From an optimization exercise on the open Yosys and OpenROAD flow, aimed at small area; shortcuts taken in it are not production practice.
Function was checked by simulation only, so behaviour that the tests miss may differ from the original.
Not every run is shown, and edits may drop behaviour that the tests do not exercise.
No activity file was given, so power comes from the tool's default toggle rates.

--- flow/config.mk ---
export PLATFORM = sky130hd
export DESIGN_NAME = ahb_lite_matrix
export DESIGN_NICKNAME = ahb_lite_matrix
export VERILOG_FILES = /design/flow/design.v
export SDC_FILE = /design/flow/constraint.sdc
export NUM_CORES = 4
export LEC_CHECK = 0
export CAP_MARGIN = 20
export CORE_AREA = 5 5 245 245
export DIE_AREA = 0 0 250 250
export SLEW_MARGIN = 20
--- flow/constraint.sdc ---
create_clock -name core_clock -period 7.0 [get_ports {HCLK}]
set_input_delay 1.4000 -clock core_clock [delete_from_list [all_inputs] [get_ports {HCLK}]]
set_output_delay 1.4000 -clock core_clock [all_outputs]
set_load 0.01 [all_outputs]
--- flow/design.v ---
module CM_ARB_REQ_PRI
   #(
   parameter REQ_NUM                 = 2,
   parameter PRI_WIDTH               = 1,
   parameter PRI_NUM                 = 1 << PRI_WIDTH
   )
   (
   input                           [REQ_NUM-1:0] req,
   input                 [PRI_WIDTH*REQ_NUM-1:0] pri,
   output                          [REQ_NUM-1:0] req_tmp,
   output reg                    [PRI_WIDTH-1:0] pri_max
   );
reg                                              find_one;
reg                      [PRI_WIDTH*REQ_NUM-1:0] pri_tmp;
reg                                [REQ_NUM-1:0] req_pri[PRI_WIDTH:0];
always@*
begin : REQ_PRI_PROC
  integer ix,iy;
  req_pri[PRI_WIDTH]    = req;
  pri_tmp               = pri;
  pri_max               = {PRI_WIDTH{1'b0}};
  for(ix = PRI_WIDTH-1;ix >= 0;ix = ix-1)
  begin
    find_one = 1'b0;
    for(iy = REQ_NUM-1;iy >= 0;iy = iy-1)
    begin
      find_one          = (pri_tmp[iy*PRI_WIDTH+ix] & req_pri[ix+1][iy]) | find_one;
	    if (find_one == 1'b1)
      begin
        req_pri[ix][iy] = (pri_tmp[iy*PRI_WIDTH+ix] & req_pri[ix+1][iy]);
	      pri_max[ix]     = 1'b1;
      end
	    else
	    begin
	      req_pri[ix]     = req_pri[ix+1];  
      end
	  end
  end
end
assign req_tmp          = req_pri[0];
endmodule
module CM_ARB_DP
  #(
   parameter REQ_NUM                   = 2,
   parameter PRI_WIDTH                 = 1
   )
   (
   input                                         clk,
   input                                         rst_n,
   input                           [REQ_NUM-1:0] req,
   input                 [PRI_WIDTH*REQ_NUM-1:0] pri,
   input                                         ready,
   output                          [REQ_NUM-1:0] gnt,
   output reg                      [REQ_NUM-1:0] last_gnt
   );
reg                                [REQ_NUM-1:0] req_tmp;
reg                                [REQ_NUM-1:0] gnt_c;
CM_ARB_REQ_PRI
   #(
    .REQ_NUM                           (REQ_NUM                                ),
    .PRI_WIDTH                         (PRI_WIDTH                              )
    )
U_CM_ARB_REQ_PRI_0(
    .req                               (req                                    ),
    .pri                               (pri                                    ),
    .req_tmp                           (req_tmp                                ),
    .pri_max                           (                                       )
    );
always@*
begin : GRANT_C_PROC
    integer ix;
    gnt_c               = {REQ_NUM{1'b0}};
  if(rst_n == 1'b0)
    gnt_c               = {REQ_NUM{1'b0}};
  else
  begin
    for(ix = REQ_NUM-1; ix >= 0; ix=ix-1)
    begin
        if(req_tmp[ix] == 1'b1)
          gnt_c         = {{(REQ_NUM-1){1'b0}},1'b1} << ix;
    end
  end
end
always@(posedge clk or negedge rst_n)
begin : LAST_GRANT_PROC
    if(rst_n == 1'b0)
      last_gnt          <= {REQ_NUM{1'b0}};
    else if ((last_gnt != gnt) && (ready == 1'b1))
      last_gnt          <= gnt;
end
assign gnt              = (ready == 1'b0) ? {REQ_NUM{1'b0}} : gnt_c;
endmodule
module decoder(
    input [31:0] HADDR,
    output reg s0_HSEL,
    output reg s1_HSEL,
    output reg s2_HSEL,
    output reg s3_HSEL,
    output reg s4_HSEL,
    output reg s5_HSEL,
    output reg s6_HSEL
);
always @* begin
    s0_HSEL = 1'b0;
    s1_HSEL = 1'b0;
    s2_HSEL = 1'b0;
    s3_HSEL = 1'b0;
    s4_HSEL = 1'b0;
    s5_HSEL = 1'b0;
    s6_HSEL = 1'b0;
    case(HADDR[31:28])
        4'h0: s0_HSEL = 1'b1;
        4'h1: s1_HSEL = 1'b1;
        4'h2: s2_HSEL = 1'b1;
        4'h3: s3_HSEL = 1'b1;
        4'h4: s4_HSEL = 1'b1;
        4'h5: s5_HSEL = 1'b1;
        4'h6: s6_HSEL = 1'b1;
    endcase
end
endmodule
module m2s_mux(    
    input [1:0]       Master_Sel_A,
    input [1:0]       Master_Sel_D,
    input [31:0]      M0_HADDR,
    input [2:0]       M0_HBURST,
    input             M0_HMASTLOCK,
    input [3:0]       M0_HPROT,
    input [2:0]       M0_HSIZE,
    input [1:0]       M0_HTRANS,
    input [31:0]      M0_HWDATA,
    input             M0_HWRITE,
    input [31:0]      M1_HADDR,
    input [2:0]       M1_HBURST,
    input             M1_HMASTLOCK,
    input [3:0]       M1_HPROT,
    input [2:0]       M1_HSIZE,
    input [1:0]       M1_HTRANS,
    input [31:0]      M1_HWDATA,
    input             M1_HWRITE,
    input [31:0]      M2_HADDR,
    input [2:0]       M2_HBURST,
    input             M2_HMASTLOCK,
    input [3:0]       M2_HPROT,
    input [2:0]       M2_HSIZE,
    input [1:0]       M2_HTRANS,
    input [31:0]      M2_HWDATA,
    input             M2_HWRITE,
    input [31:0]      M3_HADDR,
    input [2:0]       M3_HBURST,
    input             M3_HMASTLOCK,
    input [3:0]       M3_HPROT,
    input [2:0]       M3_HSIZE,
    input [1:0]       M3_HTRANS,
    input [31:0]      M3_HWDATA,
    input             M3_HWRITE,
    output reg [31:0] HADDR,
    output reg [2:0]  HBURST,
    output reg        HMASTLOCK,
    output reg [3:0]  HPROT,
    output reg [2:0]  HSIZE,
    output reg [1:0]  HTRANS,
    output reg [31:0] HWDATA,
    output reg        HWRITE
);
always @* begin
    case(Master_Sel_A)
        2'b00:begin
            HADDR     = M0_HADDR;
            HBURST    = M0_HBURST;
            HMASTLOCK = M0_HMASTLOCK;
            HPROT     = M0_HPROT;
            HSIZE     = M0_HSIZE;
            HTRANS    = M0_HTRANS;
            HWRITE    = M0_HWRITE;
        end
        2'b01:begin
            HADDR     = M1_HADDR;
            HBURST    = M1_HBURST;
            HMASTLOCK = M1_HMASTLOCK;
            HPROT     = M1_HPROT;
            HSIZE     = M1_HSIZE;
            HTRANS    = M1_HTRANS;
            HWRITE    = M1_HWRITE;
        end
        2'b10:begin
            HADDR     = M2_HADDR;
            HBURST    = M2_HBURST;
            HMASTLOCK = M2_HMASTLOCK;
            HPROT     = M2_HPROT;
            HSIZE     = M2_HSIZE;
            HTRANS    = M2_HTRANS;
            HWRITE    = M2_HWRITE;
        end
        2'b11:begin
            HADDR     = M3_HADDR;
            HBURST    = M3_HBURST;
            HMASTLOCK = M3_HMASTLOCK;
            HPROT     = M3_HPROT;
            HSIZE     = M3_HSIZE;
            HTRANS    = M3_HTRANS;
            HWRITE    = M3_HWRITE;
        end
        default:begin
            HADDR     = M0_HADDR;
            HBURST    = M0_HBURST;
            HMASTLOCK = M0_HMASTLOCK;
            HPROT     = M0_HPROT;
            HSIZE     = M0_HSIZE;
            HTRANS    = M0_HTRANS;
            HWRITE    = M0_HWRITE;
        end
    endcase
end
always @* begin
    case(Master_Sel_D)
        2'b00:begin
            HWDATA = M0_HWDATA;
        end
        2'b01:begin
            HWDATA = M1_HWDATA;
        end
        2'b10:begin
            HWDATA = M2_HWDATA;
        end
        2'b11:begin
            HWDATA = M3_HWDATA;
        end
        default:begin
            HWDATA = M0_HWDATA;
        end
    endcase
end
endmodule
module s2m_mux(
    input            HCLK,
    input            HRESETn,
    input            s0_HSEL,
    input            s1_HSEL,
    input            s2_HSEL,
    input            s3_HSEL,
    input            s4_HSEL,
    input            s5_HSEL,
    input            s6_HSEL,
    input [31:0]     s0_HRDATA,
    input            s0_HREADYOUT,
    input            s0_HRESP,
    output           s0_HREADY,
    input [31:0]     s1_HRDATA,
    input            s1_HREADYOUT,
    input            s1_HRESP,
    output           s1_HREADY,
    input [31:0]     s2_HRDATA,
    input            s2_HREADYOUT,
    input            s2_HRESP,
    output           s2_HREADY,
    input [31:0]     s3_HRDATA,
    input            s3_HREADYOUT,
    input            s3_HRESP,
    output           s3_HREADY,
    input [31:0]     s4_HRDATA,
    input            s4_HREADYOUT,
    input            s4_HRESP,
    output           s4_HREADY,
    input [31:0]     s5_HRDATA,
    input            s5_HREADYOUT,
    input            s5_HRESP,
    output           s5_HREADY,
    input [31:0]     s6_HRDATA,
    input            s6_HREADYOUT,
    input            s6_HRESP,
    output           s6_HREADY,
    output reg [31:0] HRDATA,
    output reg        HREADY,
    output reg        HRESP
);
reg [2:0] sel;
reg [2:0] nxt_sel;
always @(posedge HCLK or negedge HRESETn) begin
    if(HRESETn == 1'b0)begin
        sel <= 3'b0;
    end
    else if(HREADY == 1'b1)begin
        sel <= nxt_sel;
    end
end
always @* begin
    case({s6_HSEL,s5_HSEL,s4_HSEL,s3_HSEL,s2_HSEL,s1_HSEL,s0_HSEL})
        7'b000_0001: nxt_sel = 3'b001;
        7'b000_0010: nxt_sel = 3'b010;
        7'b000_0100: nxt_sel = 3'b011;
        7'b000_1000: nxt_sel = 3'b100;
        7'b001_0000: nxt_sel = 3'b101;
        7'b010_0000: nxt_sel = 3'b110;
        7'b100_0000: nxt_sel = 3'b111;
        default:     nxt_sel = 3'b000;
    endcase
end
always @* begin
    case(sel)
        3'b000:begin
            HRDATA = 32'b0;
            HREADY = 1'b1;
            HRESP  = 1'b0;
        end
        3'b001:begin
            HRDATA = s0_HRDATA;
            HREADY = s0_HREADYOUT;
            HRESP  = s0_HRESP;
        end
        3'b010:begin
            HRDATA = s1_HRDATA;
            HREADY = s1_HREADYOUT;
            HRESP  = s1_HRESP;
        end
        3'b011:begin
            HRDATA = s2_HRDATA;
            HREADY = s2_HREADYOUT;
            HRESP  = s2_HRESP;
        end
        3'b100:begin
            HRDATA = s3_HRDATA;
            HREADY = s3_HREADYOUT;
            HRESP  = s3_HRESP;
        end
        3'b101:begin
            HRDATA = s4_HRDATA;
            HREADY = s4_HREADYOUT;
            HRESP  = s4_HRESP;
        end
        3'b110:begin
            HRDATA = s5_HRDATA;
            HREADY = s5_HREADYOUT;
            HRESP  = s5_HRESP;
        end
        3'b111:begin
            HRDATA = s6_HRDATA;
            HREADY = s6_HREADYOUT;
            HRESP  = s6_HRESP;
        end
        default:begin
            HRDATA = 32'b0;
            HREADY = 1'b1;
            HRESP  = 1'b0;
        end
    endcase
end
assign s0_HREADY = HREADY & s0_HSEL;
assign s1_HREADY = HREADY & s1_HSEL;
assign s2_HREADY = HREADY & s2_HSEL;
assign s3_HREADY = HREADY & s3_HSEL;
assign s4_HREADY = HREADY & s4_HSEL;
assign s5_HREADY = HREADY & s5_HSEL;
assign s6_HREADY = HREADY & s6_HSEL;
endmodule
module ahb_lite_matrix(
    input             HCLK,
    input             HRESETn,
    input [31:0]      M0_HADDR,
    input [2:0]       M0_HBURST,
    input             M0_HMASTLOCK,
    input [3:0]       M0_HPROT,
    input [2:0]       M0_HSIZE,
    input [1:0]       M0_HTRANS,
    input [31:0]      M0_HWDATA,
    input             M0_HWRITE,
    output            M0_HREADY,
    output reg        M0_HRESP,
    input [1:0]       M0_Pri,
    input [31:0]      M1_HADDR,
    input [2:0]       M1_HBURST,
    input             M1_HMASTLOCK,
    input [3:0]       M1_HPROT,
    input [2:0]       M1_HSIZE,
    input [1:0]       M1_HTRANS,
    input [31:0]      M1_HWDATA,
    input             M1_HWRITE,
    output            M1_HREADY,
    output reg        M1_HRESP,
    input [1:0]       M1_Pri,
    input [31:0]      M2_HADDR,
    input [2:0]       M2_HBURST,
    input             M2_HMASTLOCK,
    input [3:0]       M2_HPROT,
    input [2:0]       M2_HSIZE,
    input [1:0]       M2_HTRANS,
    input [31:0]      M2_HWDATA,
    input             M2_HWRITE,
    output            M2_HREADY,
    output reg        M2_HRESP,
    input [1:0]       M2_Pri,
    input [31:0]      M3_HADDR,
    input [2:0]       M3_HBURST,
    input             M3_HMASTLOCK,
    input [3:0]       M3_HPROT,
    input [2:0]       M3_HSIZE,
    input [1:0]       M3_HTRANS,
    input [31:0]      M3_HWDATA,
    input             M3_HWRITE,
    output            M3_HREADY,
    output reg        M3_HRESP,
    input [1:0]       M3_Pri,
    output  [31:0] HADDR,
    output  [2:0]  HBURST,
    output         HMASTLOCK,
    output  [3:0]  HPROT,
    output  [2:0]  HSIZE,
    output  [1:0]  HTRANS,
    output  [31:0] HWDATA,
    output         HWRITE,
    output           s0_HSEL,
    output           s1_HSEL,
    output           s2_HSEL,
    output           s3_HSEL,
    output           s4_HSEL,
    output           s5_HSEL,
    output           s6_HSEL,
    input [31:0]     s0_HRDATA,
    input            s0_HREADYOUT,
    input            s0_HRESP,
    output           s0_HREADY,
    input [31:0]     s1_HRDATA,
    input            s1_HREADYOUT,
    input            s1_HRESP,
    output           s1_HREADY,
    input [31:0]     s2_HRDATA,
    input            s2_HREADYOUT,
    input            s2_HRESP,
    output           s2_HREADY,
    input [31:0]     s3_HRDATA,
    input            s3_HREADYOUT,
    input            s3_HRESP,
    output           s3_HREADY,
    input [31:0]     s4_HRDATA,
    input            s4_HREADYOUT,
    input            s4_HRESP,
    output           s4_HREADY,
    input [31:0]     s5_HRDATA,
    input            s5_HREADYOUT,
    input            s5_HRESP,
    output           s5_HREADY,
    input [31:0]     s6_HRDATA,
    input            s6_HREADYOUT,
    input            s6_HRESP,
    output           s6_HREADY,
    output [31:0] HRDATA
);
wire HREADY,HRESP;
reg occupied,nxt_occupied;
reg [3:0] control,nxt_control;
wire control_continue;
wire arb_ready;
reg [1:0] Master_Sel_A,Master_Sel_D;
wire [3:0] Mst_req;
wire [3:0] Mst_grant,Mst_last_grant;
wire [7:0] Mst_pri;
wire [3:0] HREADY_MST;
assign Mst_pri = {M3_Pri,M2_Pri,M1_Pri,M0_Pri};
assign Mst_req[0] = |M0_HTRANS;
assign Mst_req[1] = |M1_HTRANS;
assign Mst_req[2] = |M2_HTRANS;
assign Mst_req[3] = |M3_HTRANS;
assign control_continue = |(control & Mst_req);
assign arb_ready = (occupied == 1'b0) | ((occupied == 1'b1) & (control_continue == 1'b0));
always @* begin
    if(arb_ready == 1'b1)begin
        case(Mst_grant)
            4'b0001: Master_Sel_A = 2'b00;
            4'b0010: Master_Sel_A = 2'b01;
            4'b0100: Master_Sel_A = 2'b10;
            4'b1000: Master_Sel_A = 2'b11;
            default: Master_Sel_A = 2'b00;
        endcase
    end
    else begin
        case(control)
            4'b0001: Master_Sel_A = 2'b00;
            4'b0010: Master_Sel_A = 2'b01;
            4'b0100: Master_Sel_A = 2'b10;
            4'b1000: Master_Sel_A = 2'b11;
            default: Master_Sel_A = 2'b00;
        endcase
    end
end
always @(posedge HCLK or negedge HRESETn) begin
    if(HRESETn == 1'b0)begin
        occupied <= 1'b0;
    end
    else begin
        occupied <= nxt_occupied;
    end
end
always @* begin
    if(arb_ready == 1'b1)begin
        if((|Mst_req) == 1'b1)begin
            nxt_occupied = 1'b1;
        end
        else begin
            nxt_occupied = 1'b0;
        end
    end
    else begin
        nxt_occupied = 1'b1;
    end
end
always @(posedge HCLK or negedge HRESETn) begin
    if(HRESETn == 1'b0)begin
        control <= 4'b0000;
    end
    else begin
        control <= nxt_control;
    end
end
always @* begin
    if(arb_ready == 1'b1)begin
        if((|Mst_req) == 1'b1)begin
            nxt_control = Mst_grant;
        end
        else begin
            nxt_control = 4'b0;
        end
    end
    else begin
        nxt_control = 4'b0;
    end
end
always @(posedge HCLK or negedge HRESETn) begin
    if(HRESETn == 1'b0)begin
        Master_Sel_D <= 2'b00;
    end
    else begin
        if(HREADY == 1'b1)
            Master_Sel_D <= Master_Sel_A;
    end
end
always @* begin
    M0_HRESP = 1'b0;
    M1_HRESP = 1'b0;
    M2_HRESP = 1'b0;
    M3_HRESP = 1'b0;
    case(Master_Sel_D)
        2'b00: M0_HRESP = HRESP;
        2'b01: M1_HRESP = HRESP;
        2'b10: M2_HRESP = HRESP;
        2'b11: M3_HRESP = HRESP;
    endcase
end
assign HREADY_MST = HREADY ? (Mst_grant | Mst_last_grant) : 4'b0;
assign M0_HREADY  = HREADY_MST[0];
assign M1_HREADY  = HREADY_MST[1];
assign M2_HREADY  = HREADY_MST[2];
assign M3_HREADY  = HREADY_MST[3];
CM_ARB_DP#(
    .REQ_NUM                   (4),
    .PRI_WIDTH                 (2)
    ) U_arbiter
    (
    .clk        (HCLK),
    .rst_n      (HRESETn),
    .req        (Mst_req),
    .pri        (Mst_pri),
    .ready      (arb_ready),
    .gnt        (Mst_grant),
    .last_gnt   (Mst_last_grant)
    );
decoder U_decoder(
    .*
);
m2s_mux U_m2s_mux(    
    .*
);
s2m_mux U_s2m_mux(
    .*
);
endmodule
--- flow/run.sh ---
#!/bin/bash
# synth_recipe.tcl (not shown) runs the flow's synth.tcl, then flattens the netlist and writes it again
# the make line also repeats each setting of config.mk as NAME=value (left out here)
make -C /OpenROAD-flow-scripts/flow DESIGN_CONFIG=/design/flow/config.mk WORK_HOME=/design/flow/orfs CLKGATE_MAP_FILE= SYNTH_SCRIPT=/design/flow/synth_recipe.tcl finish
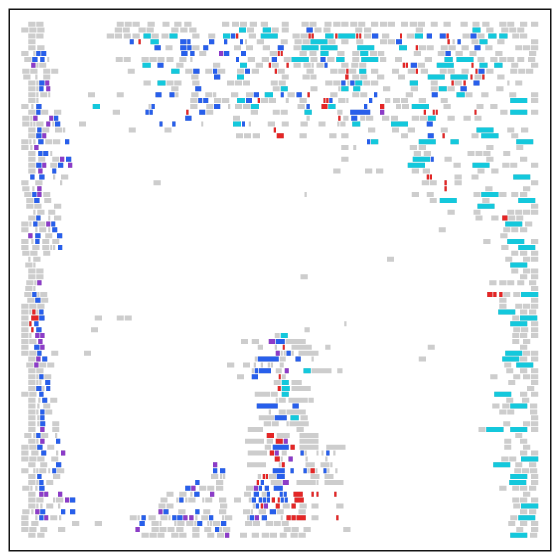
run_1/gates.png
- purple: and/or cells (cells 52; most used and2_1)
- blue: aoi and oai cells (cells 186; most used a31oi_1; where spread over the die)
- cyan: mux cells (cells 99; most used mux4_2)
- red: nor cells (cells 81; most used nor2_1)
commonest non-fill, non-tap cell in the layout: clkdlybuf4s50_1
multi-input combinational area share: 34.3%
Final Non-Filler Cells: 2079

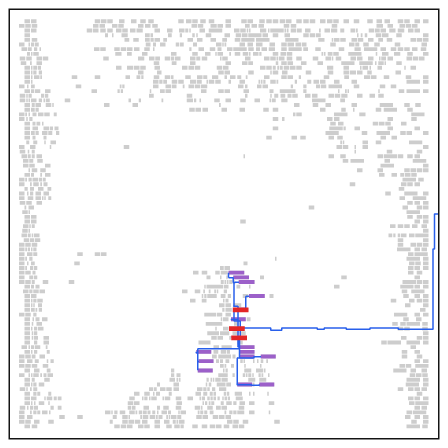
run_1/clock_wires.png
- blue: clock wires (length 387 um)
- purple: flip-flops (count 14)
- red: clock-net drivers (count 3)
- flops lie: south
- routed clock nets: 4

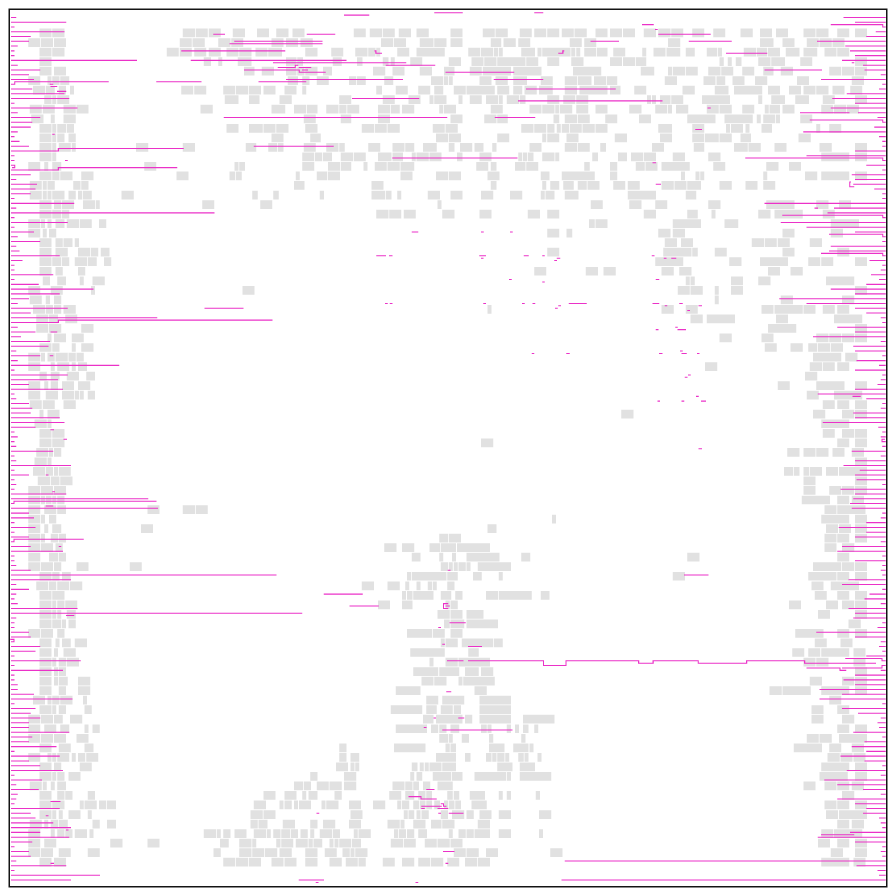
run_1/m3.png
Cells faint in the background.
- wire length on this layer: 4260 um
- nets with wire on the layer: 451
- longest straight run: 92.2 um
- share of all routed wire: 8.5%
DR vias: 8480
M3 GR Usage: 4.88%

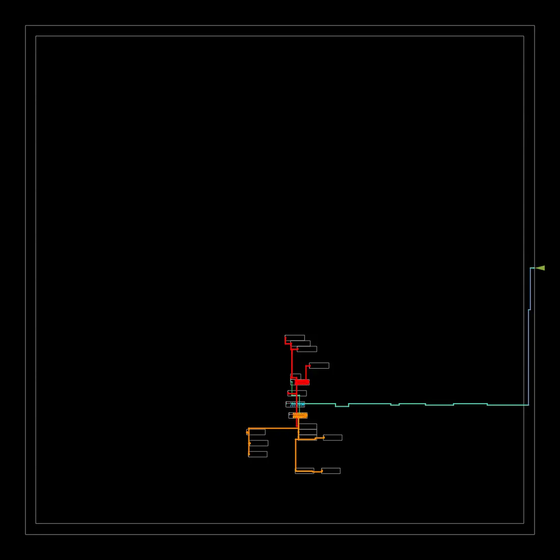
run_1/cts.png
root buffer cell: clkbuf_16
clock sinks: 14
CTS Buf Count: 3
H-tree levels: 1

==> run summary, run 1 <==
* Synthesized flop and latch total at 14
* Met3 WL at between 4000 and 5000 um
* M1 WL at 17000 um
* Drt total wl at ~50000 um
* Worst Min Path Start: U_arbiter.last_gnt[1]$_DFFE_PN0P_
* Worst Setup SP: M3_HTRANS[0]
* Largest net degree at the start of global routing at 85
* Arrival time at the worst endpoint at roughly 5 ns
* Slowest stage cell, crit path: clkdlybuf4s50_1
* Max Transition Viols Final at 0
* Post-layout minimum cycle time at roughly 6.4 ns
* DRC at 0
* Register area share after synthesis at 6.82%
* GR Overflow Total at 0
* Top Registers: U_arbiter.last_gnt: 4 flops, control: 4 flops, U_s2m_mux.sel: 3 flops
* Antenna-violating nets left at 0
* CP Launch Type: input port
* Max-cap violations at 0
* DIE AREA at 0.0625 mm2
* Net Count, Synth at 1222
* Most frequent CP cell: clkdlybuf4s50_1
* Net count, final at ~1900
* Power per cell area at around 220 mW/mm2
* Worst-path maximum fanout at 10
* Worst vdd ir at between 0.1 and 0.15 mV
* Core ar. at about 0.057 mm2
* # IOs at between 600 and 700
* Yosys top cell area share at between 20% and 30%
* Port Buffer Count at about 690
* Row count at 88
* Setup CP Type: in -> out
* Final setup viols at 0
* Slowest stage delay, CP at between 0.6 and 0.7 ns
* Post-DP HPWL at ~45000 um
* P_int at between 1500 and 2000 uW
* Post-synthesis simple-gate area fraction at 23.5%
* Status: timing/DRC/antenna clean
* Combinational Power at roughly 2600 uW
* Sequential Power at around 160 uW
* Period utilisation layout at a little over 90%
* Top cells by area, synth: mux4_2 (22%), nand2_1 (8.3%), dfrtp_1 (6.8%)
* Post-Synth Adder-Cell Area at less than 1%
* Max layer used: met5
* Least-Margin Pin Slew at between 1 and 1.5 ns
* DR pass1 iterations at 5
* Worst setup EP type: primary output
* Heaviest power group: combinational logic
* Hold Path Sink: U_arbiter.last_gnt[1]$_DFFE_PN0P_
* R2R depth at 9
* Crit path to: s2_HREADY
* Post-synthesis area per instance at around 7.8 um2
* Die W at 250 um
* Worst r2r src: U_s2m_mux.sel[1]$_DFFE_PN0N_
* Mapped Cells at approximately 660
* Post-Syn Area at approximately 0.005 mm2
* Post-CTS sizing at 0
* Commonest register cell after synthesis: dfrtp_1
* Clock Power Share at under 10%
* Unrepaired setup endpoints after global routing: no
* Min-delay worst type: reg -> reg
* Clock transition at path regs at roughly 0.05 ns
* Gr usage total at 14.9%
* Crit path required time at 5.60 ns
* Net Sw Frac at between 40% and 50%
* Final Power at between 2000 and 3000 uW
* Clock latency on the worst-skew pair at 0.25 ns
* Global-route wire length before repair at slightly below 70000 um
* Met1 usage at between 10 and 15%
* Post-CTS Setup Inserts at 0
* Max Clock Freq at 0.155 GHz
* Layout area overhead at 154%
* Vias in the first global route at ~9200
* Max-slew headroom at 29.6%
* WL met2 at 26800 um
* LEAKAGE at 0.00437 uW
* Clock tree buffer depth at 2
* XOR/XNOR share of the synthesized area at less than 1%
* Die height at around 250 um
* Fin Setup TNS at 0 ns
* Starting Density at 8.96%
* Async set-reset flop share out of synthesis at 100%
* Crit-path cells: clkdlybuf4s50_1 -> o21ai_2 -> o211ai_2 -> and2_4 -> o21a_4 -> o21a_1 -> a21oi_4 -> a21oi_2 -> a32oi_4 -> nand2b_1 -> nor3_1 -> clkdlybuf4s50_1
* CTS tree: done
* CTS Hold Buffers Added at 0
* Largest family of logic cells by synthesized area: multiplexers
* Sw Pwr at 1300 uW
* Reg power frac at roughly 5.5%
## run 1: synthesized netlist by cell type (18+ instances only)
library cell / instances
clkbuf_1: 39
nor2_1: 55
a221oi_1: 28
mux4_2: 50
mux2i_1: 18
a211oi_1: 42
a31oi_1: 45
o21ai_0: 26
mux2_2: 31
and2_1: 34
nand2_1: 113
## run 1: worst max-delay path, delay by kind of cell
family	cells	cell delay, ns
simple gates	3	0.84
buf+inv	2	1.16
compound gates	7	1.63
## run 1: through the flow
step	setup WS, ns	std cells	cell area, um2	hold WS, ns
after global routing	0.444	2077	13000	0.572
after floorplan	2.17	658	5140	0.508
after CTS	0.635	2065	13000	0.554
after global placement	0.666	2061	12900	0.525
after detailed placement	0.668	2061	12900	0.544
final	0.565	2079	13000	0.544
## run 1: area by class of cell
| type | count | area [um2] |
|---|---|---|
| sequential | 14 | 355 |
| inverter | 15 | 56.3 |
| antenna | 14 | 35.0 |
| clock buffer | 4 | 88.8 |
| tap | 765 | 957 |
| multi-input combinational | 561 | 4470 |
| timing repair buffer | 706 | 7070 |
| fill | 6263 | 44300 |
==> run 2: a larger rewrite; changed files in full <==
removed: flow/run.sh
==> flow/design.v <==
module ahb_lite_matrix(
    input             HCLK,
    input             HRESETn,
    input [31:0]      M0_HADDR,
    input [2:0]       M0_HBURST,
    input             M0_HMASTLOCK,
    input [3:0]       M0_HPROT,
    input [2:0]       M0_HSIZE,
    input [1:0]       M0_HTRANS,
    input [31:0]      M0_HWDATA,
    input             M0_HWRITE,
    output            M0_HREADY,
    output reg        M0_HRESP,
    input [1:0]       M0_Pri,
    input [31:0]      M1_HADDR,
    input [2:0]       M1_HBURST,
    input             M1_HMASTLOCK,
    input [3:0]       M1_HPROT,
    input [2:0]       M1_HSIZE,
    input [1:0]       M1_HTRANS,
    input [31:0]      M1_HWDATA,
    input             M1_HWRITE,
    output            M1_HREADY,
    output reg        M1_HRESP,
    input [1:0]       M1_Pri,
    input [31:0]      M2_HADDR,
    input [2:0]       M2_HBURST,
    input             M2_HMASTLOCK,
    input [3:0]       M2_HPROT,
    input [2:0]       M2_HSIZE,
    input [1:0]       M2_HTRANS,
    input [31:0]      M2_HWDATA,
    input             M2_HWRITE,
    output            M2_HREADY,
    output reg        M2_HRESP,
    input [1:0]       M2_Pri,
    input [31:0]      M3_HADDR,
    input [2:0]       M3_HBURST,
    input             M3_HMASTLOCK,
    input [3:0]       M3_HPROT,
    input [2:0]       M3_HSIZE,
    input [1:0]       M3_HTRANS,
    input [31:0]      M3_HWDATA,
    input             M3_HWRITE,
    output            M3_HREADY,
    output reg        M3_HRESP,
    input [1:0]       M3_Pri,
    output  [31:0] HADDR,
    output  [2:0]  HBURST,
    output         HMASTLOCK,
    output  [3:0]  HPROT,
    output  [2:0]  HSIZE,
    output  [1:0]  HTRANS,
    output  [31:0] HWDATA,
    output         HWRITE,
    output           s0_HSEL,
    output           s1_HSEL,
    output           s2_HSEL,
    output           s3_HSEL,
    output           s4_HSEL,
    output           s5_HSEL,
    output           s6_HSEL,
    input [31:0]     s0_HRDATA,
    input            s0_HREADYOUT,
    input            s0_HRESP,
    output           s0_HREADY,
    input [31:0]     s1_HRDATA,
    input            s1_HREADYOUT,
    input            s1_HRESP,
    output           s1_HREADY,
    input [31:0]     s2_HRDATA,
    input            s2_HREADYOUT,
    input            s2_HRESP,
    output           s2_HREADY,
    input [31:0]     s3_HRDATA,
    input            s3_HREADYOUT,
    input            s3_HRESP,
    output           s3_HREADY,
    input [31:0]     s4_HRDATA,
    input            s4_HREADYOUT,
    input            s4_HRESP,
    output           s4_HREADY,
    input [31:0]     s5_HRDATA,
    input            s5_HREADYOUT,
    input            s5_HRESP,
    output           s5_HREADY,
    input [31:0]     s6_HRDATA,
    input            s6_HREADYOUT,
    input            s6_HRESP,
    output           s6_HREADY,
    output [31:0] HRDATA
);
wire [3:0] req = {|M3_HTRANS, |M2_HTRANS, |M1_HTRANS, |M0_HTRANS};
wire [3:0] pri_hi = {M3_Pri[1], M2_Pri[1], M1_Pri[1], M0_Pri[1]};
wire [3:0] pri_lo = {M3_Pri[0], M2_Pri[0], M1_Pri[0], M0_Pri[0]};
function [3:0] pri_step(input [3:0] v, input [3:0] b);
    reg [3:0] vb;
    begin
        vb = v & b;
        pri_step[3] = v[3];
        pri_step[2] = v[2] & (b[2] | ~vb[3]);
        pri_step[1] = v[1] & (b[1] | ~(|vb[3:2]));
        pri_step[0] = v[0] & (b[0] | ~(|vb[3:1]));
    end
endfunction
wire [3:0] req_tmp = pri_step(pri_step(req, pri_hi), pri_lo);
wire [1:0] win = req_tmp[0] ? 2'd0 :
                 req_tmp[1] ? 2'd1 :
                 req_tmp[2] ? 2'd2 :
                 req_tmp[3] ? 2'd3 : 2'd0;
wire any_req = |req;
reg [1:0] gidx;
reg       lg_vld;
reg       occ;
wire hold = occ & req[gidx];           
wire [1:0] Master_Sel_A = hold ? gidx : win;
always @(posedge HCLK) begin
    gidx <= Master_Sel_A;
end
always @(posedge HCLK or negedge HRESETn) begin
    if (!HRESETn) begin
        lg_vld <= 1'b0;
        occ    <= 1'b0;
    end else begin
        lg_vld <= any_req;
        occ    <= ~hold & any_req;
    end
end
wire [3:0] sa = 4'b0001 << Master_Sel_A;
wire [3:0] nsa = ~sa;
wire [45:0] m0_ap = {M0_HADDR, M0_HBURST, M0_HMASTLOCK, M0_HPROT, M0_HSIZE, M0_HTRANS, M0_HWRITE};
wire [45:0] m1_ap = {M1_HADDR, M1_HBURST, M1_HMASTLOCK, M1_HPROT, M1_HSIZE, M1_HTRANS, M1_HWRITE};
wire [45:0] m2_ap = {M2_HADDR, M2_HBURST, M2_HMASTLOCK, M2_HPROT, M2_HSIZE, M2_HTRANS, M2_HWRITE};
wire [45:0] m3_ap = {M3_HADDR, M3_HBURST, M3_HMASTLOCK, M3_HPROT, M3_HSIZE, M3_HTRANS, M3_HWRITE};
assign {HADDR, HBURST, HMASTLOCK, HPROT, HSIZE, HTRANS, HWRITE} =
      (m0_ap | {46{nsa[0]}}) & (m1_ap | {46{nsa[1]}})
    & (m2_ap | {46{nsa[2]}}) & (m3_ap | {46{nsa[3]}});
wire [3:0] a_top = HADDR[31:28];
assign s0_HSEL = (a_top == 4'h0);
assign s1_HSEL = (a_top == 4'h1);
assign s2_HSEL = (a_top == 4'h2);
assign s3_HSEL = (a_top == 4'h3);
assign s4_HSEL = (a_top == 4'h4);
assign s5_HSEL = (a_top == 4'h5);
assign s6_HSEL = (a_top == 4'h6);
wire HREADY, HRESP;
reg [1:0] Master_Sel_D;
reg [2:0] sel_n;
always @(posedge HCLK or negedge HRESETn) begin
    if (!HRESETn) begin
        Master_Sel_D <= 2'b00;
        sel_n        <= 3'b000;
    end else if (HREADY) begin
        Master_Sel_D <= Master_Sel_A;
        sel_n        <= ~a_top[2:0] & {3{~a_top[3]}};
    end
end
wire [6:0] sd = {sel_n == 3'd1, sel_n == 3'd2, sel_n == 3'd3, sel_n == 3'd4,
                 sel_n == 3'd5, sel_n == 3'd6, sel_n == 3'd7};
wire [6:0] nsd = ~sd;
assign HRDATA = ({32{sd[0]}} & s0_HRDATA) | ({32{sd[1]}} & s1_HRDATA)
              | ({32{sd[2]}} & s2_HRDATA) | ({32{sd[3]}} & s3_HRDATA)
              | ({32{sd[4]}} & s4_HRDATA) | ({32{sd[5]}} & s5_HRDATA)
              | ({32{sd[6]}} & s6_HRDATA);
assign HRESP  = |(sd & {s6_HRESP, s5_HRESP, s4_HRESP, s3_HRESP, s2_HRESP, s1_HRESP, s0_HRESP});
assign HREADY = &(nsd | {s6_HREADYOUT, s5_HREADYOUT, s4_HREADYOUT, s3_HREADYOUT,
                         s2_HREADYOUT, s1_HREADYOUT, s0_HREADYOUT});
assign s0_HREADY = HREADY & s0_HSEL;
assign s1_HREADY = HREADY & s1_HSEL;
assign s2_HREADY = HREADY & s2_HSEL;
assign s3_HREADY = HREADY & s3_HSEL;
assign s4_HREADY = HREADY & s4_HSEL;
assign s5_HREADY = HREADY & s5_HSEL;
assign s6_HREADY = HREADY & s6_HSEL;
wire [3:0] nsdm = ~(4'b0001 << Master_Sel_D);
assign HWDATA = (M0_HWDATA | {32{nsdm[0]}}) & (M1_HWDATA | {32{nsdm[1]}})
              & (M2_HWDATA | {32{nsdm[2]}}) & (M3_HWDATA | {32{nsdm[3]}});
always @* begin
    M0_HRESP = HRESP & (Master_Sel_D == 2'd0);
    M1_HRESP = HRESP & (Master_Sel_D == 2'd1);
    M2_HRESP = HRESP & (Master_Sel_D == 2'd2);
    M3_HRESP = HRESP & (Master_Sel_D == 2'd3);
end
wire [3:0] win_oh = req_tmp & ~(req_tmp - 4'd1);
wire [3:0] gnt    = hold ? 4'b0000 : win_oh;
wire [3:0] lgnt   = lg_vld ? (4'b0001 << gidx) : 4'b0000;
wire [3:0] mrdy   = {4{HREADY}} & (gnt | lgnt);
assign M0_HREADY = mrdy[0];
assign M1_HREADY = mrdy[1];
assign M2_HREADY = mrdy[2];
assign M3_HREADY = mrdy[3];
endmodule
==> flow/flow/run.sh <==
#!/bin/bash
# Standard ORFS layout, with the port buffers made of the smallest buffer
# cell (sky130_fd_sc_hd__buf_1) instead of the resizer's default choice.
set -euo pipefail
bash standard.sh "BUFFER_PORTS_ARGS=-buffer_cell sky130_fd_sc_hd__buf_1" finish > standard_flow.log 2>&1
==> flow/standard.sh <==
#!/bin/bash
# synth_recipe.tcl (not shown) runs the flow's synth.tcl, then flattens the netlist and writes it again
# the make line also repeats each setting of config.mk as NAME=value (left out here)
make -C /OpenROAD-flow-scripts/flow DESIGN_CONFIG=/design/flow/config.mk WORK_HOME=/design/flow/orfs CLKGATE_MAP_FILE= SYNTH_SCRIPT=/design/flow/synth_recipe.tcl "${@:-finish}"
==> flow/config.mk <==
export PLATFORM = sky130hd
export DESIGN_NAME = ahb_lite_matrix
export DESIGN_NICKNAME = ahb_lite_matrix
export VERILOG_FILES = /design/flow/design.v
export SDC_FILE = /design/flow/constraint.sdc
export NUM_CORES = 4
export LEC_CHECK = 0
export ABC_AREA = 1
export CAP_MARGIN = 20
export CORE_AREA = 5 5 245 245
export DIE_AREA = 0 0 250 250
export SLEW_MARGIN = 20
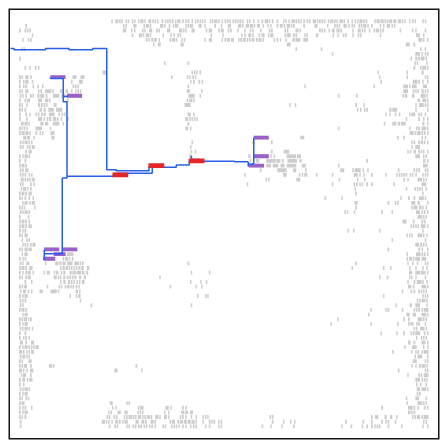
run_2/clock_wires.png
Clock Power Share: 4.2%
Setup Skew: 0.0135 ns

==> run 2 against run 1 <==
  * Still clean
  * Clock skew rose by 0.0089 ns
  * Clock power down 9%
  * Hold slack improved by 0.057 ns
  * Synthesized cell count up 7.0%
==> run summary, run 2 <==
* M3 GR Usage at 2.68% (-2.2 points)
* Commonest register cell after synthesis: dfrtp_1
* CTS tree: done
* Synth cell count leaders: nand2_1 (154), o22ai_1 (149), nor2_1 (101)
* Least-Margin Pin Slew at 0.864 ns (-0.188 ns)
* Reg2Reg Capture Point: sel_n[1]$_DFFE_PN0P_
* Comb power frac at slightly above 90%
* Register area share after synthesis at 5.59% (-1.2 points)
* Max layer used: met4
* Design area at 0.00741 mm2 (-43%)
* Worst r2r src: sel_n[2]$_DFFE_PN0P_
* Row count at 88 (unchanged)
* Sw Pwr at 1750 uW (+34%)
* Clock latency on the worst-skew pair at 0.25 ns (about the same)
* Async set-reset flop share out of synthesis at 77.8% (-22 points)
* Starting Density at 6.71% (-2.2 points)
* Global-route wire length before repair at 60300 um (-11%)
* Net Sw Frac at 66.1% (+21 points)
* P_int at 895 uW (-43%)
* GR Overflow Total at 0 (unchanged)
* Worst Setup SP: M3_HTRANS[1]
* DIE AREA at 0.0625 mm2 (unchanged)
* Max Transition Viols Final at 0 (unchanged)
* Post-layout minimum cycle time at 5.47 ns (-0.962 ns)
* Die W at 250 um (unchanged)
* Post-Syn Area at 0.00385 mm2 (-25%)
* Top cells by area, synth: o22ai_1 (24%), nand2_1 (15%), nor2_1 (9.8%)
* Finished Core Util at about 13%
* Max-slew headroom at 42.2% (+13 points)
* Ys Warns at 1
* Worst vdd ir at 0.404 mV (+190%)
* Crit path to: HTRANS[0]
* Post-CTS Setup Inserts at 0 (unchanged)
* DR pass1 iterations at 6 (+1)
* LEAKAGE at 0.00241 uW (-45%)
* Setup CP Type: in -> out
* Worst-path maximum fanout at 42 (+32)
* Layout area overhead at 92.4%
* Largest net degree at the start of global routing at 43 (-49%)
* Drt total wl at 45800 um (-8.5%)
* M1 WL at 15400 um (-9.4%)
* Fin Setup TNS at 0 ns (unchanged)
* Post-DP HPWL at 41300 um (-7.3%)
* Gr usage total at 13.4% (-1.5 points)
* Period utilisation layout at 78.2% (-14 points)
* Post-route setup slack at 1.53 ns (+0.962 ns)
* EDFF count, synth at 0
* Max Clock Freq at 0.183 GHz (+18%)
* Vias per std cell at about 3.9
* WL met2 at 24800 um (-7.5%)
* Busiest layer in global routing: met2
* Commonest non-fill, non-tap cell in the layout: buf_1
* Reg power frac at 3.8% (-1.7 points)
* Reg area at 215 um2 (-39%)
* Commonest non-fill, non-tap cells in the layout: buf_1 (691), nand2_1 (154), o22ai_1 (149)
* Port Buffer Count at 691 (unchanged)
* Layout cells sized above 1 at under 10%
* Post-CTS sizing at 0 (unchanged)
* Clock tree buffer depth at 2 (unchanged)
* Mapped Cells at 704 (+7.0%)
* Net Count, Synth at 1264 (+3.4%)
* Core ar. at 0.0574 mm2 (unchanged)
* Net count, final at 1920 (+2.9%)
* Top reg by flops: sel_n
* Die height at 250 um (unchanged)
* Fin Hold WS at 0.602 ns (+0.0574 ns)
* Met1 usage at 13.5% (-1.2 points)
* Top Registers: sel_n: 3 flops, Master_Sel_D: 2 flops, gidx: 2 flops
* GP Congestion at between 0.9 and 1
* Arrival time at the worst endpoint at 4.07 ns (-0.96 ns)
* Worst Min Path Start: Master_Sel_D[1]$_DFFE_PN0P_
* Min-delay worst type: reg -> reg
* # IOs at 692 (unchanged)
* R2R depth at 11 (+2)
* CTS Buf Count at 3 (unchanged)
* Root buffer cell: clkbuf_16
* Final Power at 2640 uW (-7.8%)
* Top-count cell post-synth: nand2_1
* Setup Slack @ Placement at 1.47 ns (+0.803 ns)
* Vias in the first global route at 8177 (-11%)
* # placed instances at 2120 (+2.9%)
* DR vias at 8286 (-2.3%)
* H-tree levels at 1 (unchanged)
* Unrepaired setup endpoints after global routing: no
* Worst setup EP type: primary output
* CTS Hold Buffers Added at 0 (unchanged)
* Largest register FFs at 3
* DRC at 0 (unchanged)
* Yosys top cell area share at 24.2% (+2.3 points)
* Final Non-Filler Cells at 2138 (+2.8%)
* DR iter-0 viols at a little under 700
* Antenna-violating nets left at 0 (unchanged)
* Final hold viol count at 0
* Fillers at 6818 (+8.9%)
* Biggest area consumer among synthesized cells: o22ai_1
* CP Launch Type: input port
* Final setup viols at 0 (unchanged)
* Synthesized flop and latch total at 9 (-5)
* Placed cell areas at 0.00729 mm2 (-43%)
* Met3 WL at 3650 um (-14%)
* Area of the multi-input gates at 0.00321 mm2 (-28%)
* Crit path required time at 5.60 ns (about the same)
* Library cells used by synthesis at 35
* Hold Path Sink: Master_Sel_D[1]$_DFFE_PN0P_
* Power per cell area at 357 mW/mm2 (+62%)
* Hold path cells at 2
* Max-cap violations at 0 (unchanged)
* Post-synthesis area per instance at 5.47 um2 (-30%)
* Status: timing/DRC/antenna clean
* Clock transition at path regs at 0.05 ns (about the same)
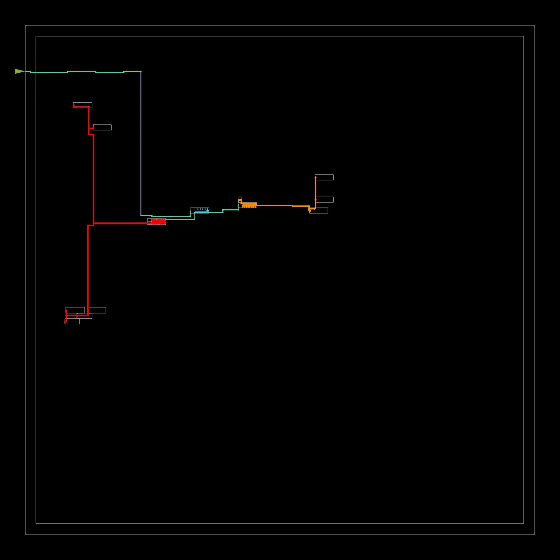
run_2/cts.png
seq_cells: 9
clock sinks: 9

## run 2: power by group through the flow
stage / sequential [uW] / clock, uW / combinational (uW)
after CTS: 101 / 117 / 2450
after global routing: 106 / 118 / 2660
final: 102 / 111 / 2430
after global placement: 102 / 0 / 2430
after detailed placement: 102 / 0 / 2440
after floorplan: 91.3 / 0 / 1490
## run 2: layout make-up
class                      count  share of cell area (%)
clock buffer                   3                    1.01
antenna                       14                   0.473
clock inverter                 1                  0.0676
multi-input combinational    583                    43.3
tap                          765                    12.9
inverter                      60                    3.04
sequential                     9                    2.91
timing repair buffer         703                    36.2
## run 2: cell families after synthesis
kind of cell,synth area share [%]
flip-flops,5.59
buffers and inverters,12.1
AO/OA/AOI/OAI,41.4
AND/OR/NAND/NOR,40.9
## run 2: critical path: stages
cell	delay (ns)
buf_1	0.20
inv_2	0.07
nand2_4	0.10
nand3_1	0.09
nand3_1	0.08
nand2_1	0.07
nand2_1	0.08
nand2_1	0.09
nand2_1	0.07
nand3_1	0.09
nand2_2	0.27
inv_1	0.18
nand2_2	0.65
o22ai_1	0.15
nor2_1	0.11
buf_1	0.31
--- run 3 (diff from run 2) ---
==> flow/run.sh (new file) <==
#!/bin/bash
# synth_recipe.tcl (not shown) runs the flow's synth.tcl, then flattens the netlist and writes it again
# the make line also repeats each setting of config.mk as NAME=value (left out here)
make -C /OpenROAD-flow-scripts/flow DESIGN_CONFIG=/design/flow/config.mk WORK_HOME=/design/flow/orfs CLKGATE_MAP_FILE= SYNTH_SCRIPT=/design/flow/synth_recipe.tcl finish
--- a/flow/config.mk
+++ b/flow/config.mk
@@ -8,5 +8,6 @@
 export ABC_AREA = 1
 export CAP_MARGIN = 20
 export CORE_AREA = 5 5 245 245
+export CTS_BUF_LIST = sky130_fd_sc_hd__clkbuf_2 sky130_fd_sc_hd__clkbuf_4
 export DIE_AREA = 0 0 250 250
 export SLEW_MARGIN = 20
removed: flow/flow/run.sh
removed: flow/standard.sh
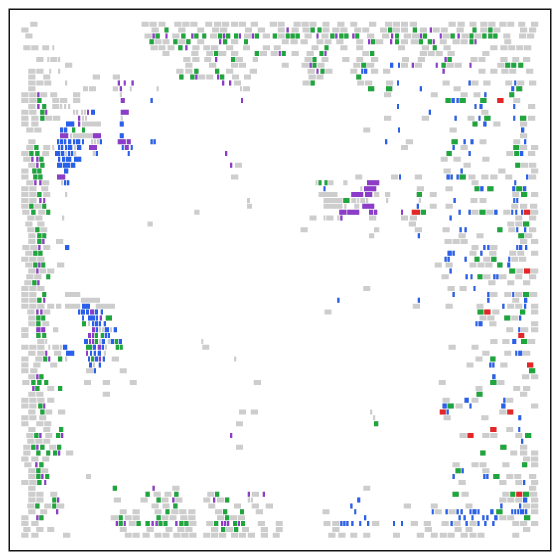
run_3/gates.png
- green: aoi and oai cells (cells 221; most used o22ai_1; where spread over the die)
- blue: nand cells (cells 224; most used nand2_1; where spread over the die)
- red: non-inverting ao/oa cells (cells 12; most used a22o_1)
- purple: nor cells (cells 125; most used nor2_1; where spread over the die)
Final Non-Filler Cells: 2133
multi-input combinational area share: 27.5%

==> run 3 against run 2 <==
  * Setup slack lost 0.64 ns
  * Synthesized cell count is the same
  * Utilization grew 7.4 points
  * Clock-buffer cell count is the same
  * Critical path depth is the same
  * Cell count shrank 0.23%
  * Clock skew grew 0.017 ns
  * Flip-flop and latch count is the same
  * Global-route usage grew 1.8 points
  * Critical endpoint unchanged
==> run summary, run 3 <==
* Status: timing/DRC/antenna clean
* Clock tree buffer depth at 2 (unchanged)
* Placed cell areas at 0.0116 mm2 (+60%)
* Crit-path cells: clkdlybuf4s50_1 -> inv_2 -> nand2_4 -> nand3_1 -> nand3_1 -> nand2_1 -> nand2_1 -> nand2_1 -> nand2_1 -> nand3_1 -> nand2_2 -> inv_1 -> nand2_2 -> o22ai_1 -> nor2_1 -> clkdlybuf4s50_1
* Post-Synth Adder-Cell Area at 0% (unchanged)
* Root buffer cell: clkbuf_4
* # placed instances at 2122 (+0.094%)
* Commonest non-fill, non-tap cells in the layout: clkdlybuf4s50_1 (691), nand2_1 (153), o22ai_1 (149)
* Max Transition Viols Final at 0 (unchanged)
* Crit path required time at 5.60 ns (about the same)
* Port Buffer Count at 691 (unchanged)
* Async set-reset flop share out of synthesis at 77.8% (unchanged)
* Global-route wire length before repair at 69000 um (+14%)
* Worst-path maximum fanout at 42 (unchanged)
* Design area at 0.0117 mm2 (+58%)
* Clock transition at path regs at 0.10 ns (+0.05 ns)
* Max-cap violations at 0 (unchanged)
* DR iter-0 viols at 568 (-17%)
* Net Count, Synth at 1264 (unchanged)
* Clock sinks at 9 (unchanged)
* GR Overflow Total at 0 (unchanged)
* DRC at 0 (unchanged)
* Post-synthesis area per instance at 5.47 um2 (unchanged)
* Commonest non-fill, non-tap cell in the layout: clkdlybuf4s50_1
* Post-CTS sizing at 0 (unchanged)
* Die W at 250 um (unchanged)
* Final setup viols at 0 (unchanged)
* H-tree levels at 1 (unchanged)
* Post-route setup slack at 0.887 ns (-0.641 ns)
* DR vias at 8496 (+2.5%)
* Max-slew headroom at 43.2% (+0.98 points)
* Largest net degree at the start of global routing at 43 (unchanged)
* Top Registers: sel_n: 3 flops, Master_Sel_D: 2 flops, gidx: 2 flops
* # IOs at 692 (unchanged)
* Most frequent CP cell: nand2_1
* Setup Slack @ Placement at 0.848 ns (-0.622 ns)
* Vias in the first global route at 8980 (+9.8%)
* Finished Core Util at 20.4% (+7.4 points)
* Arrival time at the worst endpoint at 4.71 ns (+0.64 ns)
* Min-delay worst type: reg -> reg
* Layout cells sized above 1 at 4.78% (+0.21 points)
* Ys Warns at 1 (unchanged)
* Mapped Cells at 704 (unchanged)
* Fin Hold WS at 0.625 ns (+0.0237 ns)
* Period utilisation layout at 87.3% (+9.2 points)
* Worst setup EP type: primary output
* Drt total wl at 51500 um (+12%)
* Antenna-violating nets left at 0 (unchanged)
* Synth Area in Compound Gates at 41.4% (unchanged)
* Mux cell area share after synthesis at 0% (unchanged)
* Library cells used by synthesis at 35 (unchanged)
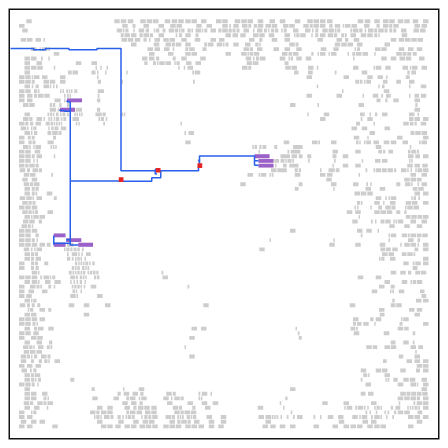
run_3/clock_wires.png
Clock Power Share: 1.4%
Setup Skew: 0.0307 ns
clock latency on the worst-skew pair: 0.30 ns
P_clk: 48.2 uW

run 3: cell counts after synthesis:
No cell type changed its count.
run 3: worst max path at each step:
stage	from	end	cells past startpoint
global placement	M3_HTRANS[1]	HTRANS[0]	16
detailed placement	M3_HTRANS[1]	HTRANS[0]	16
floorplan	M1_HTRANS[0]	s5_HREADY	16
finish	M3_HTRANS[1]	HTRANS[0]	16
CTS	M3_HTRANS[1]	HTRANS[0]	16
global route	M3_HTRANS[1]	HADDR[11]	16
run 3: layout make-up:
type	instances	area (um2)
diodes	7	17.5
clock buffers	3	22.5
clock inverters	1	5.00
fillers	6480	45700
inverters	60	225
multi-input cells	583	3210
flip-flops and latches	9	215
well taps	765	957
repair buffers	705	7020
run 3: report_power, final:
group | internal, uW | switching (uW) | total (uW)
Sequential | 72.7 | 31.4 | 104
Combinational | 1580 | 1740 | 3320
Clock | 21.3 | 26.9 | 48.2
Total | 1670 | 1800 | 3470
run 3: layer usage:
layer,vias to the layer above,GRT usage [%],routed length (um)
met5,-,0,13
met4,2,4.07,1730
met3,82,4.30,4400
met2,606,30.1,27800
met1,3904,15.5,17600
li1,3902,-,-
--- run 4 (diff from run 3) ---
==> flow/flow/run.sh (new file) <==
#!/bin/bash
# Standard ORFS layout with two changes:
#  - synthesis is the standard synthesis script, except that Yosys's abc
#    call uses flow/area.abc (area-oriented mapping) instead of ORFS's script;
#    registers are mapped before abc, so they are the same as the standard's;
#  - the port buffers are the smallest buffer cell (sky130_fd_sc_hd__buf_1).
set -euo pipefail
W=$(pwd)
{
  head -n 1 synth_recipe.tcl
  cat <<'EOT'
proc abc {args} {
  set i [lsearch -exact $args -script]
  if {$i >= 0} {
    set args [lreplace $args [expr {$i + 1}] [expr {$i + 1}] $::env(OWN_ABC_SCRIPT)]
  }
  yosys abc {*}$args
}
EOT
  tail -n +2 synth_recipe.tcl
} > own_synth.tcl
export OWN_ABC_SCRIPT="$W/flow/area.abc"
bash standard.sh "SYNTH_SCRIPT=$W/own_synth.tcl" \
  "BUFFER_PORTS_ARGS=-buffer_cell sky130_fd_sc_hd__buf_1" finish > standard_flow.log 2>&1
==> flow/flow/area.abc (new file) <==
strash
&get -n
&st
&dch
&nf -a
&st
&dch
&nf -a
&put
topo
==> flow/standard.sh (new file) <==
#!/bin/bash
# synth_recipe.tcl (not shown) runs the flow's synth.tcl, then flattens the netlist and writes it again
# the make line also repeats each setting of config.mk as NAME=value (left out here)
make -C /OpenROAD-flow-scripts/flow DESIGN_CONFIG=/design/flow/config.mk WORK_HOME=/design/flow/orfs CLKGATE_MAP_FILE= SYNTH_SCRIPT=/design/flow/synth_recipe.tcl "${@:-finish}"
--- a/flow/config.mk
+++ b/flow/config.mk
@@ -8,6 +8,6 @@
 export ABC_AREA = 1
 export CAP_MARGIN = 20
 export CORE_AREA = 5 5 245 245
-export CTS_BUF_LIST = sky130_fd_sc_hd__clkbuf_2 sky130_fd_sc_hd__clkbuf_4
+export CTS_BUF_LIST = sky130_fd_sc_hd__clkbuf_1 sky130_fd_sc_hd__clkbuf_2
 export DIE_AREA = 0 0 250 250
 export SLEW_MARGIN = 20
removed: flow/run.sh
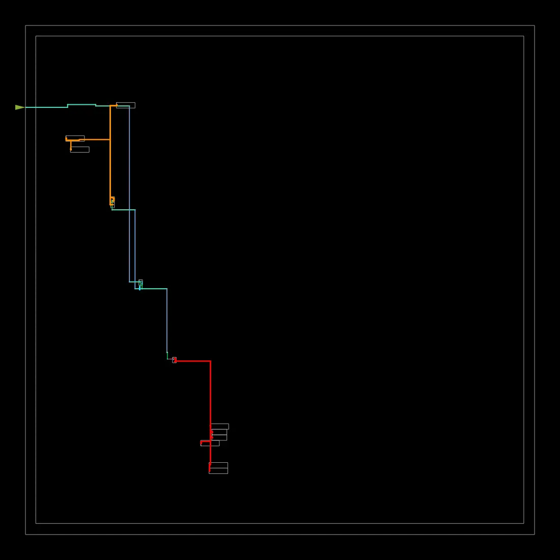
run_4/cts.png
root buffer cell: clkbuf_2

==> run 4 against run 3 <==
  * Clock power fell by 18%
  * Wire length fell by 22%
  * Clock-buffer cell count did not move
  * Sequential power rose by 7%
  * Critical path depth fell by 4
  * Non-clock buffer count rose by 2
  * Die area did not move
  * Cell count fell by 7.5%
  * Utilization fell by 8.4 points
  * Critical endpoint is now HADDR[17]
  * Largest power group unchanged
  * Highest routed layer unchanged
==> run summary, run 4 <==
* Post-CTS sizing at 0 (unchanged)
* Final setup viols at 0 (unchanged)
* Placed cell areas at 0.00677 mm2 (-42%)
* Clock sinks at 9 (unchanged)
* Port Buffer Count at 691 (unchanged)
* Slowest stage delay, CP at just under 0.8 ns
* Status: timing/DRC/antenna clean
* Fin Hold WS at 0.617 ns (-0.00883 ns)
* Unrepaired setup endpoints after global routing: no
* Initial antenna violation count at 48
* Arrival time at the worst endpoint at 4.52 ns (-0.19 ns)
* Drt total wl at 40400 um (-22%)
* Setup Slack @ Placement at 1.01 ns (+0.163 ns)
* Library cells used by synthesis at 33 (-5.7%)
* DR pass1 iterations at 10
* Die W at 250 um (unchanged)
* Max Clock Freq at around 0.17 GHz
* Worst setup EP type: primary output
* Design area at 0.00684 mm2 (-41%)
* CTS Hold Buffers Added at 0
* Post-Syn Area at slightly above 0.003 mm2
* Async set-reset flop share out of synthesis at 77.8% (unchanged)
* DR vias at 8018 (-5.6%)
* Post-CTS Setup Inserts at 0
* Commonest non-fill, non-tap cells in the layout: buf_1 (691), o22ai_1 (148), nor2_1 (94)
* Ys Warns at 1 (unchanged)
* Register area share after synthesis at 7.01%
* # IOs at 692 (unchanged)
* Commonest non-fill, non-tap cell in the layout: buf_1
* Max layer used: met5
* Layout cells sized above 1 at 2.61% (-2.2 points)
* Vias per std cell at roughly 4.1
* H-tree levels at 1 (unchanged)
* Worst-path maximum fanout at 42 (unchanged)
* Max-slew headroom at 37.9% (-5.2 points)
* M1 WL at 12700 um (-28%)
* Antenna-violating nets left at 0 (unchanged)
* Post-synthesis area per instance at 6.45 um2 (+18%)
* Crit path to: HADDR[17]
* Post-DP HPWL at 36200 um
* Global-route wire length before repair at 52900 um (-23%)
* Largest net degree at the start of global routing at 43 (unchanged)
* Max-cap violations at 0 (unchanged)
* Final Non-Filler Cells at 1973 (-7.5%)
* # placed instances at 1948 (-8.2%)
* Largest delay share family, worst path: compound AO/OA/AOI/OAI gates
* Met3 WL at 5410 um (+23%)
* Clock tree buffer depth at 2 (unchanged)
* GP Congestion at about 0.96
* Clock latency on the worst-skew pair at 0.31 ns (about the same)
* WL met2 at 20800 um (-25%)
* Core ar. at around 0.057 mm2
* Worst Setup SP: M2_HTRANS[1]
* Vias in the first global route at 7622 (-15%)
* LEAKAGE at around 0.0019 uW
* Setup Skew at 0.00257 ns (-0.0281 ns)
* Net Count, Synth at 1036 (-18%)
* Slowest stage cell, crit path: nand2b_2
* GR Overflow Total at 0 (unchanged)
* Clock transition at path regs at 0.12 ns (+0.02 ns)
* Min-delay worst type: reg -> reg
* M3 GR Usage at 5.03% (+0.73 points)
* DR iter-0 viols at 1175 (+110%)
* Top Registers: sel_n: 3 flops, Master_Sel_D: 2 flops, gidx: 2 flops
* Met2 Usage GRT at 21.7% (-8.4 points)
* CP Launch Type: input port
* Max Transition Viols Final at 0 (unchanged)
* Net count, final at between 1500 and 2000
* Period utilisation layout at 84.6% (-2.8 points)
* Crit path required time at 5.60 ns (about the same)
* Gr usage total at a little under an eighth
* Layout area overhead at 123%
* Post-route setup slack at 1.08 ns (+0.193 ns)
* Most frequent CP cell: buf_1
* Crit-path cells: buf_1 -> o21ai_0 -> a21oi_1 -> o311ai_0 -> a211o_1 -> nand2_1 -> o31ai_2 -> buf_4 -> nand2b_2 -> o22ai_1 -> nor2_1 -> buf_1
* Hold path cells at 1
* Internal reg-to-reg setup slack at slightly below 4 ns
* Finished Core Util at 11.9% (-8.4 points)
* Busiest layer in global routing: met2
* Met1 usage at 11.2% (-4.3 points)
* Mapped Cells at 476 (-32%)
* CP Depth at 12 (-4)
* DRC at 0 (unchanged)
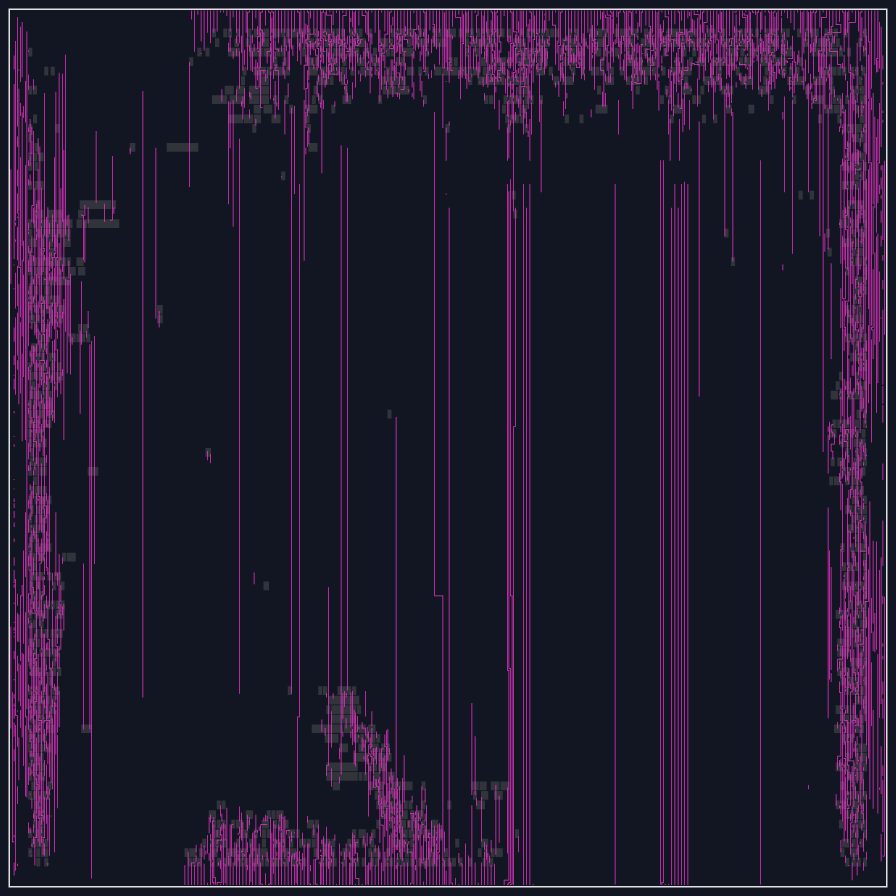
run_4/m2.png
Cells faint in the background.
- longest straight run: 207 um
- wire length on this layer: 20.8 mm
- share of all routed wire: 52%
- nets with wire on the layer: 1478
- main direction: vertical

[run 4: changes by cell type after synthesis, sizes merged, moves of 6 or more]
cell	change
a22o	-11
nor2	-18
a221oi	-33
nand3	-8
nand4	-9
inv	-60
clkbuf	-24
or2	+6
a222oi	+46
nand2	-141
a22oi	+17
buf	-28
clkinv	+6
nand2b	+7
[run 4: area by class of cell]
| type | count | area [um2] |
|---|---|---|
| Fill cell | 6784 | 50500 |
| Multi-Input combinational cell | 461 | 2860 |
| Timing Repair Buffer | 707 | 2710 |
| Tap cell | 765 | 957 |
| Sequential cell | 9 | 215 |
| Antenna cell | 21 | 52.6 |
| Inverter | 6 | 22.5 |
| Clock buffer | 3 | 15.0 |
| Clock inverter | 1 | 5.00 |
[run 4: cell families (layout without fill, tap and decap cells)]
family	count (synthesis)	after routing	synth area share, %
compound gates	256	256	59.3
other cells	0	21	0
simple gates	199	199	29.3
mux	6	6	3.67
flops	9	9	7.01
buf+inv	6	717	0.733
[run 4: power by group]
group | total [uW] | internal, uW | switching, uW
clock | 39.6 | 12.8 | 26.7
sequential | 111 | 74.3 | 37.1
combinational | 2420 | 819 | 1600
total | 2570 | 906 | 1660
--- run 5 (diff from run 4) ---
==> flow/flow/area.abc (replaced) <==
strash
&get -n
&st
&dc2
&dch
&nf -a -p -C 32 -F 8 -A 8
&st
&dch
&nf -a -p -C 32 -F 8 -A 8
&put
topo
--- a/flow/config.mk
+++ b/flow/config.mk
@@ -8,6 +8,7 @@
 export ABC_AREA = 1
 export CAP_MARGIN = 20
 export CORE_AREA = 5 5 245 245
-export CTS_BUF_LIST = sky130_fd_sc_hd__clkbuf_1 sky130_fd_sc_hd__clkbuf_2
+export CTS_BUF_LIST = sky130_fd_sc_hd__clkbuf_4
 export DIE_AREA = 0 0 250 250
+export PLACE_DENSITY = 0.95
 export SLEW_MARGIN = 20
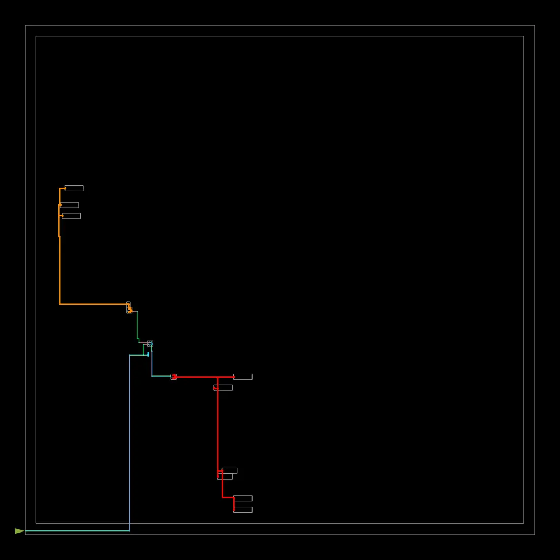
run_5/cts.png
root buffer cell: clkbuf_4

==> run 5 against run 4 <==
  * Still clean on timing, DRC and antenna
  * Die area unchanged
  * Area after synthesis down 0.69%
  * Clock skew about the same
  * Flip-flop and latch count unchanged
  * Via count increased by 1.2%
  * Critical path type unchanged
  * Critical endpoint is now s3_HREADY
  * Largest power group unchanged
==> run summary, run 5 <==
* Top Registers: sel_n: 3 flops, Master_Sel_D: 2 flops, gidx: 2 flops
* CP Launch Type: input port
* Layout area overhead at 124%
* Combinational Power at 2380 uW (-2%)
* Clock latency on the worst-skew pair at 0.28 ns (-0.03 ns)
* Clock sinks at 9 (unchanged)
* Commonest non-fill, non-tap cell in the layout: buf_1
* Slowest stage delay, CP at 0.53 ns (-0.24 ns)
* Largest delay share family, worst path: compound AO/OA/AOI/OAI gates
* Finished Core Util at 11.9% (-0.037 points)
* Net Count, Synth at 1030 (-0.58%)
* Vias per std cell at 4.14 (+1.8%)
* Clock Power Share at 1.9% (+0.4 points)
* GP Congestion at 0.922 (-4.0%)
* Max-cap violations at 0 (unchanged)
* Reg power frac at 4.5% (+0.2 points)
* Multi-input combinational area share at 41.8% (about the same)
* Comb power frac at 93.6% (-0.5 points)
* Port Buffer Count at 691 (unchanged)
* Reg area at 215 um2 (unchanged)
* Clock transition at path regs at 0.08 ns (-0.04 ns)
* Setup Slack @ Placement at 0.617 ns (-0.394 ns)
* CP Depth at 12 (unchanged)
* Gr usage total at 11.6% (+0.058 points)
* P_clk at 47.4 uW (+20%)
* Setup Skew at 0.00230 ns (-0.000271 ns)
* Non-clk buf share at 39.7% (about the same)
* Largest net degree at the start of global routing at 43 (unchanged)
* Crit-path cells: buf_1 -> o21ai_0 -> a21oi_1 -> o311a_1 -> o21ai_0 -> a32oi_1 -> nand2_1 -> buf_4 -> mux4_2 -> or2_0 -> nor3_1 -> buf_1
* Non-clock buffer count at 706 (-0.14%)
* Commonest non-fill, non-tap cells in the layout: buf_1 (691), o22ai_1 (148), nor2_1 (96)
* Final setup viols at 0 (unchanged)
* Min-delay worst type: reg -> reg
* Vias in the first global route at 7699 (+1.0%)
* Layout cells sized above 1 at 2.80% (+0.18 points)
* Library cells used by synthesis at 31 (-6.1%)
* Area of the multi-input gates at 0.00285 mm2 (-0.39%)
* Non-clk invs at 6 (unchanged)
* Core ar. at 0.0574 mm2 (unchanged)
* Die W at 250 um (unchanged)
* Max Clock Freq at 0.157 GHz (-7.1%)
* DRC at 0 (unchanged)
* Ys Warns at 1 (unchanged)
* Clock tree buffer depth at 2 (unchanged)
* Post-CTS Setup Inserts at 0 (unchanged)
* CLK BUF at 3 (unchanged)
* Status: timing/DRC/antenna clean
* Post-CTS sizing at 0 (unchanged)
* DR iter-0 viols at 1033 (-12%)
* Clk cell area share at 0.404% (+0.11 points)
* Least-Margin Pin Slew at 0.691 ns
* Crit path required time at 5.60 ns (about the same)
* CTS Hold Buffers Added at 0 (unchanged)
* Max-slew headroom at 53.9% (+16 points)
* GR Overflow Total at 0 (unchanged)
* Area-dominant class: multi-input gates
* Tapcell Cnt at 765 (unchanged)
* Max Transition Viols Final at 0 (unchanged)
* Async set-reset flop share out of synthesis at 77.8% (unchanged)
* Multi-input logic cell count at 455 (-1.3%)
* Arrival time at the worst endpoint at 4.98 ns (+0.46 ns)
* Post-DP HPWL at 36300 um (+0.27%)
* DR pass1 iterations at 10 (unchanged)
* Sequential cell area share at 3.15% (+0.0098 points)
* Mapped Cells at 470 (-1.3%)
* Sw Pwr at 1630 uW (-1.7%)
* Heaviest power group: combinational logic
* Antenna-violating nets left at 0 (unchanged)
* Unrepaired setup endpoints after global routing: no
* H-tree levels at 1 (unchanged)
* Worst Setup SP: M3_HTRANS[0]
* Register area share after synthesis at 7.05% (+0.049 points)
* Slowest stage cell, crit path: mux4_2
* Internal reg-to-reg setup slack at 3.60 ns (-0.35 ns)
* Initial antenna violation count at 50 (+4.2%)
* Global-route wire length before repair at 53600 um (+1.4%)
* LEAKAGE at 0.00184 uW (-0.90%)
* Net count, final at 1741 (-0.40%)
* Period utilisation layout at 91.1% (+6.5 points)
* Worst-path maximum fanout at 9 (-79%)
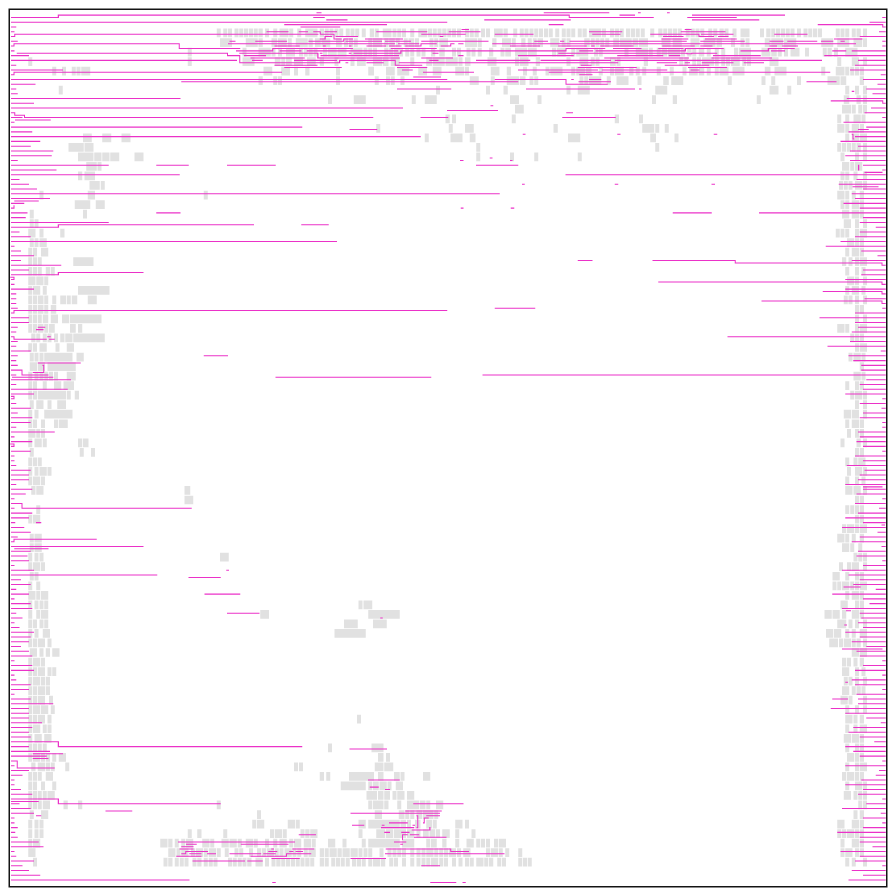
run_5/m3.png
Cells faint in the background.
- wire length on this layer: 7110 um
- nets with wire on the layer: 502
- share of all routed wire: 18%
- longest straight run: 146 um
- main direction: horizontal
drt total wl: 40500 um
M3 GR Usage: 7.69%
DR vias: 8113

[run 5: per-stage QoR]
step | hold WS (ns) | power (uW) | instance area [um2] | std cells
final | 0.680 | 2540 | 6820 | 1962
after global routing | 0.738 | 2760 | 6790 | 1951
after CTS | 0.699 | 2530 | 6780 | 1945
after detailed placement | 0.678 | 2470 | 6750 | 1941
after global placement | 0.651 | 2410 | 6750 | 1941
after floorplan | 0.516 | 1460 | 3050 | 470
[run 5: routing by layer]
metal / GRT usage (%) / part of all wire [%] / vias up / routed length [um]
li1: - / - / 3547 / -
met1: 11.8 / 32 / 3642 / 13100
met2: 20.0 / 47 / 766 / 18900
met3: 7.69 / 18 / 124 / 7110
met4: 2.70 / 2.8 / 34 / 1150
met5: 0 / 0.59 / - / 241
[run 5: logic make-up (layout without fill, tap and decap cells)]
family          count (synthesis)  in the layout  share of synthesized area, %
buf+inv                         6            716                         0.738
simple gates                  182            182                          26.4
other cells                     0             17                             0
mux                             6              6                          3.69
flops                           9              9                          7.06
compound gates                267            267                          62.1
--- run 6 (diff from run 5) ---
--- a/flow/flow/run.sh
+++ b/flow/flow/run.sh
@@ -21,4 +21,4 @@
 } > own_synth.tcl
 export OWN_ABC_SCRIPT="$W/flow/area.abc"
 bash standard.sh "SYNTH_SCRIPT=$W/own_synth.tcl" \
-  "BUFFER_PORTS_ARGS=-buffer_cell sky130_fd_sc_hd__buf_1" finish > standard_flow.log 2>&1
+  "BUFFER_PORTS_ARGS=-buffer_cell sky130_fd_sc_hd__buf_1" RECOVER_POWER=100 finish > standard_flow.log 2>&1
==> flow/flow/area.abc (replaced) <==
strash
&get -n
&st
&dch
&nf -a
&st
&dch
&nf -a
&put
topo
--- a/flow/config.mk
+++ b/flow/config.mk
@@ -7,8 +7,8 @@
 export LEC_CHECK = 0
 export ABC_AREA = 1
 export CAP_MARGIN = 20
+export CELL_PAD_IN_SITES_DETAIL_PLACEMENT = 1
 export CORE_AREA = 5 5 245 245
 export CTS_BUF_LIST = sky130_fd_sc_hd__clkbuf_4
 export DIE_AREA = 0 0 250 250
-export PLACE_DENSITY = 0.95
 export SLEW_MARGIN = 20
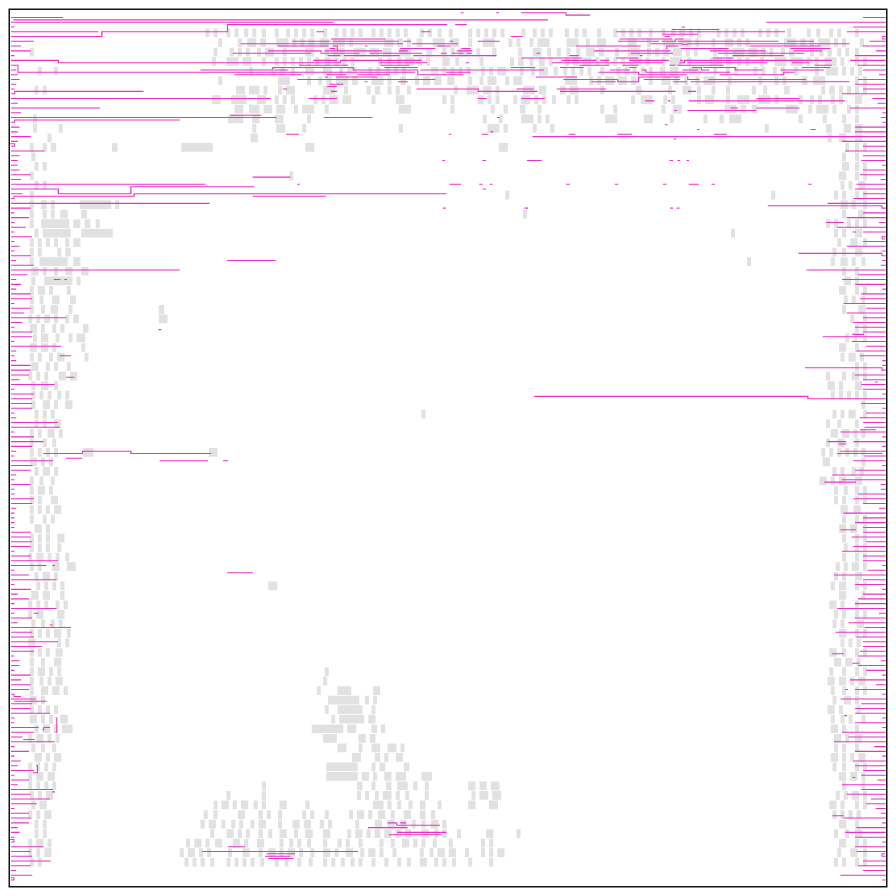
run_6/m3.png
Cells faint in the background.
- longest straight run: 152 um
- main direction: horizontal
M3 GR Usage: 4.94%
drt total wl: 43000 um
DR vias: 8162

==> run 6 against run 5 <==
  * Now fails the layout checks on capacitance limit, slew limit
  * Setup slack better by 0.35 ns
  * Power up 3.1%
  * Combinational power increased by 3%
  * Sequential share of layout area about the same
  * Global-route usage up 0.73 points
  * Clock skew is 0.00065 ns lower
  * Largest cell class unchanged
  * Area after synthesis up 0.70%
  * First-iteration DRC count decreased by 0.97%
==> run summary, run 6 <==
* Net Count, Synth at 1036 (+0.58%)
* Hold Path Sink: Master_Sel_D[0]$_DFFE_PN0P_
* Status: failed layout checks
* Vias per std cell at 4.14 (+0.20%)
* Post-CTS Setup Inserts at 0 (unchanged)
* Reg2Reg Capture Point: sel_n[2]$_DFFE_PN0P_
* GR Overflow Total at 0 (unchanged)
* Starting Density at approximately 5.4%
* Vias in the first global route at 8117 (+5.4%)
* Setup Skew at 0.00164 ns (-0.000653 ns)
* Routed WL per cell at between 20 and 25 um
* Met1 usage at 12.2% (+0.37 points)
* Setup Slack @ Placement at 0.925 ns (+0.308 ns)
* Port Buffer Count at 691 (unchanged)
* Unrepaired setup endpoints after global routing: no
* WL met2 at 22800 um (+21%)
* Top-count cell post-synth: o22ai_1
* Min-delay worst type: reg -> reg
* Core ar. at 0.0574 mm2 (unchanged)
* Max Clock Freq at 0.166 GHz (+5.8%)
* DR iter-0 viols at 1023 (-0.97%)
* Commonest non-fill, non-tap cells in the layout: buf_1 (683), o22ai_1 (148), nor2_1 (94)
* Gr usage total at 12.3% (+0.73 points)
* Register area share after synthesis at 7.01% (-0.049 points)
* Crit-path cells: buf_1 -> o21ai_0 -> a21oi_1 -> o311ai_0 -> a211o_1 -> nand2_1 -> o31ai_1 -> buf_4 -> nand2b_2 -> o22ai_1 -> nor2_1 -> buf_1
* Design area at 0.00683 mm2 (+0.11%)
* CTS Buf Count at 3
* CP Depth at 12 (unchanged)
* Post-DP HPWL at 38600 um (+6.4%)
* Setup CP Type: in -> out
* Final hold viol count at 0
* Least-Margin Pin Slew at 1.69 ns (+0.997 ns)
* Largest delay share family, worst path: compound AO/OA/AOI/OAI gates
* Post-Syn Area at 0.00307 mm2
* Met2 Usage GRT at 24.2% (+4.2 points)
* Worst Setup SP: M3_HTRANS[0]
* Die W at 250 um (unchanged)
* Clock sinks at 9 (unchanged)
* Commonest non-fill, non-tap cell in the layout: buf_1
* Initial antenna violation count at 44 (-12%)
* Ys Warns at 1 (unchanged)
* Max-slew headroom at -12.5% (-66 points)
* Internal reg-to-reg setup slack at 3.89 ns (+0.29 ns)
* Period utilisation layout at 86.1% (-5.0 points)
* Largest register FFs at 3
* Row count at 88
* Busiest layer in global routing: met2
* Layout area overhead at 122%
* Post-CTS sizing at 0 (unchanged)
* Global-route wire length before repair at 57000 um (+6.2%)
* Clock transition at path regs at 0.08 ns (about the same)
* Async set-reset flop share out of synthesis at 77.8% (unchanged)
* CP Launch Type: input port
* Crit path required time at 5.60 ns (about the same)
* Top cells by area, synth: o22ai_1 (30%), a222oi_1 (15%), nor2_1 (12%)
* Post-layout minimum cycle time at approximately 6 ns
* Largest net degree at the start of global routing at 43 (unchanged)
* GP Congestion at 0.960 (+4.2%)
* R2R depth at 9
* Slowest stage cell, crit path: nand2b_2
* Worst r2r src: gidx[1]$_DFF_P_
* DIE AREA at around 0.063 mm2
* Top Registers: sel_n: 3 flops, Master_Sel_D: 2 flops, gidx: 2 flops
* Final Power at 2610 uW (+3.1%)
* # placed instances at 1948 (+0.36%)
* Fin Hold WS at 0.608 ns (-0.0723 ns)
* Finished Core Util at 11.9% (+0.013 points)
* Mapped Cells at 476 (+1.3%)
* Root buffer cell: clkbuf_4
* Arrival time at the worst endpoint at 4.63 ns (-0.35 ns)
* Worst-path maximum fanout at 42 (+33)
* Library cells used by synthesis at 33 (+6.5%)
* H-tree levels at 1 (unchanged)
* Placed cell areas at 0.00677 mm2 (+0.32%)
* Max-cap violations at 1 (+1)
* Layout cells sized above 1 at 2.36% (-0.44 points)
* Net count, final at 1748 (+0.40%)
* M1 WL at 13500 um (+2.6%)
* SO Viols: capacitance limit, slew limit
* Synthesized flop and latch total at 9
* Hold path cells at 1
* Reg power frac at 4.2% (-0.3 points)
* Comb power frac at 93.9% (+0.3 points)
* DRC at 0 (unchanged)
* Crit path buffers/inverters at 3
* Clock tree buffer depth at 2 (unchanged)
* Sw Pwr at 1700 uW (+4.1%)
* Clock latency on the worst-skew pair at 0.30 ns (+0.02 ns)
* Clock Power Share at 1.9% (about the same)
* DR pass1 iterations at 10 (unchanged)
* Final Non-Filler Cells at 1970 (+0.41%)
* Final setup viols at 0 (unchanged)
* Max Transition Viols Final at 35 (+35)
* Max layer used: met5
* Met3 WL at 5480 um (-23%)
* LEAKAGE at 0.00185 uW (+0.53%)
* Slowest stage delay, CP at 0.77 ns (+0.24 ns)
* CTS Hold Buffers Added at 0 (unchanged)
* Antenna-violating nets left at 0 (unchanged)
* Net Sw Frac at between 60% and 70%
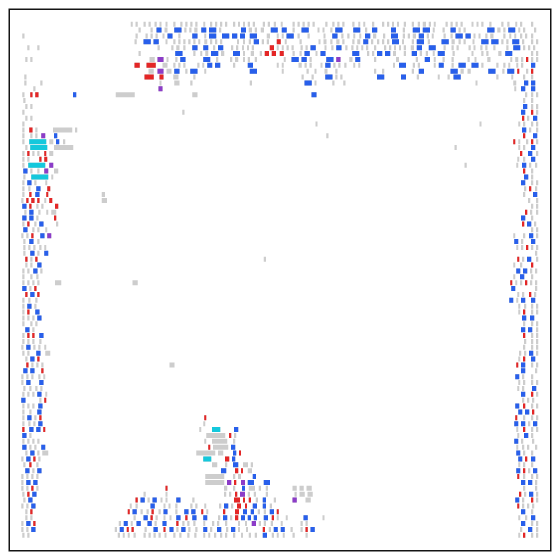
run_6/gates.png
- purple: and/or cells (cells 13; most used or2_0)
- cyan: mux cells (cells 6; most used mux4_2)
- red: nor cells (cells 116; most used nor2_1; where spread over the die)
- blue: aoi and oai cells (cells 255; most used o22ai_1; where spread over the die)

-- run 6: changes by cell type after synthesis, moves of 2 or more --
| cell | before | now |
|---|---|---|
| a22oi_1 | 54 | 42 |
| nand2_1 | 17 | 27 |
| a222oi_1 | 41 | 46 |
| nor2_1 | 98 | 95 |
| a21oi_1 | 6 | 4 |
| a31oi_1 | 1 | 3 |
| o311a_1 | 2 | 0 |
| or2_0 | 4 | 6 |
-- run 6: power by group through the flow --
stage / Clock (uW) / Combinational (uW) / Sequential (uW)
4_1_cts: 58.1 / 2460 / 114
3_5_place_dp: 0 / 2460 / 115
6_report: 49.8 / 2450 / 111
2_1_floorplan: 0 / 1370 / 96.4
5_1_grt: 58.0 / 2670 / 119
3_3_place_gp: 0 / 2410 / 113
-- run 6: cell type report --
cell class	count	area [um2]	area share, %
inverters	6	22.5	0.330
repair buffers	707	2710	39.7
multi-input cells	461	2850	41.8
clock buffers	3	22.5	0.330
well taps	765	957	14.0
clock inverters	1	5.00	0.0733
diodes	18	45.0	0.660
flip-flops and latches	9	215	3.15
-- run 6: logic make-up after synthesis --
kind of cell	after synthesis	synth area share (%)
flops	9	7.01
mux	6	3.67
buf+inv	6	0.733
simple gates	199	29.3
compound gates	256	59.3

-- afterwards: timing with drivers on the ports --
No port has a modelled driver above. Below, the same layouts with a new extraction and two added sets of constraints.
Step 1 assumes that a clkbuf_16 drives the clock port and a buf_2 every other input.
Step 2 times the ports against the registers' clock, not the clock port: input delays grow and output delays shrink by t, the midpoint of the rising clock arrivals with the driver on.
a / b / c = ideal ports / drivers / drivers and shift; a / b = the first two.
run | t, ns | setup slack, ns | worst hold slack (ns)
run 1 | 0.292 | 0.565 / 0.536 / 0.536 | 0.544 / 0.544 / 0.544
run 2 | 0.289 | 1.527 / 1.457 / 1.457 | 0.602 / 0.602 / 0.602
run 3 | 0.325 | 0.887 / 0.747 / 0.747 | 0.625 / 0.625 / 0.625
run 4 | 0.345 | 1.080 / 1.057 / 1.057 | 0.617 / 0.617 / 0.617
run 5 | 0.318 | 0.625 / 0.593 / 0.593 | 0.680 / 0.680 / 0.680
run 6 | 0.346 | 0.974 / 0.950 / 0.950 | 0.608 / 0.608 / 0.608
For run 3, which loses most, drivers alone change the setup slack by -0.140 ns; drivers and shift together by -0.140 ns.
